What follows belongs to an exercise in optimizing a design on an open flow for small area; a production flow would make more cautious choices. The RTL was checked by simulation tests, not by an equivalence proof against the original design. The series may have gaps, and a smaller design here may also do less where the tests do not look.

==> config.mk <==
export PLATFORM = sky130hd
export DESIGN_NAME = gcode_parser
export DESIGN_NICKNAME = gcode_parser
export VERILOG_FILES = /design/flow/design.v
export SDC_FILE = /design/flow/constraint.sdc
export NUM_CORES = 4
export LEC_CHECK = 0
export CAP_MARGIN = 20
export CORE_MARGIN = 2
export CORE_UTILIZATION = 40
export SLEW_MARGIN = 20
==> constraint.sdc <==
create_clock -name core_clock -period 10.0 [get_ports {i_Clock}]
set_input_delay 2.0000 -clock core_clock [delete_from_list [all_inputs] [get_ports {i_Clock}]]
set_output_delay 2.0000 -clock core_clock [all_outputs]
set_load 0.01 [all_outputs]
==> design.v <==
module gcode_parser (
	input         i_Clock,
	input         i_Reset,
	input         i_GValid,
	input  [7:0]  i_GData,
	input         i_TValid,
	input  [7:0]  i_TData,
	output [19:0] o_FBinary,
	output [19:0] o_XBinary,
	output [19:0] o_YBinary,
	output [19:0] o_ZBinary,
	output [19:0] o_EBinary,
	output [7:0]  o_S1Binary,
	output [7:0]  o_S2Binary,
	output [7:0]  o_S3Binary,
	output [7:0]  o_HBinary,
	output [7:0]  o_BBinary,
	output        o_XDirection,
	output        o_YDirection,
	output        o_ZDirection,
	output        o_EDirection,
	output        o_GLineComplete,
	output        o_TLineComplete
	);
	localparam G_IDLE = 4'd0, G_CMD = 4'd1, G_F = 4'd2, G_X = 4'd3, G_Y = 4'd4,
	           G_Z = 4'd5, G_E = 4'd6, G_S1 = 4'd7, G_S2 = 4'd8, G_S3 = 4'd9;
	reg  [3:0]  g_state;
	reg  [6:0]  g_cnt;       
	reg         g_lc;
	reg  [23:0] w_f, w_x, w_y, w_z, w_e;    
	reg  [19:0] r_f, r_x, r_y, r_z, r_e;
	reg  [7:0]  r_s1, r_s2, r_s3;
	reg         r_dx, r_dy, r_dz, r_de;
	wire       g_take = i_GValid & (g_cnt == 7'd0);
	wire       g_cr   = i_GData == 8'd13;
	wire       g_sp   = i_GData == 8'd32;
	wire       g_mi   = i_GData == 8'd45;
	wire [3:0] g_dig  = i_GData[3:0];
	wire g_idle  = g_state == G_IDLE;
	wire g_sline = (g_state == G_S1) | (g_state == G_S2) | (g_state == G_S3);
	wire g_gline = ~g_idle & ~g_sline;
	wire g_fld   = (g_state == G_F) | (g_state == G_X) | (g_state == G_Y) |
	               (g_state == G_Z) | (g_state == G_E);
	wire g_shift = g_take & g_fld & ~g_sp & ~g_cr & ~g_mi;
	wire g_sdig  = g_take & g_sline & ~g_cr;
	wire [3:0] g_q    = g_cnt[6:3];
	wire [2:0] g_ph   = g_cnt[2:0];
	wire       g_step = g_ph[2] | g_ph[1];           
	wire       g_first = g_ph == 3'd7;
	wire       q_f = g_q == 4'd11, q_x = g_q == 4'd10, q_y = g_q == 4'd9,
	           q_z = g_q == 4'd8,  q_e = g_q == 4'd7;
	wire       g_cv = g_gline & g_step;
	wire       g_wide = g_cv & (q_f | q_x | q_y | q_z | q_e);
	wire       s_tgt = (g_state == G_S3) & q_f | (g_state == G_S1) & q_x |
	                   (g_state == G_S2) & q_y;
	wire       s_cv  = g_sline & g_step & s_tgt;
	wire       s_rot = g_sline & g_first & (q_x | q_y | q_z);
	wire [3:0] g_msd = q_f ? w_f[23:20] : q_x ? w_x[23:20] : q_y ? w_y[23:20] :
	                   q_z ? w_z[23:20] : w_e[23:20];
	wire [19:0] e_acc = r_e * 4'd10 + g_msd;
	wire [7:0]  s_acc = r_s3 * 4'd10 + w_x[23:20];
	always @(posedge i_Clock or posedge i_Reset) begin
		if (i_Reset) begin
			g_state <= G_IDLE;
			g_cnt   <= 7'd0;
			g_lc    <= 1'b0;
			w_f <= 24'd0; w_x <= 24'd0; w_y <= 24'd0; w_z <= 24'd0; w_e <= 24'd0;
			r_f <= 20'd0; r_x <= 20'd0; r_y <= 20'd0; r_z <= 20'd0; r_e <= 20'd0;
			r_s1 <= 8'd0; r_s2 <= 8'd0; r_s3 <= 8'd0;
			r_dx <= 1'b0; r_dy <= 1'b0; r_dz <= 1'b0; r_de <= 1'b0;
		end else begin
			g_lc <= g_cnt != 7'd0;
			if (g_cnt != 7'd0)
				g_cnt <= g_cnt - 7'd1;
			else if (g_take & g_cr & ~g_idle)
				g_cnt <= 7'd101;
			if (g_cnt != 7'd0) begin
				if (g_q == 4'd6) g_state <= G_IDLE;
			end else if (g_take) begin
				case (g_state)
					G_IDLE: begin
						if (i_GData == 8'd72) g_state <= G_S1;
						else if (i_GData == 8'd66) g_state <= G_S2;
						else if (i_GData == 8'd83) g_state <= G_S3;
						else if (i_GData == 8'd71) g_state <= G_CMD;
					end
					G_CMD: begin
						if (i_GData == 8'd70) g_state <= G_F;
						else if (i_GData == 8'd88) g_state <= G_X;
						else if (i_GData == 8'd89) g_state <= G_Y;
						else if (i_GData == 8'd90) g_state <= G_Z;
						else if (i_GData == 8'd69) g_state <= G_E;
					end
					G_F, G_X, G_Y, G_Z, G_E: begin
						if (g_sp) g_state <= G_CMD;
					end
					default: ;
				endcase
			end
			if (g_take & g_idle & (i_GData == 8'd71)) begin
				r_dx <= 1'b0; r_dy <= 1'b0; r_dz <= 1'b0; r_de <= 1'b0;
			end
			if (g_take & g_mi & (g_state == G_X)) r_dx <= 1'b1;
			if (g_take & g_mi & (g_state == G_Y)) r_dy <= 1'b1;
			if (g_take & g_mi & (g_state == G_Z)) r_dz <= 1'b1;
			if (g_take & g_mi & (g_state == G_E)) r_de <= 1'b1;
			if (g_shift & (g_state == G_F)) w_f <= {w_f[19:0], g_dig};
			else if (g_cv & q_f) w_f <= {w_f[19:0], w_f[23:20]};
			if (g_shift & (g_state == G_X) | g_sdig) w_x <= {w_x[19:0], g_dig};
			else if (g_cv & q_x | s_cv) w_x <= {w_x[19:0], 4'd0};
			if (g_shift & (g_state == G_Y)) w_y <= {w_y[19:0], g_dig};
			else if (g_cv & q_y) w_y <= {w_y[19:0], 4'd0};
			if (g_shift & (g_state == G_Z)) w_z <= {w_z[19:0], g_dig};
			else if (g_cv & q_z) w_z <= {w_z[19:0], 4'd0};
			if (g_shift & (g_state == G_E)) w_e <= {w_e[19:0], g_dig};
			else if (g_cv & q_e) w_e <= {w_e[19:0], 4'd0};
			if (g_wide) begin
				if (g_first) begin
					r_f <= r_x; r_x <= r_y; r_y <= r_z; r_z <= r_e;
					r_e <= {16'd0, g_msd};
				end else
					r_e <= e_acc;
			end
			if (s_rot) begin
				r_s1 <= r_s2; r_s2 <= r_s3; r_s3 <= r_s1;
			end else if (s_cv & (g_ph == 3'd4))
				r_s3 <= {4'd0, w_x[23:20]};
			else if (s_cv & ~g_ph[2])
				r_s3 <= s_acc;
		end
	end
	assign o_FBinary = r_f;
	assign o_XBinary = r_x;
	assign o_YBinary = r_y;
	assign o_ZBinary = r_z;
	assign o_EBinary = r_e;
	assign o_S1Binary = r_s1;
	assign o_S2Binary = r_s2;
	assign o_S3Binary = r_s3;
	assign o_XDirection = r_dx;
	assign o_YDirection = r_dy;
	assign o_ZDirection = r_dz;
	assign o_EDirection = r_de;
	assign o_GLineComplete = g_lc;
	localparam T_IDLE = 2'd0, T_H = 2'd1, T_B = 2'd2;
	reg  [1:0]  t_state;
	reg  [6:0]  t_cnt;
	reg         t_lc;
	reg  [11:0] w_t;
	reg  [7:0]  r_h, r_b;
	wire       t_take = i_TValid & (t_cnt == 7'd0);
	wire       t_cr   = i_TData == 8'd13;
	wire [3:0] t_q    = t_cnt[6:3];
	wire [2:0] t_ph   = t_cnt[2:0];
	wire       t_step = (t_ph == 3'd6) | (t_ph == 3'd5) | (t_ph == 3'd4);
	wire       t_cv   = t_step & ((t_state == T_B) & (t_q == 4'd11) |
	                              (t_state == T_H) & (t_q == 4'd10));
	wire       t_swap = (t_state == T_H) & (t_ph == 3'd7) & ((t_q == 4'd10) | (t_q == 4'd9));
	wire [7:0] b_acc  = r_b * 4'd10 + w_t[11:8];
	always @(posedge i_Clock or posedge i_Reset) begin
		if (i_Reset) begin
			t_state <= T_IDLE;
			t_cnt   <= 7'd0;
			t_lc    <= 1'b0;
			w_t     <= 12'd0;
			r_h     <= 8'd0;
			r_b     <= 8'd0;
		end else begin
			t_lc <= t_cnt != 7'd0;
			if (t_cnt != 7'd0)
				t_cnt <= t_cnt - 7'd1;
			else if (t_take & t_cr & (t_state != T_IDLE))
				t_cnt <= 7'd101;
			if (t_cnt != 7'd0) begin
				if (t_q == 4'd6) t_state <= T_IDLE;
			end else if (t_take & (t_state == T_IDLE)) begin
				if (i_TData == 8'd72) t_state <= T_H;
				else if (i_TData == 8'd66) t_state <= T_B;
			end
			if (t_take & (t_state != T_IDLE) & ~t_cr) w_t <= {w_t[7:0], i_TData[3:0]};
			else if (t_cv) w_t <= {w_t[7:0], 4'd0};
			if (t_swap) begin
				r_h <= r_b; r_b <= r_h;
			end else if (t_cv & (t_ph == 3'd6))
				r_b <= {4'd0, w_t[11:8]};
			else if (t_cv)
				r_b <= b_acc;
		end
	end
	assign o_HBinary = r_h;
	assign o_BBinary = r_b;
	assign o_TLineComplete = t_lc;
endmodule
==> run.sh <==
#!/bin/bash
# synth_recipe.tcl (not shown) runs the flow's synth.tcl, then flattens the netlist and writes it again
# the make line also repeats each setting of config.mk as NAME=value (left out here)
make -C /OpenROAD-flow-scripts/flow DESIGN_CONFIG=/design/flow/config.mk WORK_HOME=/design/flow/orfs CLKGATE_MAP_FILE= SYNTH_SCRIPT=/design/flow/synth_recipe.tcl finish
Run 1, the metal 1 layer:
Cells faint in the background.
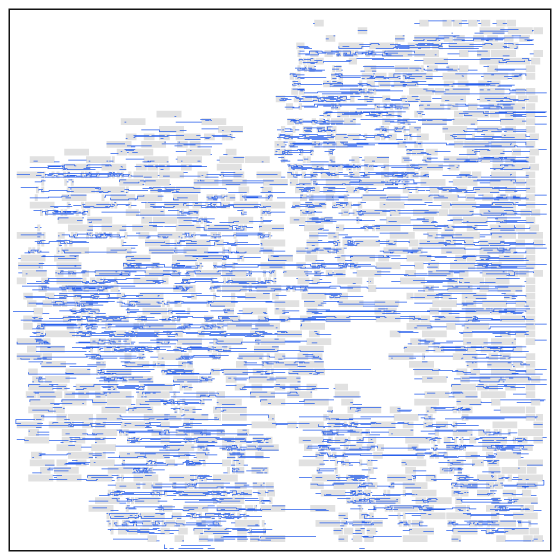
- main direction: horizontal
- share of all routed wire: 49%
- nets with wire on the layer: 1386
- wire length on this layer: 15300 um

Run 1, M2 wires:
Cells faint in the background.
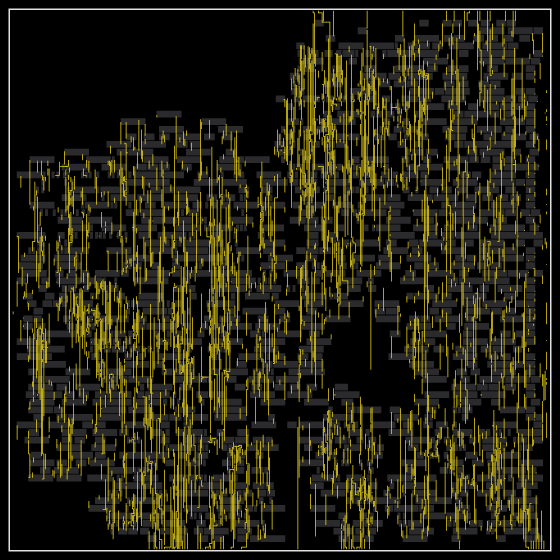
- wire length on this layer: 13900 um
- nets with wire on the layer: 1311

Run 1, signal wires on met3:
The bar under the picture is 50 um long.
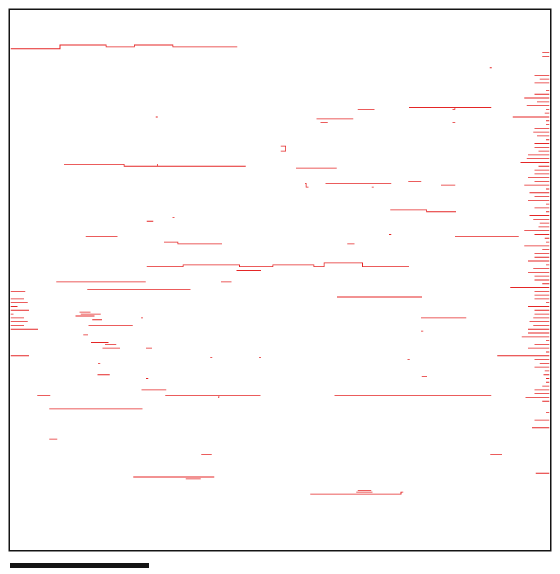
- nets with wire on the layer: 133
- share of all routed wire: 4.4%
- longest straight run: 55.9 um
- wire length on this layer: 1350 um

run 1: logic make-up after synthesis:
group / count (synthesis)
xor+xnor: 50
fa+ha+maj: 68
mux: 176
simple gates: 395
compound gates: 222
flops: 298
buf+inv: 95
run 1: through the flow:
step | util | setup slack, ns | instance area [sq um]
finish | 0.4979 | 5.278 | 17670
global route | 0.4979 | 5.110 | 17670
CTS | 0.4978 | 5.327 | 17660
detailed placement | 0.4645 | 4.785 | 16480
global placement | 0.4645 | 4.852 | 16480
floorplan | - | 4.041 | 14410
run 1: per-layer routing:
layer / up-vias / GRT usage
li1: 4913 / -
met1: 4883 / 0.2406
met2: 201 / 0.2556
met3: 47 / 0.03183
met4: 0 / 0.04750
met5: - / 0
run 1: flip-flops by register name (all words and copies together) (netlist names), 2 cells and up:
register,cells
g_cnt,7
g_state,4
r_b,8
r_e,20
r_f,20
r_h,8
r_s1,8
r_s2,8
r_s3,8
r_x,20
r_y,20
r_z,20
t_cnt,7
t_state,2
w_e,24
w_f,24
w_t,12
w_x,24
w_y,24
w_z,24
run 1: worst max-delay path, stage by stage:
cell	delay, ns
clkdlybuf4s50_1	0.92
nor4_1	0.16
a31o_2	0.26
a211oi_2	0.32
and3_1	0.32
or2_1	0.72
mux2_2	0.42
run 1: layout make-up:
type                            instances  area, sq um
Tap cell                              461        576.8
Multi-Input combinational cell        911         6571
Inverter                               35        135.1
Fill cell                            3164        17820
Clock inverter                          6        87.58
Clock buffer                           55         1094
Timing Repair Buffer                  177         1745
Sequential cell                       298         7457
run 1: path summary, 6_finish.rpt:
check | from | endpoint
max in group asynchronous | i_Reset | r_x[10]
hold / removal | w_y[12] | w_y[12]
setup reg to reg | g_cnt[4] | r_e[13]
hold reg to reg | w_y[12] | w_y[12]
setup / recovery | i_GData[0] | w_f[16]
min in group asynchronous | i_Reset | r_h[3]
run 1: cell usage in the layout (no fill, tap or decap), types with 10 or more instances in the layout:
cell	instances
a211oi_1	11
a21o_1	11
a21oi_1	45
a22o_1	19
buf_4	11
clkbuf_16	37
clkbuf_8	10
clkdlybuf4s50_1	165
dfrtp_1	298
ha_1	62
inv_1	34
mux2_2	159
mux2i_1	17
nand2_1	246
nand3_1	18
nor2_1	49
nor2b_1	10
o21ai_0	56
xnor2_1	28
xor2_1	21
==> out/metrics.cfg, run 1 <==
[hold_path]
hold_path_class=reg -> reg
whs_path_depth=2

[sta]
tightest_slew_ns=1.082
layout_min_cycle_time_ns=4.722
relSlewSlack=0.2786
max_freq_ghz=0.2118
rsz0062_at_grt=no
clock_skew_ns=0.009188
setup_viol=0
fin_crit_sh=0.4722
hold_ws_ns=0.4627
finalHoldViolCount=0
tns_ns=0
drv_slew=0

[drt]
maxUsedRoutingLayer=met4
wl_met1_um=15310
drt_iter0_drc=430
wl_met3_um=1350
drc=0
num_vias=10040
wl_met2_um=13850
detail-route-antenna-nets=0
routedWlPerCell_um=15.99
drt-pass1-iter-count=5
via_per_inst=5.169
postRouteWirelength_um=31070

[placed_design]
hpwl_um=22020
dp.cells=1882
gp_congestion=0.8608
portBuffers=165

[synthesis]
synthSimpleGateAreaFrac=0.1221
synth_xor_area_frac=0.03092
yosys.cell_count.top_type=dfrtp_1
syn_inst=1304
seq_area_frac_synth=0.5177
yosysWarnings=1
synth_top_family_by_area=multiplexers
syn_avg_cell_area_sq_um=11.05
async_reset_ff_frac=1.000
synth_flop_cell=dfrtp_1
synth-seq-cells=298
yosys.area.top_type_share=0.5177
synthAdderAreaFrac=0.06219
synth_common_cells=298 x dfrtp_1, 246 x nand2_1, 159 x mux2_2
synth_compound_area_frac=0.1043
yosys.area.top_type=dfrtp_1
synth_cell_types=78
syn_nets=1392
synth_edf_count=0
syn-cell-area_sq_um=14410
yosys-mux-area-fraction=0.1361
synth_area_leaders=dfrtp_1 52%, mux2_2 12%, nand2_1 6.4%

[critical_path]
path_class=in -> reg
cp_max_fo=23
arrival_ns=5.12
cp-end-kind=flop
crit_path_start_kind=input port
r2r_setup_slack_ns=5.97
cp.required_ns=10.39
reg2reg_depth=12

[floorplanning]
io_pins=166
die_y_um=193.8
die_w_um=193.8
coreArea_sq_um=35480
dieArea_sq_um=37550
num_rows=69
initial_core_util=0.4060

[grt]
grt_pass1_wl_um=52050
grt_pass1_vias=9803
overflow=0
grt_max_degree=85
grt_usage=0.1665
antenna_found_initial=0

[clocking]
clkLatencyLatePin_ns=0.52
cts_num_sinks=298
cts_made_buffers=35
cts_buffer_depth=3
ctsResizeCount=0
cts_root_buffer=clkbuf_16
cts_post_setup_buffers_inserted=0
hold_buffers=0
path_clk_slew_ns=0.06
cts_tree=done
htreeDepth=2

[layout]
diodes=0
area_growth_pct=22.64
final_nets=1546
instances_no_fill=1943
drive_gt1_frac=0.1667

[status]
status=finished clean

[flow_run]
max_cap_viol_count=0

--- run 2 (changed files replaced; the others as in run 1) ---
==> design.v <==
module gcode_parser (
	input         i_Clock,
	input         i_Reset,
	input         i_GValid,
	input  [7:0]  i_GData,
	input         i_TValid,
	input  [7:0]  i_TData,
	output [19:0] o_FBinary,
	output [19:0] o_XBinary,
	output [19:0] o_YBinary,
	output [19:0] o_ZBinary,
	output [19:0] o_EBinary,
	output [7:0]  o_S1Binary,
	output [7:0]  o_S2Binary,
	output [7:0]  o_S3Binary,
	output [7:0]  o_HBinary,
	output [7:0]  o_BBinary,
	output        o_XDirection,
	output        o_YDirection,
	output        o_ZDirection,
	output        o_EDirection,
	output        o_GLineComplete,
	output        o_TLineComplete
	);
	function [19:0] ripple20(input [19:0] a, input [19:0] b, input ci);
		integer i;
		reg c;
		begin
			c = ci;
			for (i = 0; i < 20; i = i + 1) begin
				ripple20[i] = a[i] ^ b[i] ^ c;
				c = a[i] & b[i] | a[i] & c | b[i] & c;
			end
		end
	endfunction
	function [7:0] ripple8(input [7:0] a, input [7:0] b, input ci);
		integer i;
		reg c;
		begin
			c = ci;
			for (i = 0; i < 8; i = i + 1) begin
				ripple8[i] = a[i] ^ b[i] ^ c;
				c = a[i] & b[i] | a[i] & c | b[i] & c;
			end
		end
	endfunction
	localparam G_IDLE = 4'b0000, G_CMD = 4'b0110,
	           G_X = 4'b0001, G_Y = 4'b0010, G_Z = 4'b0011, G_E = 4'b0100, G_F = 4'b0101,
	           G_S1 = 4'b1001, G_S2 = 4'b1010, G_S3 = 4'b1011;
	reg  [3:0]  g_state;
	reg  [6:0]  g_cnt;       
	reg         g_lc;
	reg  [23:0] w_f;                  
	reg  [23:0] w_x, w_y, w_z, w_e;   
	reg  [19:0] r_f, r_x, r_y, r_z, r_e;
	reg  [7:0]  r_s1, r_s2, r_s3;
	reg         r_dx, r_dy, r_dz, r_de;
	wire       g_take = i_GValid & (g_cnt == 7'd0);
	wire       g_cr   = i_GData == 8'd13;
	wire       g_sp   = i_GData == 8'd32;
	wire       g_mi   = i_GData == 8'd45;
	wire [3:0] g_dig  = i_GData[3:0];
	wire g_idle  = g_state == G_IDLE;
	wire g_sline = g_state[3];
	wire g_gline = ~g_idle & ~g_sline;
	wire g_start = g_take & g_idle & ((i_GData == 8'd72) | (i_GData == 8'd66) |
	                                  (i_GData == 8'd83) | (i_GData == 8'd71));
	wire g_chr   = g_take & ~g_cr & (g_sline | ~g_sp & ~g_mi);
	wire [2:0] g_fld = g_state[2:0];
	wire d_x = g_chr & (g_fld == 3'd1);
	wire d_y = g_chr & (g_fld == 3'd2);
	wire d_z = g_chr & (g_fld == 3'd3);
	wire d_e = g_chr & (g_fld == 3'd4);
	wire d_f = g_chr & (g_fld == 3'd5);
	wire [3:0] g_q    = g_cnt[6:3];
	wire [2:0] g_ph   = g_cnt[2:0];
	wire       g_step = g_ph[2] | g_ph[1];
	wire       g_first = g_ph == 3'd7;
	wire       g_rnd  = (g_q == 4'd11) | (g_q == 4'd10) | (g_q == 4'd9) |
	                    (g_q == 4'd8) | (g_q == 4'd7);
	wire       g_rot  = g_rnd & g_step;           
	wire       g_wide = g_rot & g_gline;
	wire [3:0] g_msd  = w_f[23:20];
	wire       s_rot  = g_first & ((g_q == 4'd10) | (g_q == 4'd9) | (g_q == 4'd8));
	wire       s_cv   = g_sline & ~g_ph[2] & g_step & (g_q == {2'b10, ~g_state[1:0]}) |
	                    g_sline & (g_ph == 3'd4) & (g_q == {2'b10, ~g_state[1:0]});
	wire       s_new  = g_ph == 3'd4;
	wire [2:0] g_da = g_msd[2:0] | {3{g_msd[3]}};
	wire       g_dc = g_msd[3] & g_msd[0];
	wire [19:0] e_acc = ripple20({r_e[16:0], g_da}, {r_e[18:0], g_msd[3]}, g_dc);
	wire [7:0]  s_acc = ripple8({r_s3[4:0], g_da}, {r_s3[6:0], g_msd[3]}, g_dc);
	always @(posedge i_Clock or posedge i_Reset) begin
		if (i_Reset) begin
			g_state <= G_IDLE;
			g_cnt   <= 7'd0;
			g_lc    <= 1'b0;
			w_f <= 24'd0;
			r_f <= 20'd0; r_x <= 20'd0; r_y <= 20'd0; r_z <= 20'd0; r_e <= 20'd0;
			r_s1 <= 8'd0; r_s2 <= 8'd0; r_s3 <= 8'd0;
			r_dx <= 1'b0; r_dy <= 1'b0; r_dz <= 1'b0; r_de <= 1'b0;
		end else begin
			g_lc <= g_cnt != 7'd0;
			if (g_cnt != 7'd0)
				g_cnt <= g_cnt - 7'd1;
			else if (g_take & g_cr & ~g_idle)
				g_cnt <= 7'd101;
			if (g_cnt != 7'd0) begin
				if (g_q == 4'd6) g_state <= G_IDLE;
			end else if (g_take) begin
				if (g_idle) begin
					if (i_GData == 8'd72) g_state <= G_S1;
					else if (i_GData == 8'd66) g_state <= G_S2;
					else if (i_GData == 8'd83) g_state <= G_S3;
					else if (i_GData == 8'd71) g_state <= G_CMD;
				end else if (g_state == G_CMD) begin
					if (i_GData == 8'd70) g_state <= G_F;
					else if (i_GData == 8'd88) g_state <= G_X;
					else if (i_GData == 8'd89) g_state <= G_Y;
					else if (i_GData == 8'd90) g_state <= G_Z;
					else if (i_GData == 8'd69) g_state <= G_E;
				end else if (~g_sline & g_sp)
					g_state <= G_CMD;
			end
			if (g_take & g_idle & (i_GData == 8'd71)) begin
				r_dx <= 1'b0; r_dy <= 1'b0; r_dz <= 1'b0; r_de <= 1'b0;
			end
			if (g_take & g_mi & (g_state == G_X)) r_dx <= 1'b1;
			if (g_take & g_mi & (g_state == G_Y)) r_dy <= 1'b1;
			if (g_take & g_mi & (g_state == G_Z)) r_dz <= 1'b1;
			if (g_take & g_mi & (g_state == G_E)) r_de <= 1'b1;
			if (d_f) w_f <= {w_f[19:0], g_dig};
			else if (g_rot) w_f <= {w_f[19:0], w_x[23:20]};
			if (g_wide) begin
				if (g_first) begin
					r_f <= r_x; r_x <= r_y; r_y <= r_z; r_z <= r_e;
					r_e <= {16'd0, g_msd};
				end else
					r_e <= e_acc;
			end
			if (s_rot) begin
				r_s1 <= r_s2; r_s2 <= r_s3; r_s3 <= r_s1;
			end else if (s_cv)
				r_s3 <= s_new ? {4'd0, g_msd} : s_acc;
		end
	end
	always @(posedge i_Clock) begin
		if (g_start) begin
			w_x <= 24'd0; w_y <= 24'd0; w_z <= 24'd0; w_e <= 24'd0;
		end else begin
			if (d_x) w_x <= {w_x[19:0], g_dig};
			else if (g_rot) w_x <= {w_x[19:0], w_y[23:20]};
			if (d_y) w_y <= {w_y[19:0], g_dig};
			else if (g_rot) w_y <= {w_y[19:0], w_z[23:20]};
			if (d_z) w_z <= {w_z[19:0], g_dig};
			else if (g_rot) w_z <= {w_z[19:0], w_e[23:20]};
			if (d_e) w_e <= {w_e[19:0], g_dig};
			else if (g_rot) w_e <= {w_e[19:0], w_f[23:20]};
		end
	end
	assign o_FBinary = r_f;
	assign o_XBinary = r_x;
	assign o_YBinary = r_y;
	assign o_ZBinary = r_z;
	assign o_EBinary = r_e;
	assign o_S1Binary = r_s1;
	assign o_S2Binary = r_s2;
	assign o_S3Binary = r_s3;
	assign o_XDirection = r_dx;
	assign o_YDirection = r_dy;
	assign o_ZDirection = r_dz;
	assign o_EDirection = r_de;
	assign o_GLineComplete = g_lc;
	localparam T_IDLE = 2'd0, T_H = 2'd1, T_B = 2'd2;
	reg  [1:0]  t_state;
	reg  [6:0]  t_cnt;
	reg         t_lc;
	reg  [11:0] w_t;         
	reg  [7:0]  r_h, r_b;
	wire       t_take = i_TValid & (t_cnt == 7'd0);
	wire       t_cr   = i_TData == 8'd13;
	wire       t_idle = t_state == T_IDLE;
	wire       t_start = t_take & t_idle & ((i_TData == 8'd72) | (i_TData == 8'd66));
	wire [3:0] t_q    = t_cnt[6:3];
	wire [2:0] t_ph   = t_cnt[2:0];
	wire       t_rnd  = t_q == 4'd11;
	wire       t_rot  = t_rnd & ((t_ph == 3'd6) | (t_ph == 3'd5) | (t_ph == 3'd4));
	wire       t_swap = t_rnd & (t_state == T_H) & ((t_ph == 3'd7) | (t_ph == 3'd3));
	wire [3:0] t_msd  = w_t[11:8];
	wire [2:0] t_da   = t_msd[2:0] | {3{t_msd[3]}};
	wire       t_dc   = t_msd[3] & t_msd[0];
	wire [7:0] b_acc  = ripple8({r_b[4:0], t_da}, {r_b[6:0], t_msd[3]}, t_dc);
	always @(posedge i_Clock or posedge i_Reset) begin
		if (i_Reset) begin
			t_state <= T_IDLE;
			t_cnt   <= 7'd0;
			t_lc    <= 1'b0;
			r_h     <= 8'd0;
			r_b     <= 8'd0;
		end else begin
			t_lc <= t_cnt != 7'd0;
			if (t_cnt != 7'd0)
				t_cnt <= t_cnt - 7'd1;
			else if (t_take & t_cr & ~t_idle)
				t_cnt <= 7'd101;
			if (t_cnt != 7'd0) begin
				if (t_q == 4'd6) t_state <= T_IDLE;
			end else if (t_take & t_idle) begin
				if (i_TData == 8'd72) t_state <= T_H;
				else if (i_TData == 8'd66) t_state <= T_B;
			end
			if (t_swap) begin
				r_h <= r_b; r_b <= r_h;
			end else if (t_rot)
				r_b <= (t_ph == 3'd6) ? {4'd0, t_msd} : b_acc;
		end
	end
	always @(posedge i_Clock) begin
		if (t_start) w_t <= 12'd0;
		else if (t_take & ~t_idle & ~t_cr) w_t <= {w_t[7:0], i_TData[3:0]};
		else if (t_rot) w_t <= {w_t[7:0], w_t[11:8]};
	end
	assign o_HBinary = r_h;
	assign o_BBinary = r_b;
	assign o_TLineComplete = t_lc;
endmodule
==> config.mk <==
export PLATFORM = sky130hd
export DESIGN_NAME = gcode_parser
export DESIGN_NICKNAME = gcode_parser
export VERILOG_FILES = /design/flow/design.v
export SDC_FILE = /design/flow/constraint.sdc
export NUM_CORES = 4
export LEC_CHECK = 0
export CAP_MARGIN = 20
export CORE_MARGIN = 2
export CORE_UTILIZATION = 40
export CTS_BUF_LIST = sky130_fd_sc_hd__clkbuf_8
export CTS_CLUSTER_DIAMETER = 60
export CTS_CLUSTER_SIZE = 20
export SLEW_MARGIN = 20
Run 2, the metal 1 layer:
Cells faint in the background.
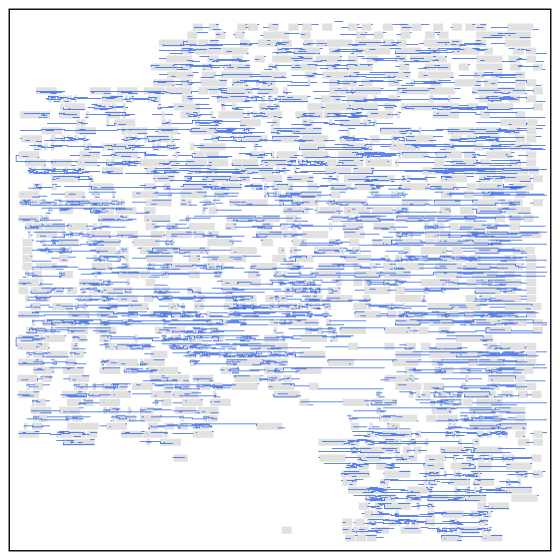
WL final: 26850 um
met1 Usage GRT: 0.2196
via count: 8709

Run 2, signal wires on met3:
The bar under the picture is 50 um long.
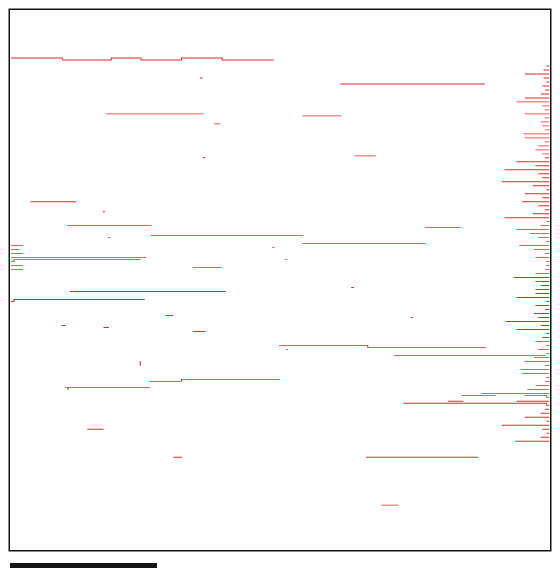
- main direction: horizontal
- share of all routed wire: 5.0%

Run 2, M2 wires:
Cells faint in the background.
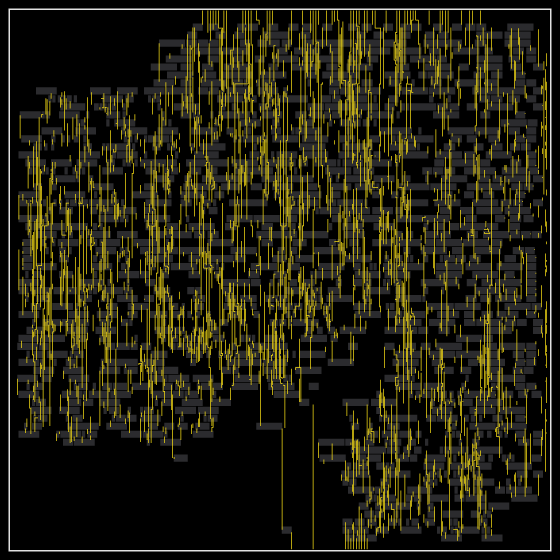
- share of all routed wire: 46%
- nets with wire on the layer: 1140
- wire length on this layer: 12300 um
- main direction: vertical

==> out/metrics.cfg, run 2 <==
[status]
status=finished clean  ; unchanged

[critical_path]
worst_path_max_delay_cell=dfrtp_1  ; was clkdlybuf4s50_1
cp.required_ns=10.50  ; was 10.39 ns
path_class=reg -> reg  ; was in -> reg
cp_common_cell=fa_1
crit_path_start_kind=flop  ; was input port
arrival_ns=8.59  ; was 5.12 ns
cp-end-kind=flop  ; unchanged

[grt]
grt_max_degree=142  ; was 85
met3_usage=0.02813  ; was 0.03183
busiest_layer=met2  ; unchanged
grt_usage=0.1573  ; was 0.1665
grt_util_met2=0.2568  ; was 0.2556
overflow=0  ; unchanged

[sta]
layout_min_cycle_time_ns=8.096  ; was 4.722 ns
finalHoldViolCount=0  ; unchanged
max_freq_ghz=0.1235  ; was 0.2118 GHz
tns_ns=0  ; unchanged
clock_skew_ns=0.04490  ; was 0.009188 ns
rsz0062_at_grt=no  ; unchanged
tightest_slew_ns=0.9828  ; was 1.082 ns
setup_viol=0  ; unchanged
setup_slack_ns=1.904  ; was 5.278 ns

[synthesis]
synth_area_leaders=dfrtp_1 37%, dfxtp_1 17%, mux2_2 9.1%  ; was dfrtp_1 52%, mux2_2 12%, nand2_1 6.4%
seq_area_frac_synth=0.5338  ; was 0.5177
async_reset_ff_frac=0.6376  ; was 1.000
syn_nets=1244  ; was 1392
yosys.area.top_type=dfrtp_1  ; unchanged
yosys.cell_count.top_type=dfrtp_1  ; unchanged
syn_inst=1186  ; was 1304
synth_cell_types=73  ; was 78
synth_edf_count=0  ; unchanged
yosys.area.top_type_share=0.3669  ; was 0.5177
synth_flop_cell=dfrtp_1  ; unchanged
syn_avg_cell_area_sq_um=10.93  ; was 11.05 sq um

[floorplanning]
initial_core_util=0.4085  ; was 0.4060
num_rows=65  ; was 69
dieArea_sq_um=33850  ; was 37550 sq um
coreArea_sq_um=31720  ; was 35480 sq um
die_w_um=184.0  ; was 193.8 um

[clocking]
htreeDepth=1  ; was 2
cts_num_sinks=298  ; unchanged
clkLatencyLatePin_ns=0.59  ; was 0.52 ns
cts_post_setup_buffers_inserted=0  ; unchanged
cts_tree=done  ; unchanged
cts_made_buffers=25  ; was 35
cts_root_buffer=clkbuf_8  ; was clkbuf_16
cts_buffer_depth=3  ; unchanged

[placed_design]
hpwl_um=18650  ; was 22020 um
portBuffers=165  ; unchanged
post-place-ws_ns=1.961  ; was 4.785 ns
gp_congestion=0.7800  ; was 0.8608

[drt]
routedWlPerCell_um=15.44  ; was 15.99 um
drt-pass1-iter-count=4  ; was 5
drc=0  ; unchanged
detail-route-antenna-nets=0  ; unchanged

[layout]
drive_gt1_frac=0.1384  ; was 0.1667
final_nets=1376  ; was 1546
diodes=0  ; unchanged
area_growth_pct=19.07  ; was 22.64%

[hold_path]
hold_path_class=reg -> reg  ; unchanged
whs_path_depth=2  ; unchanged

[flow_run]
max_cap_viol_count=0  ; unchanged

==> run 2: logic make-up after synthesis <==
kind of cell,Yosys count,synth area share
AOI/OAI and AO/OA,193,0.09473
xor gates and xnor gates,13,0.008787
adders and majority gates,38,0.05408
buffers and inverters,126,0.04731
DFF,298,0.5338
muxes,168,0.1399
and+or+nand+nor,350,0.1214
==> run 2: final timing paths <==
check                              from  endpoint  slack [ns]
worst max-delay path            w_f[23]   r_e[19]        1.90
worst min-delay path             w_y[8]   w_y[12]        0.45
worst max register to register  w_f[23]   r_e[19]        1.90
worst min register to register   w_y[8]   w_y[12]        0.45
max in group asynchronous       i_Reset   r_s1[7]        6.71
min in group asynchronous       i_Reset    r_h[0]        2.03
==> run 2: critical path: cells and delay by family, from the launching register on <==
kind | cells | cell delay (ns)
AOI/OAI and AO/OA | 1 | 0.17
buffers and inverters | 5 | 0.38
xor gates and xnor gates | 2 | 0.29
adders and majority gates | 18 | 6.67
DFF | 1 | 0.48
==> run 2: final cells by class <==
| class | count | area [sq um] |
|---|---|---|
| clock buffer | 25 | 344.1 |
| clock inverter | 21 | 257.7 |
| fill | 2954 | 16290 |
| inverter | 55 | 214.0 |
| multi-input combinational | 762 | 5459 |
| sequential | 298 | 6917 |
| tap | 402 | 503.0 |
| timing repair buffer | 176 | 1734 |
==> run 2: stage by stage <==
stage	instances	area, sq um	hold WS, ns
floorplan	1186	12960	0.4245
global placement	1693	14820	0.4303
detailed placement	1693	14820	0.4365
CTS	1739	15420	0.4422
global route	1739	15430	0.4685
finish	1739	15430	0.4504
==> run 2: metal layers <==
metal / wire length [um] / share of wire
met3: 1353 / 0.050
met2: 12270 / 0.46
met5: 0 / 0
met1: 12810 / 0.48
met4: 417 / 0.016
==> run 3, diff against run 2 <==
--- a/config.mk
+++ b/config.mk
@@ -9,6 +9,3 @@
 export CORE_MARGIN = 2
 export CORE_UTILIZATION = 40
-export CTS_BUF_LIST = sky130_fd_sc_hd__clkbuf_8
-export CTS_CLUSTER_DIAMETER = 60
-export CTS_CLUSTER_SIZE = 20
 export SLEW_MARGIN = 20
Run 3, M2 wires:
Cells faint in the background.
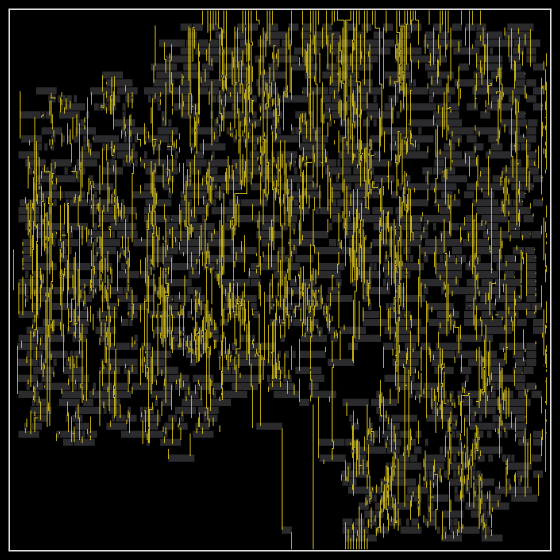
via count: 8819
met2 Use GR: 0.2604
WL final: 27220 um

Run 3, the metal 1 layer:
Cells faint in the background.
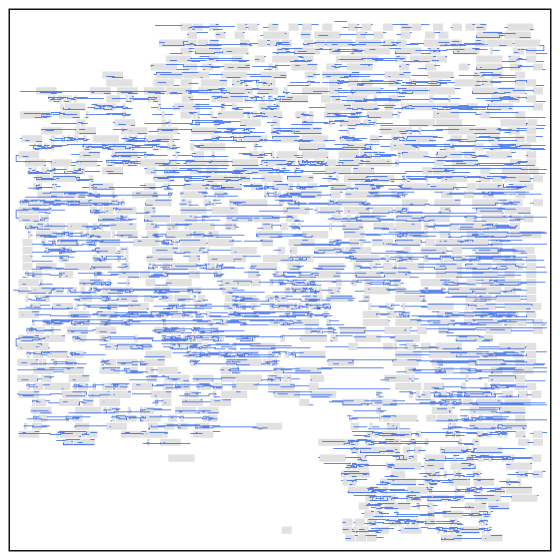
- nets with wire on the layer: 1265
- longest straight run: 49.7 um
- main direction: horizontal

Run 3, signal wires on met3:
The bar under the picture is 50 um long.
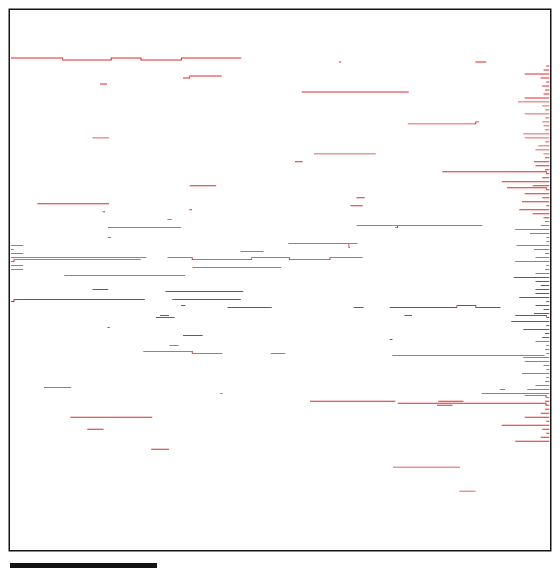
- wire length on this layer: 1490 um
- main direction: horizontal

==> out/metrics.cfg, run 3 <==
[critical_path]
cp.required_ns=10.42  ; was 10.50 ns
cp_max_fo=7  ; unchanged
path_class=reg -> reg  ; unchanged
crit_path_start_kind=flop  ; unchanged
arrival_ns=8.50  ; was 8.59 ns
cp-end-kind=flop  ; unchanged

[drt]
drc=0  ; unchanged
via_per_inst=5.028  ; was 5.008
drt_iter0_drc=439  ; was 380
detail-route-antenna-nets=0  ; unchanged
drt-pass1-iter-count=4  ; unchanged
routedWlPerCell_um=15.52  ; was 15.44 um

[synthesis]
syn-cell-area_sq_um=12960  ; unchanged
yosys.cell_count.top_type=dfrtp_1  ; unchanged
synth_common_cells=190 x dfrtp_1, 183 x nand2_1, 108 x dfxtp_1  ; unchanged
synth_area_leaders=dfrtp_1 37%, dfxtp_1 17%, mux2_2 9.1%  ; unchanged
synth_cell_types=73  ; unchanged
yosys.area.top_type_share=0.3669  ; unchanged
synth-seq-cells=298  ; unchanged
seq_area_frac_synth=0.5338  ; unchanged
yosysWarnings=1  ; unchanged
yosys.area.top_type=dfrtp_1  ; unchanged
async_reset_ff_frac=0.6376  ; unchanged
syn_inst=1186  ; unchanged
synth_edf_count=0  ; unchanged
syn_avg_cell_area_sq_um=10.93  ; unchanged
syn_nets=1244  ; unchanged
synth_flop_cell=dfrtp_1  ; unchanged

[sta]
fin_crit_sh=0.8077  ; was 0.8096
finalHoldViolCount=0  ; unchanged
max_freq_ghz=0.1238  ; was 0.1235 GHz
relSlewSlack=0.3474  ; was 0.3448
clock_skew_ns=0.01572  ; was 0.04490 ns
tns_ns=0  ; unchanged
setup_viol=0  ; unchanged
tightest_slew_ns=0.9790  ; was 0.9828 ns
drv_slew=0  ; unchanged
setup_slack_ns=1.923  ; was 1.904 ns
layout_min_cycle_time_ns=8.077  ; was 8.096 ns
rsz0062_at_grt=no  ; unchanged

[layout]
layout_commonest_cell=dfrtp_1  ; unchanged
area_growth_pct=22.86  ; was 19.07%
diodes=0  ; unchanged
instances_no_fill=1754  ; was 1739
layout_common_cells=190 x dfrtp_1, 183 x nand2_1, 165 x clkdlybuf4s50_1  ; unchanged
final_nets=1385  ; was 1376
drive_gt1_frac=0.1413  ; was 0.1384

[placed_design]
portBuffers=165  ; unchanged
post-place-ws_ns=1.961  ; unchanged
dp.cells=1693  ; unchanged
hpwl_um=18650  ; unchanged
gp_congestion=0.7800  ; unchanged

[status]
status=finished clean  ; unchanged

[clocking]
cts_made_buffers=34  ; was 25
path_clk_slew_ns=0.06  ; was 0.12 ns
cts_num_sinks=298  ; unchanged
cts_root_buffer=clkbuf_16  ; was clkbuf_8
hold_buffers=0  ; unchanged
clkLatencyLatePin_ns=0.51  ; was 0.59 ns
ctsResizeCount=0  ; unchanged
cts_tree=done  ; unchanged
cts_buffer_depth=3  ; unchanged
htreeDepth=2  ; was 1
cts_post_setup_buffers_inserted=0  ; unchanged

[flow_run]
max_cap_viol_count=0  ; unchanged

[floorplanning]
die_y_um=184.0  ; unchanged
coreArea_sq_um=31720  ; unchanged
dieArea_sq_um=33850  ; unchanged
io_pins=166  ; unchanged
die_w_um=184.0  ; unchanged
initial_core_util=0.4085  ; unchanged
num_rows=65  ; unchanged

[grt]
overflow=0  ; unchanged
antenna_found_initial=0  ; unchanged
grt_pass1_vias=8433  ; was 8344
grt_max_degree=142  ; unchanged
grt_pass1_wl_um=44240  ; was 43770 um
grt_usage=0.1605  ; was 0.1573

[hold_path]
hold_path_class=reg -> reg  ; unchanged

[run 3: cell counts after synthesis]
No cell type changed its count.
[run 3: final cells by class]
type	count	area, sq um
clock buffer	54	1027
clock inverter	7	65.06
fill	2912	15800
inverter	55	214.0
multi-input combinational	762	5459
sequential	298	6917
tap	402	503.0
timing repair buffer	176	1734
[run 3: critical path, stage by stage, from the launching register on]
cell	delay, ns
dfrtp_1	0.46
inv_1	0.13
fa_1	0.43
fa_1	0.40
inv_1	0.08
fa_1	0.17
inv_1	0.05
fa_1	0.38
fa_1	0.41
fa_1	0.40
fa_1	0.40
fa_1	0.41
fa_1	0.40
fa_1	0.40
fa_1	0.41
fa_1	0.39
fa_1	0.39
fa_1	0.39
fa_1	0.36
inv_1	0.07
fa_1	0.16
inv_1	0.05
fa_1	0.38
fa_1	0.39
xor2_1	0.16
xnor2_1	0.13
o31ai_1	0.17
[run 3: path summary, 6_finish.rpt]
path | from | endpoint | slack, ns | cells past startpoint
max | w_f[23] | r_e[19] | 1.92 | 26
min | w_y[9] | w_y[13] | 0.44 | 2
max reg2reg | w_f[23] | r_e[19] | 1.92 | 26
min reg2reg | w_y[9] | w_y[13] | 0.44 | 2
max in group asynchronous | i_Reset | r_s2[3] | 6.62 | 3
min in group asynchronous | i_Reset | r_b[1] | 2.09 | 2
[run 3: cell families (layout without fill, tap and decap cells)]
| logic type | count (synthesis) | in the layout | synth area share |
|---|---|---|---|
| mux | 168 | 168 | 0.1399 |
| compound gates | 193 | 193 | 0.09473 |
| flops | 298 | 298 | 0.5338 |
| fa+ha+maj | 38 | 38 | 0.05408 |
| xor+xnor | 13 | 13 | 0.008787 |
| buf+inv | 126 | 292 | 0.04731 |
| simple gates | 350 | 350 | 0.1214 |
[run 3: per-stage QoR]
step | hold slack (ns) | utilization | cell area, sq um
final | 0.4434 | 0.5019 | 15920
after global routing | 0.4660 | 0.5019 | 15920
after CTS | 0.4452 | 0.5017 | 15910
after detailed placement | 0.4365 | 0.4673 | 14820
after global placement | 0.4303 | 0.4673 | 14820
after floorplan | 0.4245 | - | 12960
[run 3: layer usage]
metal / GRT usage / up-vias / part of all wire
met3: 0.03407 / 46 / 0.055
met2: 0.2604 / 188 / 0.46
met4: 0.04288 / 0 / 0.021
li1: - / 4334 / -
met5: 0 / - / 0
met1: 0.2185 / 4251 / 0.47
==> run 4, diff against run 3 <==
--- a/design.v
+++ b/design.v
@@ -47,5 +47,5 @@
 	localparam G_IDLE = 4'b0000, G_CMD = 4'b0110,
 	           G_X = 4'b0001, G_Y = 4'b0010, G_Z = 4'b0011, G_E = 4'b0100, G_F = 4'b0101,
-	           G_S1 = 4'b1001, G_S2 = 4'b1010, G_S3 = 4'b1011;
+	           G_S1 = 4'b1001, G_S2 = 4'b1101, G_S3 = 4'b1111;
 	reg  [3:0]  g_state;
 	reg  [6:0]  g_cnt;       
@@ -68,9 +68,9 @@
 	wire g_chr   = g_take & ~g_cr & (g_sline | ~g_sp & ~g_mi);
 	wire [2:0] g_fld = g_state[2:0];
-	wire d_x = g_chr & (g_fld == 3'd1);
-	wire d_y = g_chr & (g_fld == 3'd2);
-	wire d_z = g_chr & (g_fld == 3'd3);
-	wire d_e = g_chr & (g_fld == 3'd4);
-	wire d_f = g_chr & (g_fld == 3'd5);
+	wire d_x = g_chr & (g_sline | (g_fld == 3'd1));
+	wire d_y = g_chr & ~g_sline & (g_fld == 3'd2);
+	wire d_z = g_chr & ~g_sline & (g_fld == 3'd3);
+	wire d_e = g_chr & ~g_sline & (g_fld == 3'd4);
+	wire d_f = g_chr & ~g_sline & (g_fld == 3'd5);
 	wire [3:0] g_q    = g_cnt[6:3];
 	wire [2:0] g_ph   = g_cnt[2:0];
@@ -82,12 +82,8 @@
 	wire       g_wide = g_rot & g_gline;
 	wire [3:0] g_msd  = w_f[23:20];
-	wire       s_rot  = g_first & ((g_q == 4'd10) | (g_q == 4'd9) | (g_q == 4'd8));
-	wire       s_cv   = g_sline & ~g_ph[2] & g_step & (g_q == {2'b10, ~g_state[1:0]}) |
-	                    g_sline & (g_ph == 3'd4) & (g_q == {2'b10, ~g_state[1:0]});
-	wire       s_new  = g_ph == 3'd4;
+	wire       s_cv   = g_sline & (g_cnt == 7'd100);
 	wire [2:0] g_da = g_msd[2:0] | {3{g_msd[3]}};
 	wire       g_dc = g_msd[3] & g_msd[0];
 	wire [19:0] e_acc = ripple20({r_e[16:0], g_da}, {r_e[18:0], g_msd[3]}, g_dc);
-	wire [7:0]  s_acc = ripple8({r_s3[4:0], g_da}, {r_s3[6:0], g_msd[3]}, g_dc);
 	always @(posedge i_Clock or posedge i_Reset) begin
 		if (i_Reset) begin
@@ -138,8 +134,7 @@
 					r_e <= e_acc;
 			end
-			if (s_rot) begin
-				r_s1 <= r_s2; r_s2 <= r_s3; r_s3 <= r_s1;
-			end else if (s_cv)
-				r_s3 <= s_new ? {4'd0, g_msd} : s_acc;
+			if (s_cv & (g_state == G_S1)) r_s1 <= cv3;
+			if (s_cv & (g_state == G_S2)) r_s2 <= cv3;
+			if (s_cv & (g_state == G_S3)) r_s3 <= cv3;
 		end
 	end
@@ -181,13 +176,20 @@
 	wire       t_idle = t_state == T_IDLE;
 	wire       t_start = t_take & t_idle & ((i_TData == 8'd72) | (i_TData == 8'd66));
-	wire [3:0] t_q    = t_cnt[6:3];
-	wire [2:0] t_ph   = t_cnt[2:0];
-	wire       t_rnd  = t_q == 4'd11;
-	wire       t_rot  = t_rnd & ((t_ph == 3'd6) | (t_ph == 3'd5) | (t_ph == 3'd4));
-	wire       t_swap = t_rnd & (t_state == T_H) & ((t_ph == 3'd7) | (t_ph == 3'd3));
-	wire [3:0] t_msd  = w_t[11:8];
-	wire [2:0] t_da   = t_msd[2:0] | {3{t_msd[3]}};
-	wire       t_dc   = t_msd[3] & t_msd[0];
-	wire [7:0] b_acc  = ripple8({r_b[4:0], t_da}, {r_b[6:0], t_msd[3]}, t_dc);
+	wire       t_cv   = ~t_idle & ((t_cnt == 7'd100) & ~s_cv |
+	                               (t_cnt == 7'd99) & g_sline & (g_cnt == 7'd99));
+	wire [11:0] cv_in = s_cv ? w_x[11:0] : w_t;
+	wire [3:0]  cv_a = cv_in[11:8], cv_b = cv_in[7:4], cv_c = cv_in[3:0];
+	reg  [7:0]  cv_p;
+	always @* begin
+		if (cv_a[3])
+			cv_p = cv_a[0] ? 8'd132 : 8'd32;
+		else case (cv_a[2:0])
+			3'd0: cv_p = 8'd0;   3'd1: cv_p = 8'd100; 3'd2: cv_p = 8'd200; 3'd3: cv_p = 8'd44;
+			3'd4: cv_p = 8'd144; 3'd5: cv_p = 8'd244; 3'd6: cv_p = 8'd88;  default: cv_p = 8'd188;
+		endcase
+	end
+	wire [7:0] cv_q = ripple8({1'b0, cv_b, cv_c[2:0] | {3{cv_c[3]}}}, {3'd0, cv_b, cv_c[3]},
+	                          cv_c[3] & cv_c[0]);
+	wire [7:0] cv3  = ripple8(cv_p, cv_q, 1'b0);
 	always @(posedge i_Clock or posedge i_Reset) begin
 		if (i_Reset) begin
@@ -204,13 +206,11 @@
 				t_cnt <= 7'd101;
 			if (t_cnt != 7'd0) begin
-				if (t_q == 4'd6) t_state <= T_IDLE;
+				if (t_cnt == 7'd1) t_state <= T_IDLE;
 			end else if (t_take & t_idle) begin
 				if (i_TData == 8'd72) t_state <= T_H;
 				else if (i_TData == 8'd66) t_state <= T_B;
 			end
-			if (t_swap) begin
-				r_h <= r_b; r_b <= r_h;
-			end else if (t_rot)
-				r_b <= (t_ph == 3'd6) ? {4'd0, t_msd} : b_acc;
+			if (t_cv & (t_state == T_H)) r_h <= cv3;
+			if (t_cv & (t_state == T_B)) r_b <= cv3;
 		end
 	end
@@ -218,5 +218,4 @@
 		if (t_start) w_t <= 12'd0;
 		else if (t_take & ~t_idle & ~t_cr) w_t <= {w_t[7:0], i_TData[3:0]};
-		else if (t_rot) w_t <= {w_t[7:0], w_t[11:8]};
 	end
 	assign o_HBinary = r_h;
==> flow/run.sh (new file) <==
#!/bin/bash
# The standard layout (standard.sh: the ORFS flow with its own synthesis),
# with two options changed:
#  - port buffers are sky130_fd_sc_hd__buf_1 instead of the buffer_ports
#    default (a clkdlybuf4s50_1 delay cell);
#  - clock tree: clkbuf_8 cluster buffers and no dummy loads.
# make's full output goes to flow.log here; ORFS keeps each step's log under
# orfs/logs/.
set -euo pipefail
bash standard.sh \
  "BUFFER_PORTS_ARGS=-buffer_cell sky130_fd_sc_hd__buf_1" \
  "CTS_ARGS=-sink_clustering_enable -repair_clock_nets -buf_list sky130_fd_sc_hd__clkbuf_8 -sink_clustering_size 20 -sink_clustering_max_diameter 60 -dont_use_dummy_load" \
  finish > flow.log 2>&1
==> standard.sh (new file) <==
#!/bin/bash
# synth_recipe.tcl (not shown) runs the flow's synth.tcl, then flattens the netlist and writes it again
# the make line also repeats each setting of config.mk as NAME=value (left out here)
make -C /OpenROAD-flow-scripts/flow DESIGN_CONFIG=/design/flow/config.mk WORK_HOME=/design/flow/orfs CLKGATE_MAP_FILE= SYNTH_SCRIPT=/design/flow/synth_recipe.tcl "${@:-finish}"
removed: run.sh
==> out/metrics.cfg, run 4 <==
[status]
status=finished clean  ; unchanged

[critical_path]
reg2reg_depth=26  ; unchanged
crit_path_start_kind=flop  ; unchanged
r2r_start=r_e[0]  ; was w_f[23]
cp-end-kind=flop  ; unchanged
arrival_ns=8.45  ; was 8.50 ns
r2r_end=r_e[19]  ; unchanged
cp.required_ns=10.49  ; was 10.42 ns
cp_max_fo=4  ; was 7
worst_path_max_delay_cell=fa_1  ; was dfrtp_1
r2r_setup_slack_ns=2.04  ; was 1.92 ns
path_class=reg -> reg  ; unchanged
cp_common_cell=fa_1  ; unchanged
critical-path-max-stage-delay_ns=0.45  ; was 0.46 ns

[grt]
antenna_found_initial=0  ; unchanged
overflow=0  ; unchanged
grt_pass1_vias=8817  ; was 8433
grt_max_degree=128  ; was 142
grt_usage=0.1674  ; was 0.1605
grt_pass1_wl_um=46420  ; was 44240 um

[hold_path]
whs_path_depth=2  ; unchanged
hold_path_class=reg -> reg  ; unchanged
min-delay-start=w_z[2]  ; was w_y[9]
hold_path_end=w_z[6]  ; was w_y[13]

[synthesis]
synth_flop_cell=dfrtp_1  ; unchanged
syn-cell-area_sq_um=12990  ; was 12960 sq um
yosys.cell_count.top_type=dfrtp_1  ; unchanged
synth-seq-cells=298  ; unchanged
synth_edf_count=0  ; unchanged
seq_area_frac_synth=0.5324  ; was 0.5338
async_reset_ff_frac=0.6376  ; unchanged
synth_cell_types=75  ; was 73
syn_nets=1298  ; was 1244
synth_area_leaders=dfrtp_1 37%, dfxtp_1 17%, mux2_2 7.7%  ; was dfrtp_1 37%, dfxtp_1 17%, mux2_2 9.1%
yosys.area.top_type_share=0.3659  ; was 0.3669
yosysWarnings=1  ; unchanged
yosys.area.top_type=dfrtp_1  ; unchanged
syn_inst=1240  ; was 1186
syn_avg_cell_area_sq_um=10.48  ; was 10.93 sq um
synth_common_cells=190 x dfrtp_1, 118 x nand2_1, 112 x o21ai_0  ; was 190 x dfrtp_1, 183 x nand2_1, 108 x dfxtp_1

[sta]
hold_ws_ns=0.4451  ; was 0.4434 ns
drv_slew=0  ; unchanged
setup_slack_ns=2.040  ; was 1.923 ns
finalHoldViolCount=0  ; unchanged
rsz0062_at_grt=no  ; unchanged
setup_viol=0  ; unchanged
clock_skew_ns=0.06668  ; was 0.01572 ns
tns_ns=0  ; unchanged
relSlewSlack=0.2861  ; was 0.3474
tightest_slew_ns=1.071  ; was 0.9790 ns
layout_min_cycle_time_ns=7.960  ; was 8.077 ns
max_freq_ghz=0.1256  ; was 0.1238 GHz
fin_crit_sh=0.7960  ; was 0.8077

[clocking]
hold_buffers=0  ; unchanged
cts_tree=done  ; unchanged
htreeDepth=1  ; was 2
cts_root_buffer=clkbuf_8  ; was clkbuf_16
clkLatencyLatePin_ns=0.60  ; was 0.51 ns
cts_post_setup_buffers_inserted=0  ; unchanged
cts_num_sinks=298  ; unchanged
cts_buffer_depth=3  ; unchanged
ctsResizeCount=0  ; unchanged
path_clk_slew_ns=0.10  ; was 0.06 ns
cts_made_buffers=27  ; was 34

[placed_design]
dpl_cell_area_sq_um=13950  ; was 14820 sq um
hpwl_um=19220  ; was 18650 um
post-place-ws_ns=2.025  ; was 1.961 ns
gp_congestion=0.8280  ; was 0.7800
portBuffers=165  ; unchanged
dp.cells=1773  ; was 1693

[layout]
regArea_sq_um=6917  ; unchanged
instances_no_fill=1800  ; was 1754
diodes=0  ; unchanged
area_growth_pct=10.29  ; was 22.86%
layout_commonest_cell=dfrtp_1  ; unchanged
drive_gt1_frac=0.1114  ; was 0.1413
finalInstanceArea_sq_um=14330  ; was 15920 sq um
fillers=3067  ; was 2912
fin_util=0.4506  ; was 0.5019
layout_common_cells=190 x dfrtp_1, 165 x buf_1, 118 x nand2_1  ; was 190 x dfrtp_1, 183 x nand2_1, 165 x clkdlybuf4s50_1
multi_input_area_sq_um=5499  ; was 5459 sq um
final_nets=1425  ; was 1385

[floorplanning]
num_rows=65  ; unchanged
die_w_um=184.2  ; was 184.0 um
coreArea_sq_um=31800  ; was 31720 sq um
initial_core_util=0.4086  ; was 0.4085
dieArea_sq_um=33940  ; was 33850 sq um
die_y_um=184.2  ; was 184.0 um
io_pins=166  ; unchanged

[drt]
num_vias=9261  ; was 8819
drc=0  ; unchanged
drt_iter0_drc=579  ; was 439
via_per_inst=5.145  ; was 5.028
drt-pass1-iter-count=4  ; unchanged
routedWlPerCell_um=15.67  ; was 15.52 um
postRouteWirelength_um=28200  ; was 27220 um
detail-route-antenna-nets=0  ; unchanged

[flow_run]
max_cap_viol_count=0  ; unchanged

==> run 4: cell count changes in the layout (fill, tap and decap cells not counted), sizes merged, moves of 25 or more <==
cell and delta:
clkbuf -27, buf +167, a21oi +28, nand3 +61, clkdlybuf4s50 -165, nand2 -66
o21ai +25
==> run 4: cells by family (layout without fill, tap and decap cells) <==
logic type               count (synthesis)  in the layout  share of synthesized area
AO/OA/AOI/OAI                          248            248                     0.1151
multiplexers                           135            135                     0.1126
flip-flops                             298            298                     0.5324
adder cells (fa/ha/maj)                 38             38                    0.05162
XOR/XNOR                                 8              8                   0.005392
AND/OR/NAND/NOR                        360            360                     0.1342
buffers and inverters                  153            278                    0.04873
==> run 4: layout make-up <==
class,count,area share
flip-flops and latches,298,0.4827
inverters,73,0.01965
multi-input cells,789,0.3837
clock buffers,27,0.02593
well taps,435,0.03798
repair buffers,178,0.05003
==> run 4: metal layers <==
metal	vias to the layer above	track usage	routed length, um
li1	4515	-	-
met1	4501	0.2388	13570
met2	213	0.2672	12660
met3	32	0.02608	1336
met4	0	0.04192	635
met5	-	0	0
==> run 4: worst max-delay path by stage <==
stage,cells after the start,start,endpoint,slack [ns]
3_3_place_gp,26,r_e[0],r_e[19],2.11
4_1_cts,26,r_e[0],r_e[19],2.01
2_1_floorplan,26,r_e[0],r_e[19],2.34
5_1_grt,26,r_e[0],r_e[19],1.74
3_5_place_dp,26,r_e[0],r_e[19],2.03
6_report,26,r_e[0],r_e[19],2.04
==> run 4: worst max-delay path: cells and delay by family, from the launching register on <==
| family | cells | cell delay (ns) |
|---|---|---|
| XOR/XNOR | 2 | 0.29 |
| flip-flops | 1 | 0.42 |
| adder cells (fa/ha/maj) | 18 | 6.65 |
| buffers and inverters | 5 | 0.35 |
| AO/OA/AOI/OAI | 1 | 0.18 |
Run 4, met4 routing:
Cells faint in the background.
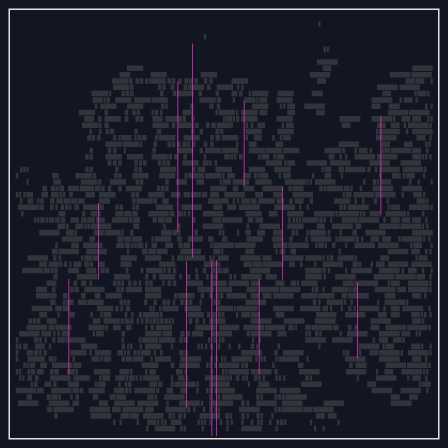
- nets with wire on the layer: 5
- longest straight run: 91.8 um
- main direction: vertical
- wire length on this layer: 635 um

Run 4, signal wires on met3:
The bar under the picture is 50 um long.
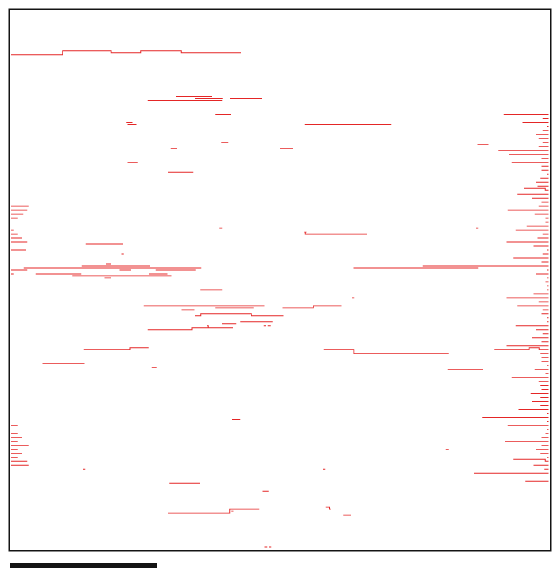
- share of all routed wire: 4.7%
- wire length on this layer: 1340 um
- nets with wire on the layer: 142

Run 4, M2 wires:
Cells faint in the background.
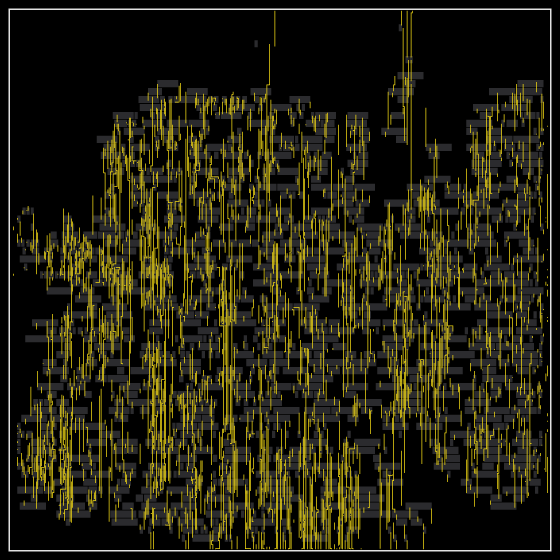
- nets with wire on the layer: 1188
- main direction: vertical
- wire length on this layer: 12700 um
- share of all routed wire: 45%

==> run 5, diff against run 4 <==
==> flow/run.sh (replaced) <==
#!/bin/bash
# The standard layout (standard.sh: the ORFS flow and synthesis script),
# with three options changed:
#  - ABC maps the logic for area (strash; dch -f; amap) instead of ORFS's
#    delay-oriented script; flip-flops are mapped before ABC, as before;
#  - port buffers are sky130_fd_sc_hd__buf_1 instead of the buffer_ports
#    default (a clkdlybuf4s50_1 delay cell);
#  - clock tree: clkbuf_8 cluster buffers and no dummy loads.
# make's full output goes to flow.log here; ORFS keeps each step's log under
# orfs/logs/.
set -euo pipefail
rm -rf scripts_area
cp -r "$FLOW_HOME/scripts" scripts_area
printf 'strash\ndch -f\namap\ntopo\n' > scripts_area/abc_speed.script
bash standard.sh \
  "SCRIPTS_DIR=$PWD/scripts_area" \
  "BUFFER_PORTS_ARGS=-buffer_cell sky130_fd_sc_hd__buf_1" \
  "CTS_ARGS=-sink_clustering_enable -repair_clock_nets -buf_list sky130_fd_sc_hd__clkbuf_16 -sink_clustering_size 30 -sink_clustering_max_diameter 100 -dont_use_dummy_load" \
  finish > flow.log 2>&1
==> out/metrics.cfg, run 5 <==
[drt]
drc=0  ; unchanged
via_per_inst=5.461  ; was 5.145
detail-route-antenna-nets=0  ; unchanged
routedWlPerCell_um=16.25  ; was 15.67 um
drt_iter0_drc=682  ; was 579
drt-pass1-iter-count=6  ; was 4

[status]
status=finished clean  ; unchanged

[critical_path]
arrival_ns=8.37  ; was 8.45 ns
cp_max_fo=3  ; was 4
path_class=reg -> reg  ; unchanged
cp.required_ns=10.39  ; was 10.49 ns
crit_path_start_kind=flop  ; unchanged
path_delay_family=adder cells  ; unchanged
cp_common_cell=fa_1  ; unchanged
critical-path-max-stage-delay_ns=0.46  ; was 0.45 ns
critPathBufInv=5  ; unchanged
r2r_setup_slack_ns=2.02  ; was 2.04 ns
worst_path_max_delay_cell=fa_1  ; unchanged
cp-end-kind=flop  ; unchanged

[clocking]
cts_buffer_depth=3  ; unchanged
cts_root_buffer=clkbuf_16  ; was clkbuf_8
htreeDepth=1  ; unchanged
cts_made_buffers=14  ; was 27
path_clk_slew_ns=0.11  ; was 0.10 ns
cts_tree=done  ; unchanged
cts_post_setup_buffers_inserted=0  ; unchanged
clkLatencyLatePin_ns=0.50  ; was 0.60 ns
hold_buffers=0  ; unchanged
ctsResizeCount=0  ; unchanged
cts_num_sinks=298  ; unchanged

[placed_design]
dp.cells=1595  ; was 1773
portBuffers=165  ; unchanged
dpl_cell_area_sq_um=12900  ; was 13950 sq um
hpwl_um=17840  ; was 19220 um
gp_congestion=0.8525  ; was 0.8280

[sta]
clock_skew_ns=0.03774  ; was 0.06668 ns
finalHoldViolCount=0  ; unchanged
relSlewSlack=0.3123  ; was 0.2861
tightest_slew_ns=1.030  ; was 1.071 ns
max_freq_ghz=0.1253  ; was 0.1256 GHz
tns_ns=0  ; unchanged
drv_slew=0  ; unchanged
layout_min_cycle_time_ns=7.978  ; was 7.960 ns
rsz0062_at_grt=no  ; unchanged
fin_crit_sh=0.7978  ; was 0.7960
setup_viol=0  ; unchanged

[synthesis]
synth-seq-cells=298  ; unchanged
syn_avg_cell_area_sq_um=11.30  ; was 10.48 sq um
seq_area_frac_synth=0.5936  ; was 0.5324
syn_nets=1089  ; was 1298
synth_common_cells=190 x dfrtp_1, 172 x nor2_1, 108 x dfxtp_1  ; was 190 x dfrtp_1, 118 x nand2_1, 112 x o21ai_0
syn-cell-area_sq_um=11650  ; was 12990 sq um
yosys.cell_count.top_type=dfrtp_1  ; unchanged
syn_inst=1031  ; was 1240
yosysWarnings=1  ; unchanged
yosys.area.top_type_share=0.4080  ; was 0.3659
yosys.area.top_type=dfrtp_1  ; unchanged
synth_flop_cell=dfrtp_1  ; unchanged
synth_cell_types=37  ; was 75
synth_edf_count=0  ; unchanged
synth_area_leaders=dfrtp_1 41%, dfxtp_1 19%, o22a_1 7.9%  ; was dfrtp_1 37%, dfxtp_1 17%, mux2_2 7.7%
async_reset_ff_frac=0.6376  ; unchanged

[layout]
diodes=0  ; unchanged
final_nets=1285  ; was 1425
drive_gt1_frac=0.03102  ; was 0.1114
layout_common_cells=190 x dfrtp_1, 171 x nor2_1, 165 x buf_1  ; was 190 x dfrtp_1, 165 x buf_1, 118 x nand2_1
area_growth_pct=13.80  ; was 10.29%
layout_commonest_cell=dfrtp_1  ; unchanged

[floorplanning]
num_rows=62  ; was 65
initial_core_util=0.4060  ; was 0.4086
coreArea_sq_um=28700  ; was 31800 sq um
io_pins=166  ; unchanged

[hold_path]
hold_path_class=reg -> reg  ; unchanged

[flow_run]
max_cap_viol_count=0  ; unchanged

[grt]
grt_pass1_wl_um=43070  ; was 46420 um
grt_pass1_vias=8272  ; was 8817
grt_max_degree=113  ; was 128
grt_usage=0.1690  ; was 0.1674
antenna_found_initial=0  ; unchanged
overflow=0  ; unchanged

-- run 5: changes by cell type after synthesis, sizes merged, moves of 81 or more --
cell | before | now
mux2 | 89 | 0
clkinv | 1 | 101
o22a | 1 | 105
nand2 | 118 | 24
nor2 | 91 | 172
o21ai | 116 | 17
-- run 5: kinds of logic (layout without fill, tap and decap cells) --
group	Yosys count	count (layout)	synth area share
AOI/OAI and AO/OA	340	340	0.2231
adders and majority gates	38	38	0.05755
buffers and inverters	101	295	0.03253
DFF	298	298	0.5936
and+or+nand+nor	254	254	0.09320
-- run 5: final cells by class --
cell class,count,area (sq um)
Clock buffer,14,350.3
Fill cell,2741,15440
Multi-Input combinational cell,632,4393
Timing Repair Buffer,180,732.0
Sequential cell,298,6917
Tap cell,384,480.5
Inverter,101,387.9
-- run 5: worst register-to-register path, delay by kind of cell, from the launching register on --
family	cells	cell delay, ns
compound gates	2	0.33
fa+ha+maj	18	6.65
buf+inv	5	0.42
flops	1	0.41
simple gates	1	0.06
-- run 5: routing by layer --
metal,wire length (um),global-route usage,vias up
met4,346,0.03611,0
met1,12820,0.2576,4304
met2,11650,0.2586,228
met5,0,0,-
met3,1339,0.02111,26
li1,-,-,4229
-- run 5: worst paths after layout --
path / cells after the start / endpoint / from
worst min register to register: 2 / w_e[17] / w_e[13]
worst max register to register: 26 / r_e[19] / r_e[0]
worst max-delay path: 26 / r_e[19] / r_e[0]
worst min-delay path: 2 / w_e[17] / w_e[13]
max in group asynchronous: 3 / r_z[2] / i_Reset
min in group asynchronous: 2 / r_f[16] / i_Reset
-- run 5: through the flow --
step	setup slack, ns	hold slack [ns]
2_1_floorplan	0.6725	0.4319
5_1_grt	1.636	0.4976
3_5_place_dp	2.022	0.4628
3_3_place_gp	2.054	0.4610
6_report	2.022	0.4799
4_1_cts	2.010	0.4809
Run 5, M2 wires:
Cells faint in the background.
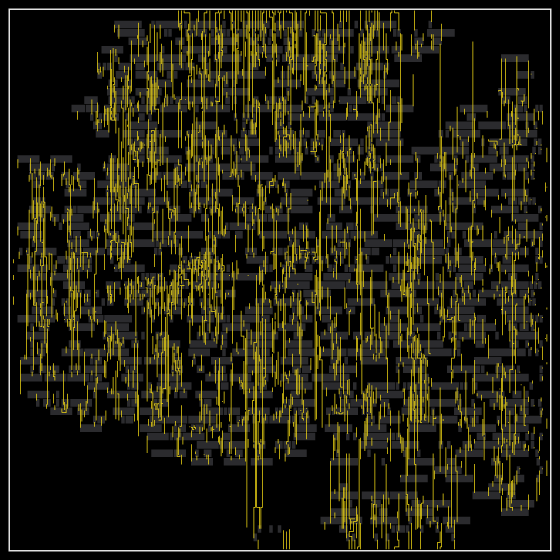
WL final: 26150 um
via count: 8787
met2 Use GR: 0.2586

Run 5, met4 routing:
Cells faint in the background.
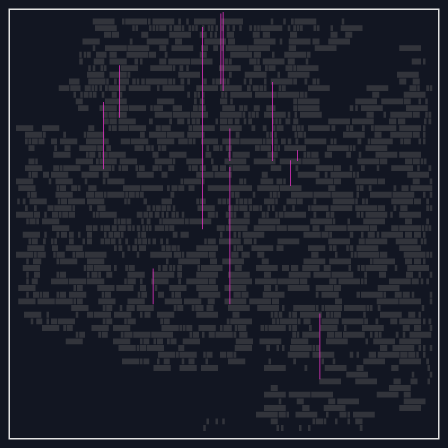
- wire length on this layer: 347 um
- longest straight run: 82.3 um
- main direction: vertical
- share of all routed wire: 1.3%

Run 5, the whole layout, all layers:
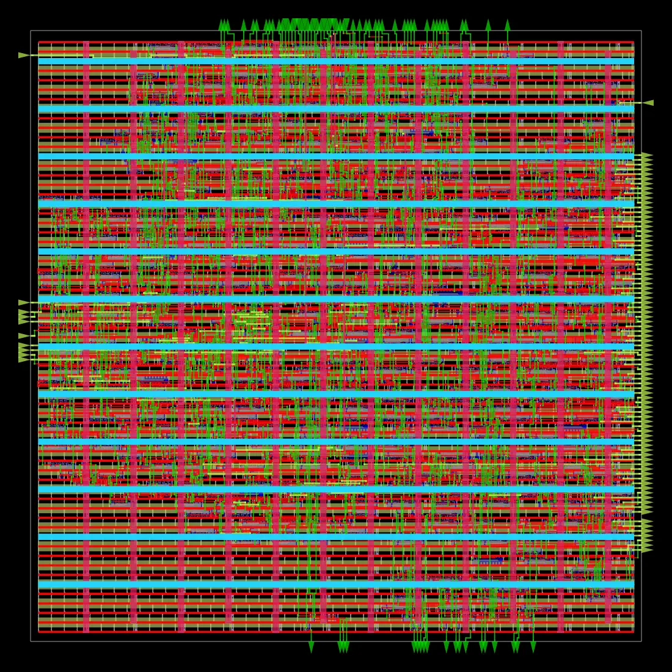
die width: 174.7 um
final core area utilization: 0.4620
Non-Filler Instances: 1609
Die Area: 30510 sq um
Finished Cell Area: 13260 sq um

==> run 6, diff against run 5 <==
--- a/config.mk
+++ b/config.mk
@@ -8,4 +8,4 @@
 export CAP_MARGIN = 20
 export CORE_MARGIN = 2
-export CORE_UTILIZATION = 40
+export CORE_UTILIZATION = 55
 export SLEW_MARGIN = 20
Run 6, congestion heat map:
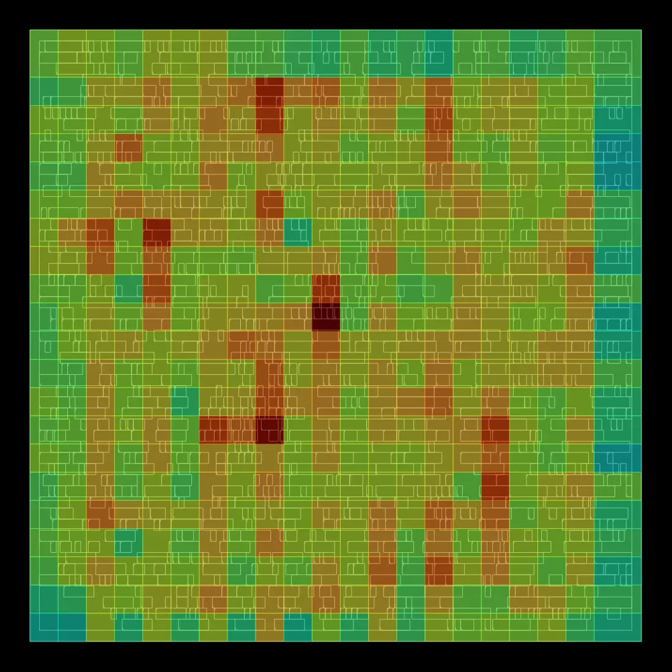
final core area utilization: 0.6271
met1 Usage GRT: 0.3420
Tot GR Track Use: 0.2214

Run 6, met4 routing:
Cells faint in the background.
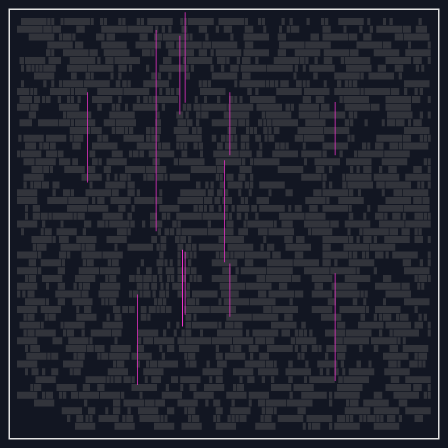
via count: 8747
WL final: 25090 um

Run 6, the metal 1 layer:
Cells faint in the background.
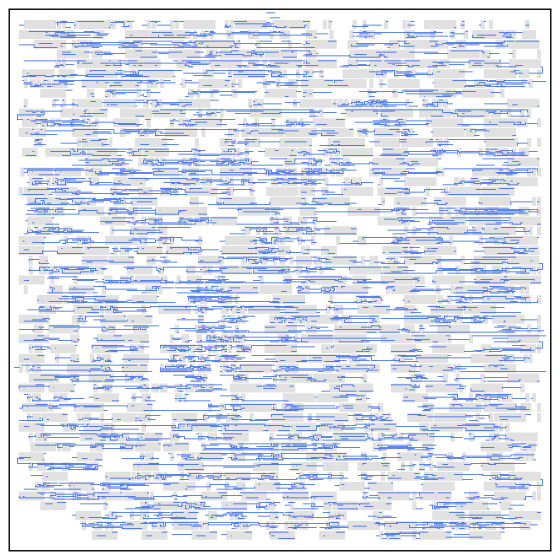
- longest straight run: 42.3 um
- share of all routed wire: 47%
- main direction: horizontal
- nets with wire on the layer: 1163

==> out/metrics.cfg, run 6 <==
[clocking]
path_clk_slew_ns=0.11  ; about the same
cts_root_buffer=clkbuf_16  ; unchanged
htreeDepth=1  ; unchanged
cts_post_setup_buffers_inserted=0  ; unchanged
ctsResizeCount=0  ; unchanged
cts_buffer_depth=3  ; unchanged
cts_made_buffers=13  ; was 14
cts_tree=done  ; unchanged
clkLatencyLatePin_ns=0.49  ; was 0.50 ns

[sta]
tightest_slew_ns=1.089  ; was 1.030 ns
tns_ns=0  ; unchanged
setup_viol=0  ; unchanged
clock_skew_ns=0.01672  ; was 0.03774 ns
finalHoldViolCount=0  ; unchanged
drv_slew=0  ; unchanged
layout_min_cycle_time_ns=8.082  ; was 7.978 ns
rsz0062_at_grt=no  ; unchanged
fin_crit_sh=0.8082  ; was 0.7978
relSlewSlack=0.2720  ; was 0.3123

[synthesis]
yosys-mux-area-fraction=0  ; unchanged
async_reset_ff_frac=0.6376  ; unchanged
syn_inst=1031  ; unchanged
synth-seq-cells=298  ; unchanged
synth_area_leaders=dfrtp_1 41%, dfxtp_1 19%, o22a_1 7.9%  ; unchanged
seq_area_frac_synth=0.5936  ; unchanged
synth_top_family_by_area=compound AO/OA/AOI/OAI gates  ; unchanged
synthAdderAreaFrac=0.05755  ; unchanged
syn_nets=1089  ; unchanged
synthSimpleGateAreaFrac=0.09320  ; unchanged
yosysWarnings=1  ; unchanged
synth_common_cells=190 x dfrtp_1, 172 x nor2_1, 108 x dfxtp_1  ; unchanged
syn_avg_cell_area_sq_um=11.30  ; unchanged
synth_edf_count=0  ; unchanged
synth_compound_area_frac=0.2231  ; unchanged
yosys.area.top_type_share=0.4080  ; unchanged
synth_flop_cell=dfrtp_1  ; unchanged
syn-cell-area_sq_um=11650  ; unchanged
synth_cell_types=37  ; unchanged
yosys.area.top_type=dfrtp_1  ; unchanged
yosys.cell_count.top_type=dfrtp_1  ; unchanged
synth_xor_area_frac=0  ; unchanged

[placed_design]
gp_congestion=0.9212  ; was 0.8525
hpwl_um=16920  ; was 17840 um
portBuffers=165  ; unchanged

[flow_run]
max_cap_viol_count=0  ; unchanged

[critical_path]
critical-path-max-stage-delay_ns=0.45  ; was 0.46 ns
cp_common_cell=fa_1  ; unchanged
crit_path_end=r_e[19]  ; unchanged
cp_max_fo=5  ; was 3
worst_path_max_delay_cell=dfrtp_1  ; was fa_1
cp.required_ns=10.37  ; was 10.39 ns
path_class=reg -> reg  ; unchanged
reg2reg_depth=26  ; unchanged
cp-end-kind=flop  ; unchanged
crit_path_start_kind=flop  ; unchanged
r2r_start=w_f[23]  ; was r_e[0]
cp.depth=26  ; unchanged
r2r_end=r_e[19]  ; unchanged
r2r_setup_slack_ns=1.92  ; was 2.02 ns
arrival_ns=8.45  ; was 8.37 ns
critPathBufInv=5  ; unchanged
setup.worst_path.start=w_f[23]  ; was r_e[0]

[layout]
fillers=1831  ; was 2741
area_growth_pct=12.42  ; was 13.80%
final_nets=1285  ; unchanged
regArea_sq_um=6917  ; unchanged
layout_common_cells=190 x dfrtp_1, 171 x nor2_1, 165 x buf_1  ; unchanged
layout_commonest_cell=dfrtp_1  ; unchanged
multi_input_area_sq_um=4388  ; was 4393 sq um
diodes=0  ; unchanged

[grt]
grt_pass1_vias=8031  ; was 8272
grt_max_degree=112  ; was 113
antenna_found_initial=0  ; unchanged
overflow=0  ; unchanged
grt_pass1_wl_um=40810  ; was 43070 um

[drt]
via_per_inst=5.831  ; was 5.461
drc=0  ; unchanged
routedWlPerCell_um=16.72  ; was 16.25 um
detail-route-antenna-nets=0  ; unchanged
drt-pass1-iter-count=7  ; was 6
drt_iter0_drc=558  ; was 682

[floorplanning]
num_rows=53  ; was 62
die_w_um=149.6  ; was 174.7 um
coreArea_sq_um=20890  ; was 28700 sq um
initial_core_util=0.5578  ; was 0.4060
die_y_um=149.6  ; was 174.7 um
io_pins=166  ; unchanged

[status]
status=finished clean  ; unchanged

[hold_path]
hold_path_class=reg -> reg  ; unchanged

## run 6: routing by layer
metal  global-route usage  part of all wire
met5                    0                 0
met4              0.04571             0.015
met2               0.3429              0.47
met1               0.3420              0.47
met3              0.02134             0.050
## run 6: worst min path at each step
stage,from,to,depth (start not counted)
3_3_place_gp,w_t[0],w_t[0],2
2_1_floorplan,w_x[0],w_x[4],2
4_1_cts,w_t[0],w_t[0],2
6_report,w_t[0],w_t[0],2
5_1_grt,w_t[0],w_t[0],2
3_5_place_dp,w_t[0],w_t[0],2
## run 6: kinds of logic after synthesis
kind of cell	Yosys count
AOI/OAI and AO/OA	340
adders and majority gates	38
buffers and inverters	101
DFF	298
and+or+nand+nor	254
## run 6: per-stage QoR
stage / setup WS [ns] / hold slack, ns / utilization / area [sq um] / instances
6_report: 1.918 / 0.4772 / 0.6271 / 13100 / 1500
5_1_grt: 1.525 / 0.4862 / 0.6271 / 13100 / 1500
4_1_cts: 1.980 / 0.4741 / 0.6268 / 13090 / 1500
3_5_place_dp: 1.999 / 0.4552 / 0.6113 / 12770 / 1487
3_3_place_gp: 2.063 / 0.4522 / 0.6113 / 12770 / 1487
2_1_floorplan: 0.6725 / 0.4319 / - / 11650 / 1031
## run 6: area by class of cell
| class | count | area share |
|---|---|---|
| well taps | 275 | 0.02627 |
| clock buffers | 13 | 0.02483 |
| multi-input cells | 632 | 0.3350 |
| repair buffers | 181 | 0.05645 |
| flip-flops and latches | 298 | 0.5280 |
| inverters | 101 | 0.02951 |
## run 6: worst register-to-register path: stages, from the launching register on
cell and delay, ns:
dfrtp_1 0.45, clkinv_1 0.15, fa_1 0.45, fa_1 0.41
clkinv_1 0.07, fa_1 0.16, clkinv_1 0.07, fa_1 0.39
fa_1 0.40, fa_1 0.39, fa_1 0.40, fa_1 0.41
fa_1 0.42, fa_1 0.40, fa_1 0.39, fa_1 0.39
fa_1 0.37, clkinv_1 0.06, fa_1 0.15, clkinv_1 0.07
fa_1 0.38, fa_1 0.39, fa_1 0.39, fa_1 0.38
nand2_1 0.06, o21ai_0 0.08, o32ai_1 0.25
==> run 7, diff against run 6 <==
--- a/flow/run.sh
+++ b/flow/run.sh
@@ -16,4 +16,4 @@
   "SCRIPTS_DIR=$PWD/scripts_area" \
   "BUFFER_PORTS_ARGS=-buffer_cell sky130_fd_sc_hd__buf_1" \
-  "CTS_ARGS=-sink_clustering_enable -repair_clock_nets -buf_list sky130_fd_sc_hd__clkbuf_16 -sink_clustering_size 30 -sink_clustering_max_diameter 100 -dont_use_dummy_load" \
+  "CTS_ARGS=-sink_clustering_enable -repair_clock_nets -buf_list sky130_fd_sc_hd__clkbuf_8 -sink_clustering_size 16 -sink_clustering_max_diameter 50 -dont_use_dummy_load" \
   finish > flow.log 2>&1
--- a/config.mk
+++ b/config.mk
@@ -8,4 +8,4 @@
 export CAP_MARGIN = 20
 export CORE_MARGIN = 2
-export CORE_UTILIZATION = 55
+export CORE_UTILIZATION = 40
 export SLEW_MARGIN = 20
==> out/metrics.cfg, run 7 <==
[status]
status=finished clean  ; unchanged

[layout]
multi_input_area_sq_um=4393  ; was 4388 sq um
layout_common_cells=190 x dfrtp_1, 171 x nor2_1, 165 x buf_1  ; unchanged
regArea_sq_um=6917  ; unchanged
final_nets=1305  ; was 1285
drive_gt1_frac=0.04659  ; was 0.02939
layout_commonest_cell=dfrtp_1  ; unchanged
diodes=0  ; unchanged
fin_util=0.4661  ; was 0.6271
fillers=2740  ; was 1831
area_growth_pct=14.81  ; was 12.42%

[placed_design]
portBuffers=165  ; unchanged
post-place-ws_ns=2.022  ; was 1.999 ns
hpwl_um=17840  ; was 16920 um
gp_congestion=0.8525  ; was 0.9212

[synthesis]
syn_avg_cell_area_sq_um=11.30  ; unchanged
yosys.area.top_type=dfrtp_1  ; unchanged
syn-cell-area_sq_um=11650  ; unchanged
yosys.area.top_type_share=0.4080  ; unchanged
synth-seq-cells=298  ; unchanged
synth_common_cells=190 x dfrtp_1, 172 x nor2_1, 108 x dfxtp_1  ; unchanged
syn_nets=1089  ; unchanged
async_reset_ff_frac=0.6376  ; unchanged
synth_edf_count=0  ; unchanged
yosys.cell_count.top_type=dfrtp_1  ; unchanged
syn_inst=1031  ; unchanged
yosysWarnings=1  ; unchanged
seq_area_frac_synth=0.5936  ; unchanged
synth_area_leaders=dfrtp_1 41%, dfxtp_1 19%, o22a_1 7.9%  ; unchanged
synth_cell_types=37  ; unchanged
synth_flop_cell=dfrtp_1  ; unchanged

[grt]
grt_max_degree=113  ; was 112
overflow=0  ; unchanged
met3_usage=0.03351  ; was 0.02134
grt_pass1_vias=8419  ; was 8031
grt_pass1_wl_um=43840  ; was 40810 um
antenna_found_initial=0  ; unchanged
busiest_layer=met2  ; unchanged
grt_usage=0.1739  ; was 0.2214

[clocking]
cts_post_setup_buffers_inserted=0  ; unchanged
htreeDepth=2  ; was 1
cts_num_sinks=298  ; unchanged
ctsResizeCount=0  ; unchanged
path_clk_slew_ns=0.07  ; was 0.11 ns
hold_buffers=0  ; unchanged
cts_tree=done  ; unchanged
clkLatencyLatePin_ns=0.54  ; was 0.49 ns
cts_root_buffer=clkbuf_8  ; was clkbuf_16
cts_made_buffers=34  ; was 13
cts_buffer_depth=3  ; unchanged

[floorplanning]
dieArea_sq_um=30510  ; was 22370 sq um
initial_core_util=0.4060  ; was 0.5578
coreArea_sq_um=28700  ; was 20890 sq um
die_y_um=174.7  ; was 149.6 um
num_rows=62  ; was 53
io_pins=166  ; unchanged
die_w_um=174.7  ; was 149.6 um

[drt]
drc=0  ; unchanged
drt_iter0_drc=683  ; was 558
drt-pass1-iter-count=5  ; was 7
routedWlPerCell_um=16.36  ; was 16.72 um
detail-route-antenna-nets=0  ; unchanged
postRouteWirelength_um=26650  ; was 25090 um
via_per_inst=5.458  ; was 5.831
num_vias=8891  ; was 8747

[sta]
setup_viol=0  ; unchanged
setup_slack_ns=2.021  ; was 1.918 ns
tightest_slew_ns=1.040  ; was 1.089 ns
clock_skew_ns=0.06684  ; was 0.01672 ns
layout_min_cycle_time_ns=7.979  ; was 8.082 ns
finalHoldViolCount=0  ; unchanged
fin_crit_sh=0.7979  ; was 0.8082
rsz0062_at_grt=no  ; unchanged
drv_slew=0  ; unchanged
tns_ns=0  ; unchanged
max_freq_ghz=0.1253  ; was 0.1237 GHz
relSlewSlack=0.3055  ; was 0.2720

[critical_path]
crit_path_start_kind=flop  ; unchanged
r2r_setup_slack_ns=2.02  ; was 1.92 ns
arrival_ns=8.39  ; was 8.45 ns
cp-end-kind=flop  ; unchanged
path_class=reg -> reg  ; unchanged
cp_max_fo=3  ; was 5
cp.required_ns=10.41  ; was 10.37 ns

[flow_run]
max_cap_viol_count=0  ; unchanged

[hold_path]
hold_path_class=reg -> reg  ; unchanged

## run 7: layout make-up
type	count	area share
multi-input cells	632	0.3284
well taps	384	0.03591
clock buffers	34	0.03498
repair buffers	180	0.05471
inverters	101	0.02899
flip-flops and latches	298	0.5170
## run 7: path summary, 6_finish.rpt
path / start / end / cells after the start
min in group asynchronous: i_Reset / r_f[16] / 2
setup reg to reg: r_e[0] / r_e[19] / 26
hold / removal: w_y[6] / w_y[10] / 2
setup / recovery: r_e[0] / r_e[19] / 26
hold reg to reg: w_y[6] / w_y[10] / 2
max in group asynchronous: i_Reset / r_e[2] / 3
## run 7: cell families after synthesis
| family | count (synthesis) | share of synthesized area |
|---|---|---|
| adder cells (fa/ha/maj) | 38 | 0.05755 |
| AND/OR/NAND/NOR | 254 | 0.09320 |
| flip-flops | 298 | 0.5936 |
| buffers and inverters | 101 | 0.03253 |
| AO/OA/AOI/OAI | 340 | 0.2231 |
## run 7: metal layers
metal,part of all wire,vias to the layer above
li1,-,4261
met1,0.49,4348
met2,0.44,243
met3,0.056,39
met4,0.017,0
met5,0,-
## run 7: stage by stage
| stage | instance area, sq um | hold WS (ns) | instances |
|---|---|---|---|
| after CTS | 13370 | 0.4783 | 1629 |
| after floorplan | 11650 | 0.4319 | 1031 |
| after global placement | 12900 | 0.4610 | 1595 |
| after global routing | 13380 | 0.4950 | 1629 |
| final | 13380 | 0.4729 | 1629 |
| after detailed placement | 12900 | 0.4628 | 1595 |
## run 7: worst max-delay path, cell delays in order (launching register included)
cell and delay, ns:
dfrtp_1 0.39, clkinv_1 0.14, fa_1 0.47, fa_1 0.40
clkinv_1 0.07, fa_1 0.16, clkinv_1 0.07, fa_1 0.39
fa_1 0.40, fa_1 0.40, fa_1 0.40, fa_1 0.39
fa_1 0.39, fa_1 0.39, fa_1 0.40, fa_1 0.39
fa_1 0.38, clkinv_1 0.07, fa_1 0.16, clkinv_1 0.07
fa_1 0.38, fa_1 0.39, fa_1 0.39, fa_1 0.38
nand2_1 0.06, o21ai_0 0.07, o32ai_1 0.26
Run 7, congestion heat map:
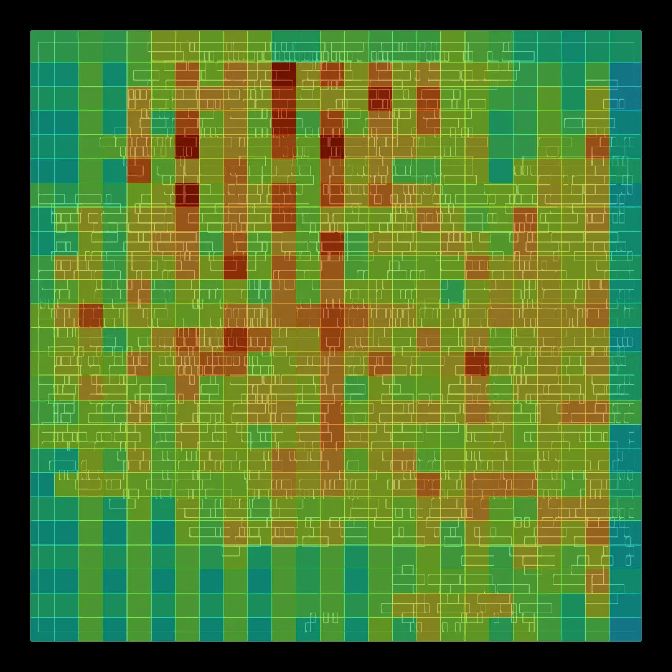
met1 Usage GRT: 0.2591
met2 Use GR: 0.2594

Run 7, met4 routing:
Cells faint in the background.
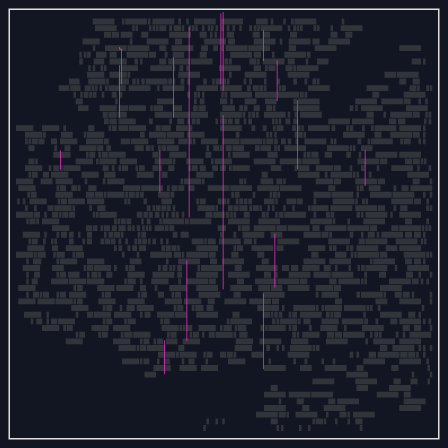
- wire length on this layer: 464 um
- nets with wire on the layer: 10
- longest straight run: 77.5 um
- main direction: vertical

Run 7, the metal 1 layer:
Cells faint in the background.
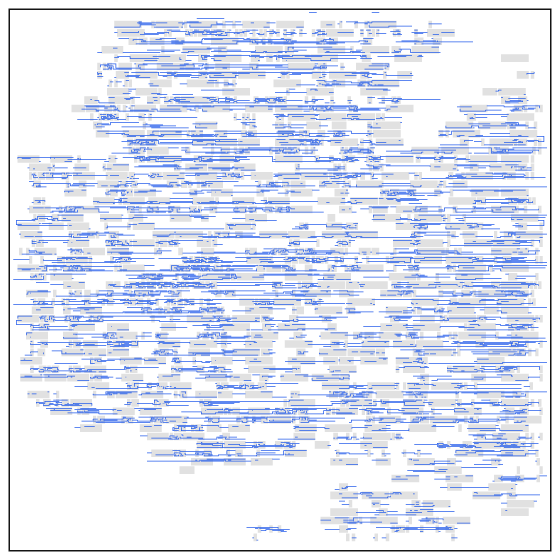
- main direction: horizontal
- nets with wire on the layer: 1174
- longest straight run: 67.6 um
- wire length on this layer: 12900 um

==> run 8, diff against run 7 <==
--- a/design.v
+++ b/design.v
@@ -82,5 +82,5 @@
 	wire       g_wide = g_rot & g_gline;
 	wire [3:0] g_msd  = w_f[23:20];
-	wire       s_cv   = g_sline & (g_cnt == 7'd100);
+	wire       s_cv   = g_sline & ((g_cnt == 7'd100) & ~t_cv | (g_cnt == 7'd99) & t_cv1);
 	wire [2:0] g_da = g_msd[2:0] | {3{g_msd[3]}};
 	wire       g_dc = g_msd[3] & g_msd[0];
@@ -168,14 +168,17 @@
 	localparam T_IDLE = 2'd0, T_H = 2'd1, T_B = 2'd2;
 	reg  [1:0]  t_state;
-	reg  [6:0]  t_cnt;
+	reg         t_win;
 	reg         t_lc;
 	reg  [11:0] w_t;         
 	reg  [7:0]  r_h, r_b;
-	wire       t_take = i_TValid & (t_cnt == 7'd0);
+	wire       t_last = t_lc & (w_t[6:0] == 7'd100);
+	wire       t_take = i_TValid & (~t_win | t_last);
 	wire       t_cr   = i_TData == 8'd13;
-	wire       t_idle = t_state == T_IDLE;
-	wire       t_start = t_take & t_idle & ((i_TData == 8'd72) | (i_TData == 8'd66));
-	wire       t_cv   = ~t_idle & ((t_cnt == 7'd100) & ~s_cv |
-	                               (t_cnt == 7'd99) & g_sline & (g_cnt == 7'd99));
+	wire       t_idle = t_last | (t_state == T_IDLE);
+	wire       t_h    = i_TData == 8'd72;
+	wire       t_b    = i_TData == 8'd66;
+	wire       t_start = t_take & t_idle & (t_h | t_b);
+	wire       t_cv   = t_win & ~t_lc;
+	wire       t_cv1  = t_lc & (w_t[6:0] == 7'd0);    
 	wire [11:0] cv_in = s_cv ? w_x[11:0] : w_t;
 	wire [3:0]  cv_a = cv_in[11:8], cv_b = cv_in[7:4], cv_c = cv_in[3:0];
@@ -195,20 +198,18 @@
 		if (i_Reset) begin
 			t_state <= T_IDLE;
-			t_cnt   <= 7'd0;
+			t_win   <= 1'b0;
 			t_lc    <= 1'b0;
 			r_h     <= 8'd0;
 			r_b     <= 8'd0;
 		end else begin
-			t_lc <= t_cnt != 7'd0;
-			if (t_cnt != 7'd0)
-				t_cnt <= t_cnt - 7'd1;
+			if (t_last) begin
+				t_win <= 1'b0;
+				t_lc  <= 1'b0;
+			end else if (t_win)
+				t_lc <= 1'b1;
 			else if (t_take & t_cr & ~t_idle)
-				t_cnt <= 7'd101;
-			if (t_cnt != 7'd0) begin
-				if (t_cnt == 7'd1) t_state <= T_IDLE;
-			end else if (t_take & t_idle) begin
-				if (i_TData == 8'd72) t_state <= T_H;
-				else if (i_TData == 8'd66) t_state <= T_B;
-			end
+				t_win <= 1'b1;
+			if (t_last | t_take & t_idle)
+				t_state <= t_start & t_h ? T_H : t_start ? T_B : T_IDLE;
 			if (t_cv & (t_state == T_H)) r_h <= cv3;
 			if (t_cv & (t_state == T_B)) r_b <= cv3;
@@ -218,4 +219,6 @@
 		if (t_start) w_t <= 12'd0;
 		else if (t_take & ~t_idle & ~t_cr) w_t <= {w_t[7:0], i_TData[3:0]};
+		else if (t_cv) w_t[6:0] <= 7'd0;
+		else if (t_win) w_t[6:0] <= w_t[6:0] + 7'd1;
 	end
 	assign o_HBinary = r_h;
--- a/flow/run.sh
+++ b/flow/run.sh
@@ -16,4 +16,4 @@
   "SCRIPTS_DIR=$PWD/scripts_area" \
   "BUFFER_PORTS_ARGS=-buffer_cell sky130_fd_sc_hd__buf_1" \
-  "CTS_ARGS=-sink_clustering_enable -repair_clock_nets -buf_list sky130_fd_sc_hd__clkbuf_8 -sink_clustering_size 16 -sink_clustering_max_diameter 50 -dont_use_dummy_load" \
+  "CTS_ARGS=-sink_clustering_enable -repair_clock_nets -buf_list sky130_fd_sc_hd__clkbuf_16 -sink_clustering_size 30 -sink_clustering_max_diameter 100 -dont_use_dummy_load" \
   finish > flow.log 2>&1
--- a/config.mk
+++ b/config.mk
@@ -8,4 +8,5 @@
 export CAP_MARGIN = 20
 export CORE_MARGIN = 2
-export CORE_UTILIZATION = 40
+export CORE_UTILIZATION = 55
+export GPL_TIMING_DRIVEN = 0
 export SLEW_MARGIN = 20
==> out/metrics.cfg, run 8 <==
[synthesis]
synthAdderAreaFrac=0.05707  ; was 0.05755
syn-cell-area_sq_um=11530  ; was 11650 sq um
yosys-mux-area-fraction=0  ; unchanged
synthSimpleGateAreaFrac=0.1029  ; was 0.09320
synth_cell_types=38  ; was 37
async_reset_ff_frac=0.6301  ; was 0.6376
synth_area_leaders=dfrtp_1 40%, dfxtp_1 19%, o22a_1 7.5%  ; was dfrtp_1 41%, dfxtp_1 19%, o22a_1 7.9%
synth-seq-cells=292  ; was 298
synth_compound_area_frac=0.2191  ; was 0.2231
synth_common_cells=196 x nor2_1, 184 x dfrtp_1, 108 x dfxtp_1  ; was 190 x dfrtp_1, 172 x nor2_1, 108 x dfxtp_1
yosys.cell_count.top_type=nor2_1  ; was dfrtp_1
syn_avg_cell_area_sq_um=10.98  ; was 11.30 sq um
yosys.area.top_type_share=0.3993  ; was 0.4080
synth_xor_area_frac=0  ; unchanged
yosysWarnings=1  ; unchanged
synth_top_family_by_area=compound AO/OA/AOI/OAI gates  ; unchanged
seq_area_frac_synth=0.5868  ; was 0.5936
synth_flop_cell=dfrtp_1  ; unchanged
syn_inst=1050  ; was 1031
yosys.area.top_type=dfrtp_1  ; unchanged
synth_edf_count=0  ; unchanged
syn_nets=1107  ; was 1089

[drt]
wl_met2_um=11450  ; was 11740 um
wl_met1_um=11700  ; was 12950 um
wl_met3_um=1219  ; was 1500 um
drt_iter0_drc=559  ; was 683
drt-pass1-iter-count=5  ; unchanged
detail-route-antenna-nets=0  ; unchanged
via_per_inst=5.762  ; was 5.458
postRouteWirelength_um=24640  ; was 26650 um
num_vias=8730  ; was 8891
routedWlPerCell_um=16.27  ; was 16.36 um
maxUsedRoutingLayer=met4  ; unchanged
drc=0  ; unchanged

[critical_path]
cp-end-kind=flop  ; unchanged
arrival_ns=8.45  ; was 8.39 ns
worst_path_max_delay_cell=fa_1  ; unchanged
reg2reg_depth=26  ; unchanged
path_class=reg -> reg  ; unchanged
setup.worst_path.start=r_e[0]  ; unchanged
cp_common_cell=fa_1  ; unchanged
r2r_start=r_e[0]  ; unchanged
r2r_setup_slack_ns=1.93  ; was 2.02 ns
cp.required_ns=10.38  ; was 10.41 ns
critical-path-max-stage-delay_ns=0.47  ; about the same
crit_path_start_kind=flop  ; unchanged
cp_max_fo=3  ; unchanged

[hold_path]
hold_path_class=reg -> reg  ; unchanged
whs_path_depth=2  ; unchanged
min-delay-start=w_z[19]  ; was w_y[6]

[sta]
clock_skew_ns=0.02210  ; was 0.06684 ns
drv_slew=0  ; unchanged
relSlewSlack=0.3950  ; was 0.3055
layout_min_cycle_time_ns=8.074  ; was 7.979 ns
setup_viol=0  ; unchanged
tightest_slew_ns=0.8991  ; was 1.040 ns
hold_ws_ns=0.4875  ; was 0.4729 ns
finalHoldViolCount=0  ; unchanged
rsz0062_at_grt=no  ; unchanged
max_freq_ghz=0.1239  ; was 0.1253 GHz
fin_crit_sh=0.8074  ; was 0.7979

[clocking]
cts_made_buffers=13  ; was 34
cts_root_buffer=clkbuf_16  ; was clkbuf_8
htreeDepth=1  ; was 2
cts_post_setup_buffers_inserted=0  ; unchanged
hold_buffers=0  ; unchanged
clkLatencyLatePin_ns=0.49  ; was 0.54 ns
ctsResizeCount=0  ; unchanged
path_clk_slew_ns=0.11  ; was 0.07 ns
cts_tree=done  ; unchanged
cts_num_sinks=292  ; was 298
cts_buffer_depth=3  ; unchanged

[grt]
grt_pass1_wl_um=40230  ; was 43840 um
grt_max_degree=84  ; was 113
grt_pass1_vias=7920  ; was 8419
antenna_found_initial=0  ; unchanged
overflow=0  ; unchanged

[placed_design]
portBuffers=165  ; unchanged
gp_congestion=0.8616  ; was 0.8525
hpwl_um=17270  ; was 17840 um
dpl_cell_area_sq_um=12820  ; was 12900 sq um

[status]
status=finished clean  ; unchanged

[floorplanning]
num_rows=52  ; was 62
die_w_um=148.8  ; was 174.7 um
coreArea_sq_um=20430  ; was 28700 sq um
initial_core_util=0.5644  ; was 0.4060
die_y_um=148.8  ; was 174.7 um

[layout]
regArea_sq_um=6766  ; was 6917 sq um
layout_common_cells=189 x nor2_1, 184 x dfrtp_1, 165 x buf_1  ; was 190 x dfrtp_1, 171 x nor2_1, 165 x buf_1
layout_commonest_cell=nor2_1  ; was dfrtp_1
final_nets=1303  ; was 1305
multi_input_area_sq_um=4428  ; was 4393 sq um
drive_gt1_frac=0.03537  ; was 0.04659
fillers=1719  ; was 2740
area_growth_pct=14.10  ; was 14.81%

[flow_run]
max_cap_viol_count=0  ; unchanged

-- run 8: cell types whose count changed after synthesis, moves of 3 or more --
cell,before,now
nor2_1,172,196
nor3_1,10,20
o221a_1,9,0
dfrtp_1,190,184
o22a_1,105,99
nand3_1,11,6
a211oi_1,2,6
a222oi_1,20,24
a31oi_1,5,1
clkinv_1,101,105
nor4b_1,3,0
o221ai_1,1,4
-- run 8: final cells by class --
cell class	count	share of cell area
Antenna cell	1	0.0001902
Timing Repair Buffer	181	0.06809
Inverter	105	0.03043
Tap cell	270	0.02568
Sequential cell	292	0.5143
Clock buffer	13	0.02473
Multi-Input combinational cell	653	0.3366
-- run 8: kinds of logic (layout without fill, tap and decap cells) --
group / Yosys count / in the layout
other: 0 / 1
and+or+nand+nor: 282 / 282
DFF: 292 / 292
buffers and inverters: 105 / 299
adders and majority gates: 37 / 37
AOI/OAI and AO/OA: 334 / 334
-- run 8: routing by layer --
metal	vias up	track usage
li1	4270	-
met1	4253	0.3302
met2	190	0.3507
met3	17	0.02905
met4	0	0.03857
met5	-	0
-- run 8: worst max-delay path: cells and delay by family, from the launching register on --
kind            cells  cell delay, ns
fa+ha+maj          18            6.70
buf+inv             5            0.45
flops               1            0.43
compound gates      2            0.33
simple gates        1            0.06
-- run 8: final timing paths --
check | end
min in group asynchronous | r_x[17]
min | w_z[23]
max | r_e[19]
max reg2reg | r_e[19]
max in group asynchronous | w_f[1]
min reg2reg | w_z[23]
-- run 8: metrics by stage --
step                  util  setup WS, ns  instances  setup TNS [ns]
floorplan                -        0.8799       1050               0
global placement    0.6113        -3.393       1485         -203.10
detailed placement  0.6275         1.948       1501               0
CTS                 0.6434         1.898       1514               0
global route        0.6439         1.517       1514               0
finish              0.6440         1.926       1515               0
Run 8, M2 wires:
Cells faint in the background.
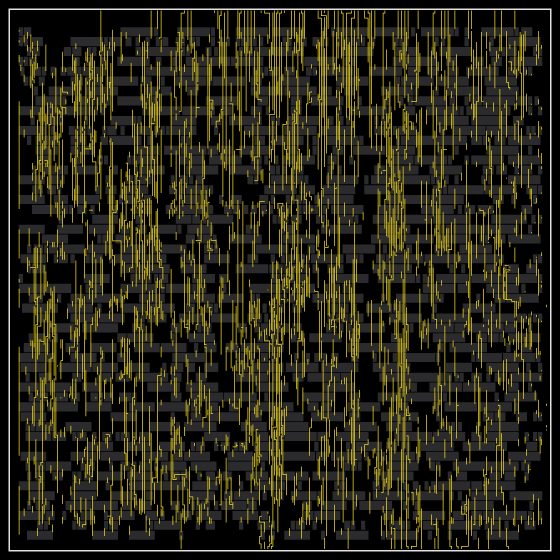
- wire length on this layer: 11400 um
- nets with wire on the layer: 1117

Run 8, congestion heat map:
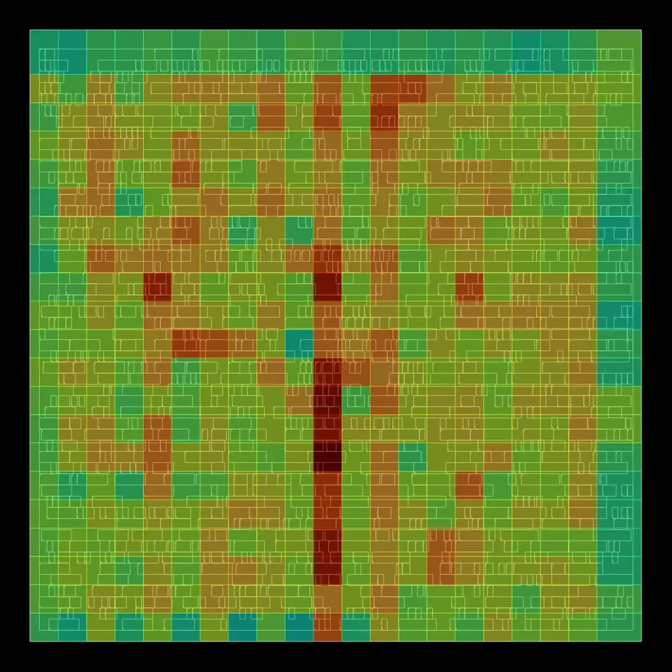
met3 Usage GRT: 0.02905
Tot GR Track Use: 0.2200
met1 Usage GRT: 0.3302
gr busiest metal: met2

Run 8, the whole layout, all layers:
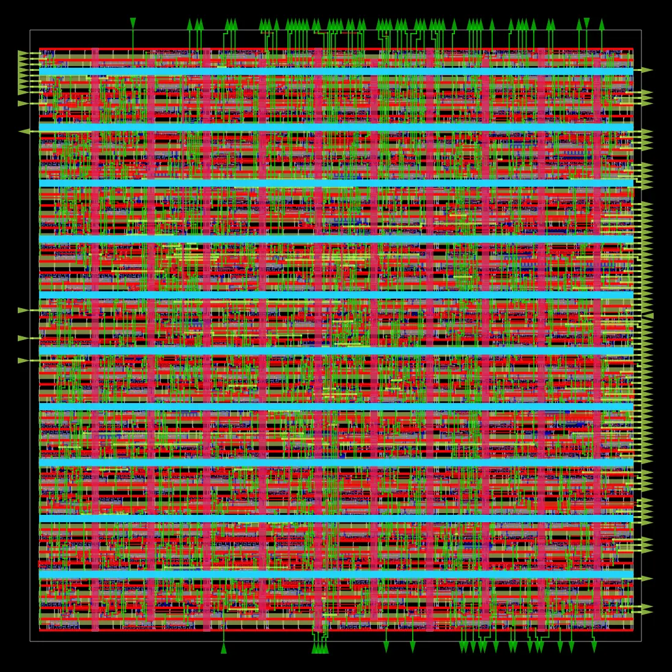
Finished Cell Area: 13160 sq um
final core area utilization: 0.6440
Boundary Pins: 166
Die Area: 22140 sq um

==> run 9, diff against run 8 <==
--- a/config.mk
+++ b/config.mk
@@ -9,4 +9,3 @@
 export CORE_MARGIN = 2
 export CORE_UTILIZATION = 55
-export GPL_TIMING_DRIVEN = 0
 export SLEW_MARGIN = 20
==> out/metrics.cfg, run 9 <==
[status]
status=finished clean  ; unchanged

[synthesis]
syn_inst=1050  ; unchanged
yosys.cell_count.top_type=nor2_1  ; unchanged
synth-seq-cells=292  ; unchanged
synth_area_leaders=dfrtp_1 40%, dfxtp_1 19%, o22a_1 7.5%  ; unchanged
yosys.area.top_type=dfrtp_1  ; unchanged
yosys.area.top_type_share=0.3993  ; unchanged
syn-cell-area_sq_um=11530  ; unchanged
yosysWarnings=1  ; unchanged
syn_nets=1107  ; unchanged
synth_flop_cell=dfrtp_1  ; unchanged
synth_edf_count=0  ; unchanged
synth_cell_types=38  ; unchanged
seq_area_frac_synth=0.5868  ; unchanged
synth_common_cells=196 x nor2_1, 184 x dfrtp_1, 108 x dfxtp_1  ; unchanged
syn_avg_cell_area_sq_um=10.98  ; unchanged
async_reset_ff_frac=0.6301  ; unchanged

[clocking]
cts_post_setup_buffers_inserted=0  ; unchanged
cts_made_buffers=13  ; unchanged
cts_root_buffer=clkbuf_16  ; unchanged
clkLatencyLatePin_ns=0.48  ; was 0.49 ns
htreeDepth=1  ; unchanged
hold_buffers=0  ; unchanged
ctsResizeCount=0  ; unchanged
cts_buffer_depth=3  ; unchanged
cts_num_sinks=292  ; unchanged
cts_tree=done  ; unchanged
path_clk_slew_ns=0.11  ; about the same

[sta]
tns_ns=0  ; unchanged
drv_slew=0  ; unchanged
max_freq_ghz=0.1244  ; was 0.1239 GHz
relSlewSlack=0.3510  ; was 0.3950
setup_slack_ns=1.961  ; was 1.926 ns
setup_viol=0  ; unchanged
clock_skew_ns=0.02320  ; was 0.02210 ns
finalHoldViolCount=0  ; unchanged
fin_crit_sh=0.8039  ; was 0.8074
tightest_slew_ns=0.9735  ; was 0.8991 ns
layout_min_cycle_time_ns=8.039  ; was 8.074 ns
rsz0062_at_grt=no  ; unchanged

[layout]
drive_gt1_frac=0.02579  ; was 0.03537
layout_commonest_cell=nor2_1  ; unchanged
layout_common_cells=194 x nor2_1, 184 x dfrtp_1, 165 x buf_1  ; was 189 x nor2_1, 184 x dfrtp_1, 165 x buf_1
diodes=0  ; was 1
multi_input_area_sq_um=4410  ; was 4428 sq um
fillers=1786  ; was 1719
regArea_sq_um=6766  ; unchanged
final_nets=1300  ; was 1303
area_growth_pct=12.38  ; was 14.10%

[grt]
overflow=0  ; unchanged
antenna_found_initial=0  ; unchanged
grt_max_degree=112  ; was 84
grt_pass1_wl_um=40510  ; was 40230 um
busiest_layer=met2  ; unchanged
met1_usage=0.3337  ; was 0.3302
grt_pass1_vias=7999  ; was 7920

[drt]
drc=0  ; unchanged
detail-route-antenna-nets=0  ; unchanged
via_per_inst=5.733  ; was 5.762
routedWlPerCell_um=16.25  ; was 16.27 um
drt-pass1-iter-count=7  ; was 5
num_vias=8662  ; was 8730
drt_iter0_drc=513  ; was 559

[floorplanning]
initial_core_util=0.5644  ; unchanged
dieArea_sq_um=22140  ; unchanged
io_pins=166  ; unchanged
coreArea_sq_um=20430  ; unchanged

[hold_path]
hold_path_class=reg -> reg  ; unchanged
whs_path_depth=2  ; unchanged

[critical_path]
crit_path_start_kind=flop  ; unchanged
cp-end-kind=flop  ; unchanged
path_class=reg -> reg  ; unchanged
cp_max_fo=3  ; unchanged
arrival_ns=8.41  ; was 8.45 ns
reg2reg_depth=26  ; unchanged
cp.required_ns=10.37  ; was 10.38 ns

[placed_design]
hpwl_um=16770  ; was 17270 um
dp.cells=1498  ; was 1501
post-place-ws_ns=1.994  ; was 1.948 ns
gp_congestion=0.8540  ; was 0.8616
portBuffers=165  ; unchanged

[flow_run]
max_cap_viol_count=0  ; unchanged

run 9: cell counts after synthesis:
No cell type changed its count.
run 9: logic make-up (layout without fill, tap and decap cells):
group / after synthesis / count (layout) / share of synthesized area
compound gates: 334 / 334 / 0.2191
buf+inv: 105 / 296 / 0.03418
fa+ha+maj: 37 / 37 / 0.05707
simple gates: 282 / 282 / 0.1029
flops: 292 / 292 / 0.5868
run 9: layout make-up:
type                            count  share of cell area
Timing Repair Buffer              178             0.05532
Multi-Input combinational cell    653              0.3403
Tap cell                          270             0.02607
Sequential cell                   292              0.5222
Inverter                          105             0.03099
Clock buffer                       13             0.02510
run 9: worst max-delay path, cell delays in order, from the launching register on:
cell      delay, ns
dfrtp_1        0.41
clkinv_1       0.14
fa_1           0.46
fa_1           0.40
clkinv_1       0.07
fa_1           0.16
clkinv_1       0.07
fa_1           0.40
fa_1           0.40
fa_1           0.39
fa_1           0.39
fa_1           0.39
fa_1           0.41
fa_1           0.38
clkinv_1       0.07
fa_1           0.16
clkinv_1       0.08
fa_1           0.38
fa_1           0.39
fa_1           0.39
fa_1           0.40
fa_1           0.40
fa_1           0.39
fa_1           0.39
nand2_1        0.06
o21ai_0        0.07
o32ai_1        0.27
run 9: worst paths after layout:
path                           end     from  slack, ns
min reg2reg                 w_x[6]   w_x[6]       0.49
max                        r_e[19]   r_e[0]       1.96
min                         w_x[6]   w_x[6]       0.49
min in group asynchronous  r_f[18]  i_Reset       1.65
max in group asynchronous     t_lc  i_Reset       6.93
max reg2reg                r_e[19]   r_e[0]       1.96
run 9: metrics by stage:
stage	instance area [sq um]	hold WS, ns
floorplan	11530	0.4505
global placement	12620	0.4723
detailed placement	12620	0.4781
CTS	12940	0.4945
global route	12960	0.5183
finish	12960	0.4907
run 9: routing by layer:
metal	up-vias	share of wire
met5	-	0
met4	0	0.015
met3	28	0.051
met2	207	0.47
met1	4168	0.46
li1	4259	-
Run 9, congestion heat map:
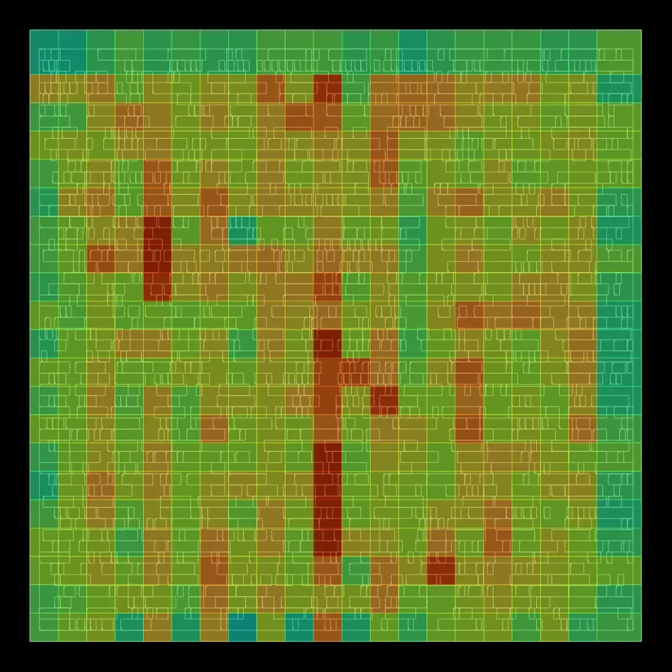
final core area utilization: 0.6343
Tot GR Track Use: 0.2212
met2 Use GR: 0.3514
met3 Usage GRT: 0.02599

Run 9, the whole layout, all layers:
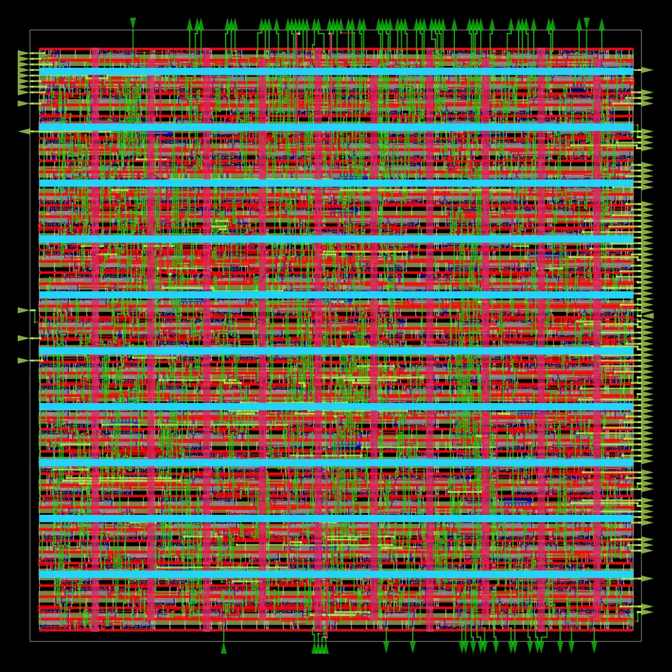
die width: 148.8 um
Finished Cell Area: 12960 sq um
WL final: 24560 um
# rows: 52
Non-Filler Instances: 1511

Run 9, signal wires on met3:
The bar under the picture is 50 um long.
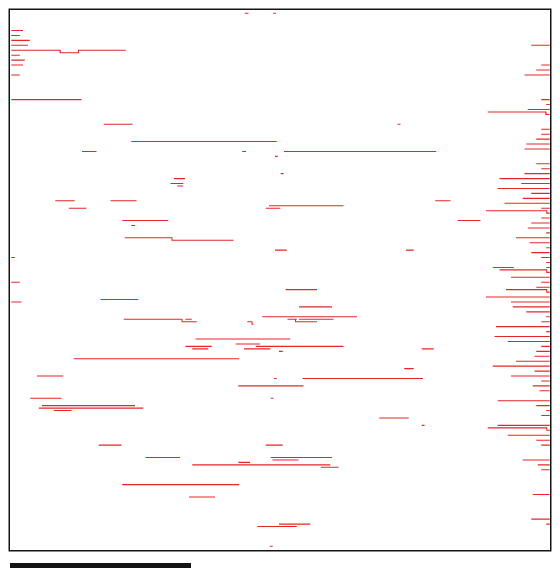
- nets with wire on the layer: 130
- main direction: horizontal
- wire length on this layer: 1260 um
- share of all routed wire: 5.1%
- longest straight run: 45.3 um


## Gallery

Met4 routing.
Cells faint in the background.
picture 1
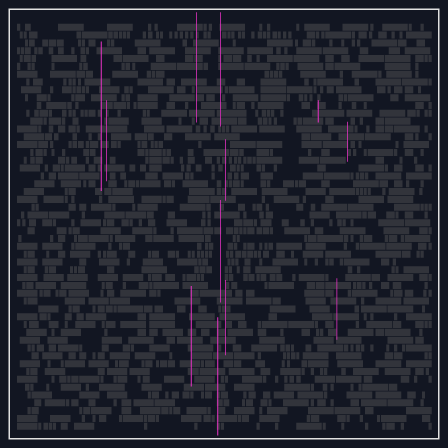
picture 2
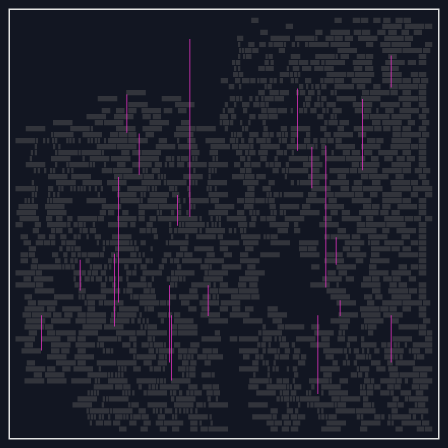
picture 3
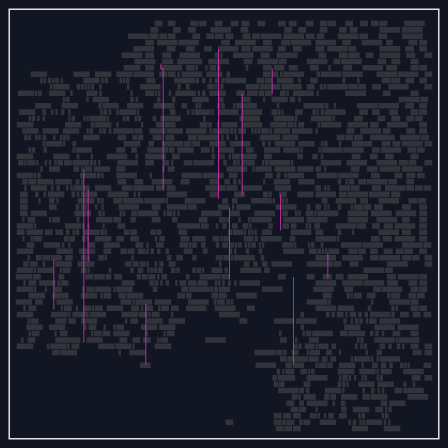
picture 4
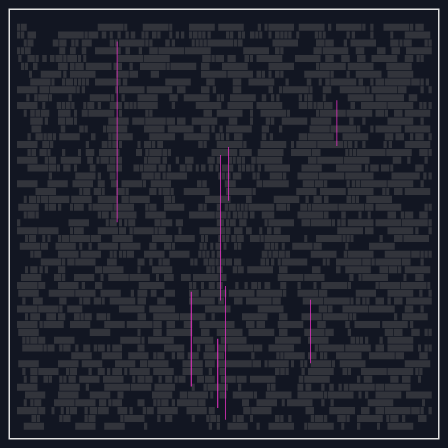
Picture 1 comes from run 9.
Picture 3 comes from run 2.
Picture 4 comes from run 8.
Picture 2 comes from run 1.

Key to picture 3:
- nets with wire on the layer: 6
- main direction: vertical


## Gallery

The whole layout, all layers.
(a)
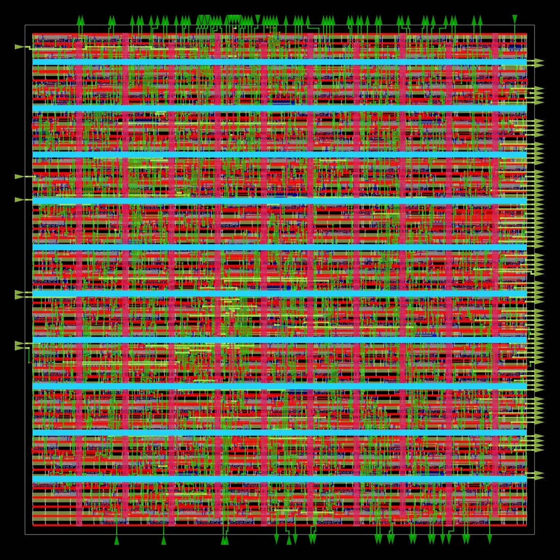
(b)
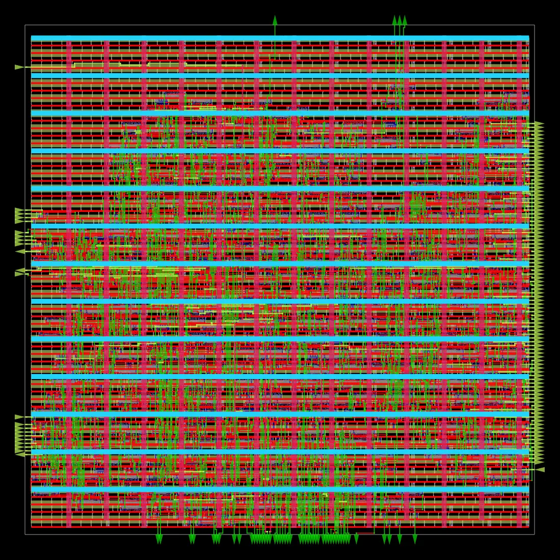
(c)
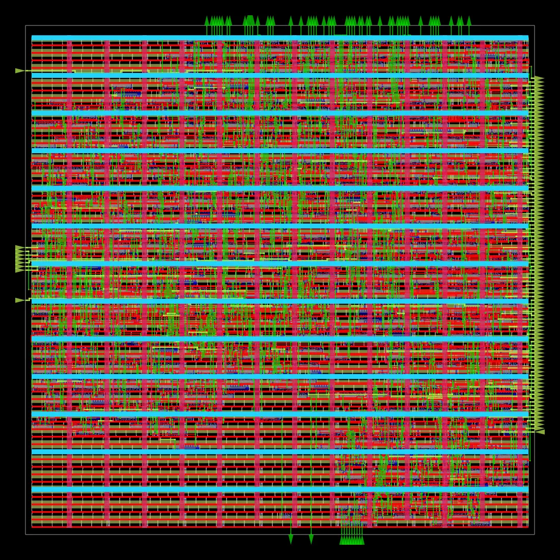
(d)
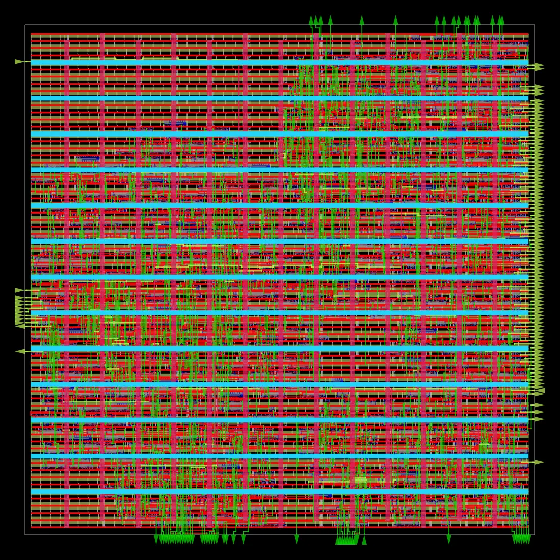
For run 6, see (a).
For run 3, see (c).
For run 4, see (b).
For run 1, see (d).
Of these, smallest die: (a)

separate check: timing with driven ports:
How much do the figures lean on ideal ports? The routed layouts below were timed once more, with nothing changed but the port constraints.
Step 1 sets driving cells, clkbuf_16 on the clock port and buf_2 on the other inputs (assumed; they add their load-dependent delay and slew).
Step 2 times the ports against the registers' clock, not the clock port: input delays grow and output delays shrink by t, the midpoint of the rising clock arrivals with the driver on.
Three values: ideal ports, drivers, drivers and shift; two values: the first two.
| run | t, ns | slack for setup (ns) | clock arrival spread, ns |
|---|---|---|---|
| run 1 | 0.560 | 5.278 / 5.302 / 4.742 | 0.010 / 0.011 |
| run 2 | 0.617 | 1.904 / 1.904 / 1.904 | 0.046 / 0.046 |
| run 3 | 0.552 | 1.923 / 1.923 / 1.923 | 0.017 / 0.017 |
| run 4 | 0.607 | 2.040 / 2.040 / 2.040 | 0.067 / 0.067 |
| run 5 | 0.530 | 2.022 / 2.022 / 2.022 | 0.038 / 0.037 |
| run 6 | 0.528 | 1.918 / 1.918 / 1.918 | 0.021 / 0.022 |
| run 7 | 0.554 | 2.021 / 2.021 / 2.021 | 0.075 / 0.074 |
| run 8 | 0.524 | 1.926 / 1.926 / 1.926 | 0.023 / 0.022 |
| run 9 | 0.518 | 1.961 / 1.961 / 1.961 | 0.024 / 0.024 |
After both steps setup and hold are still met in every run listed. The setup slack of run 1, which loses most, moves by +0.024 ns with the drivers and by -0.536 ns with both steps.
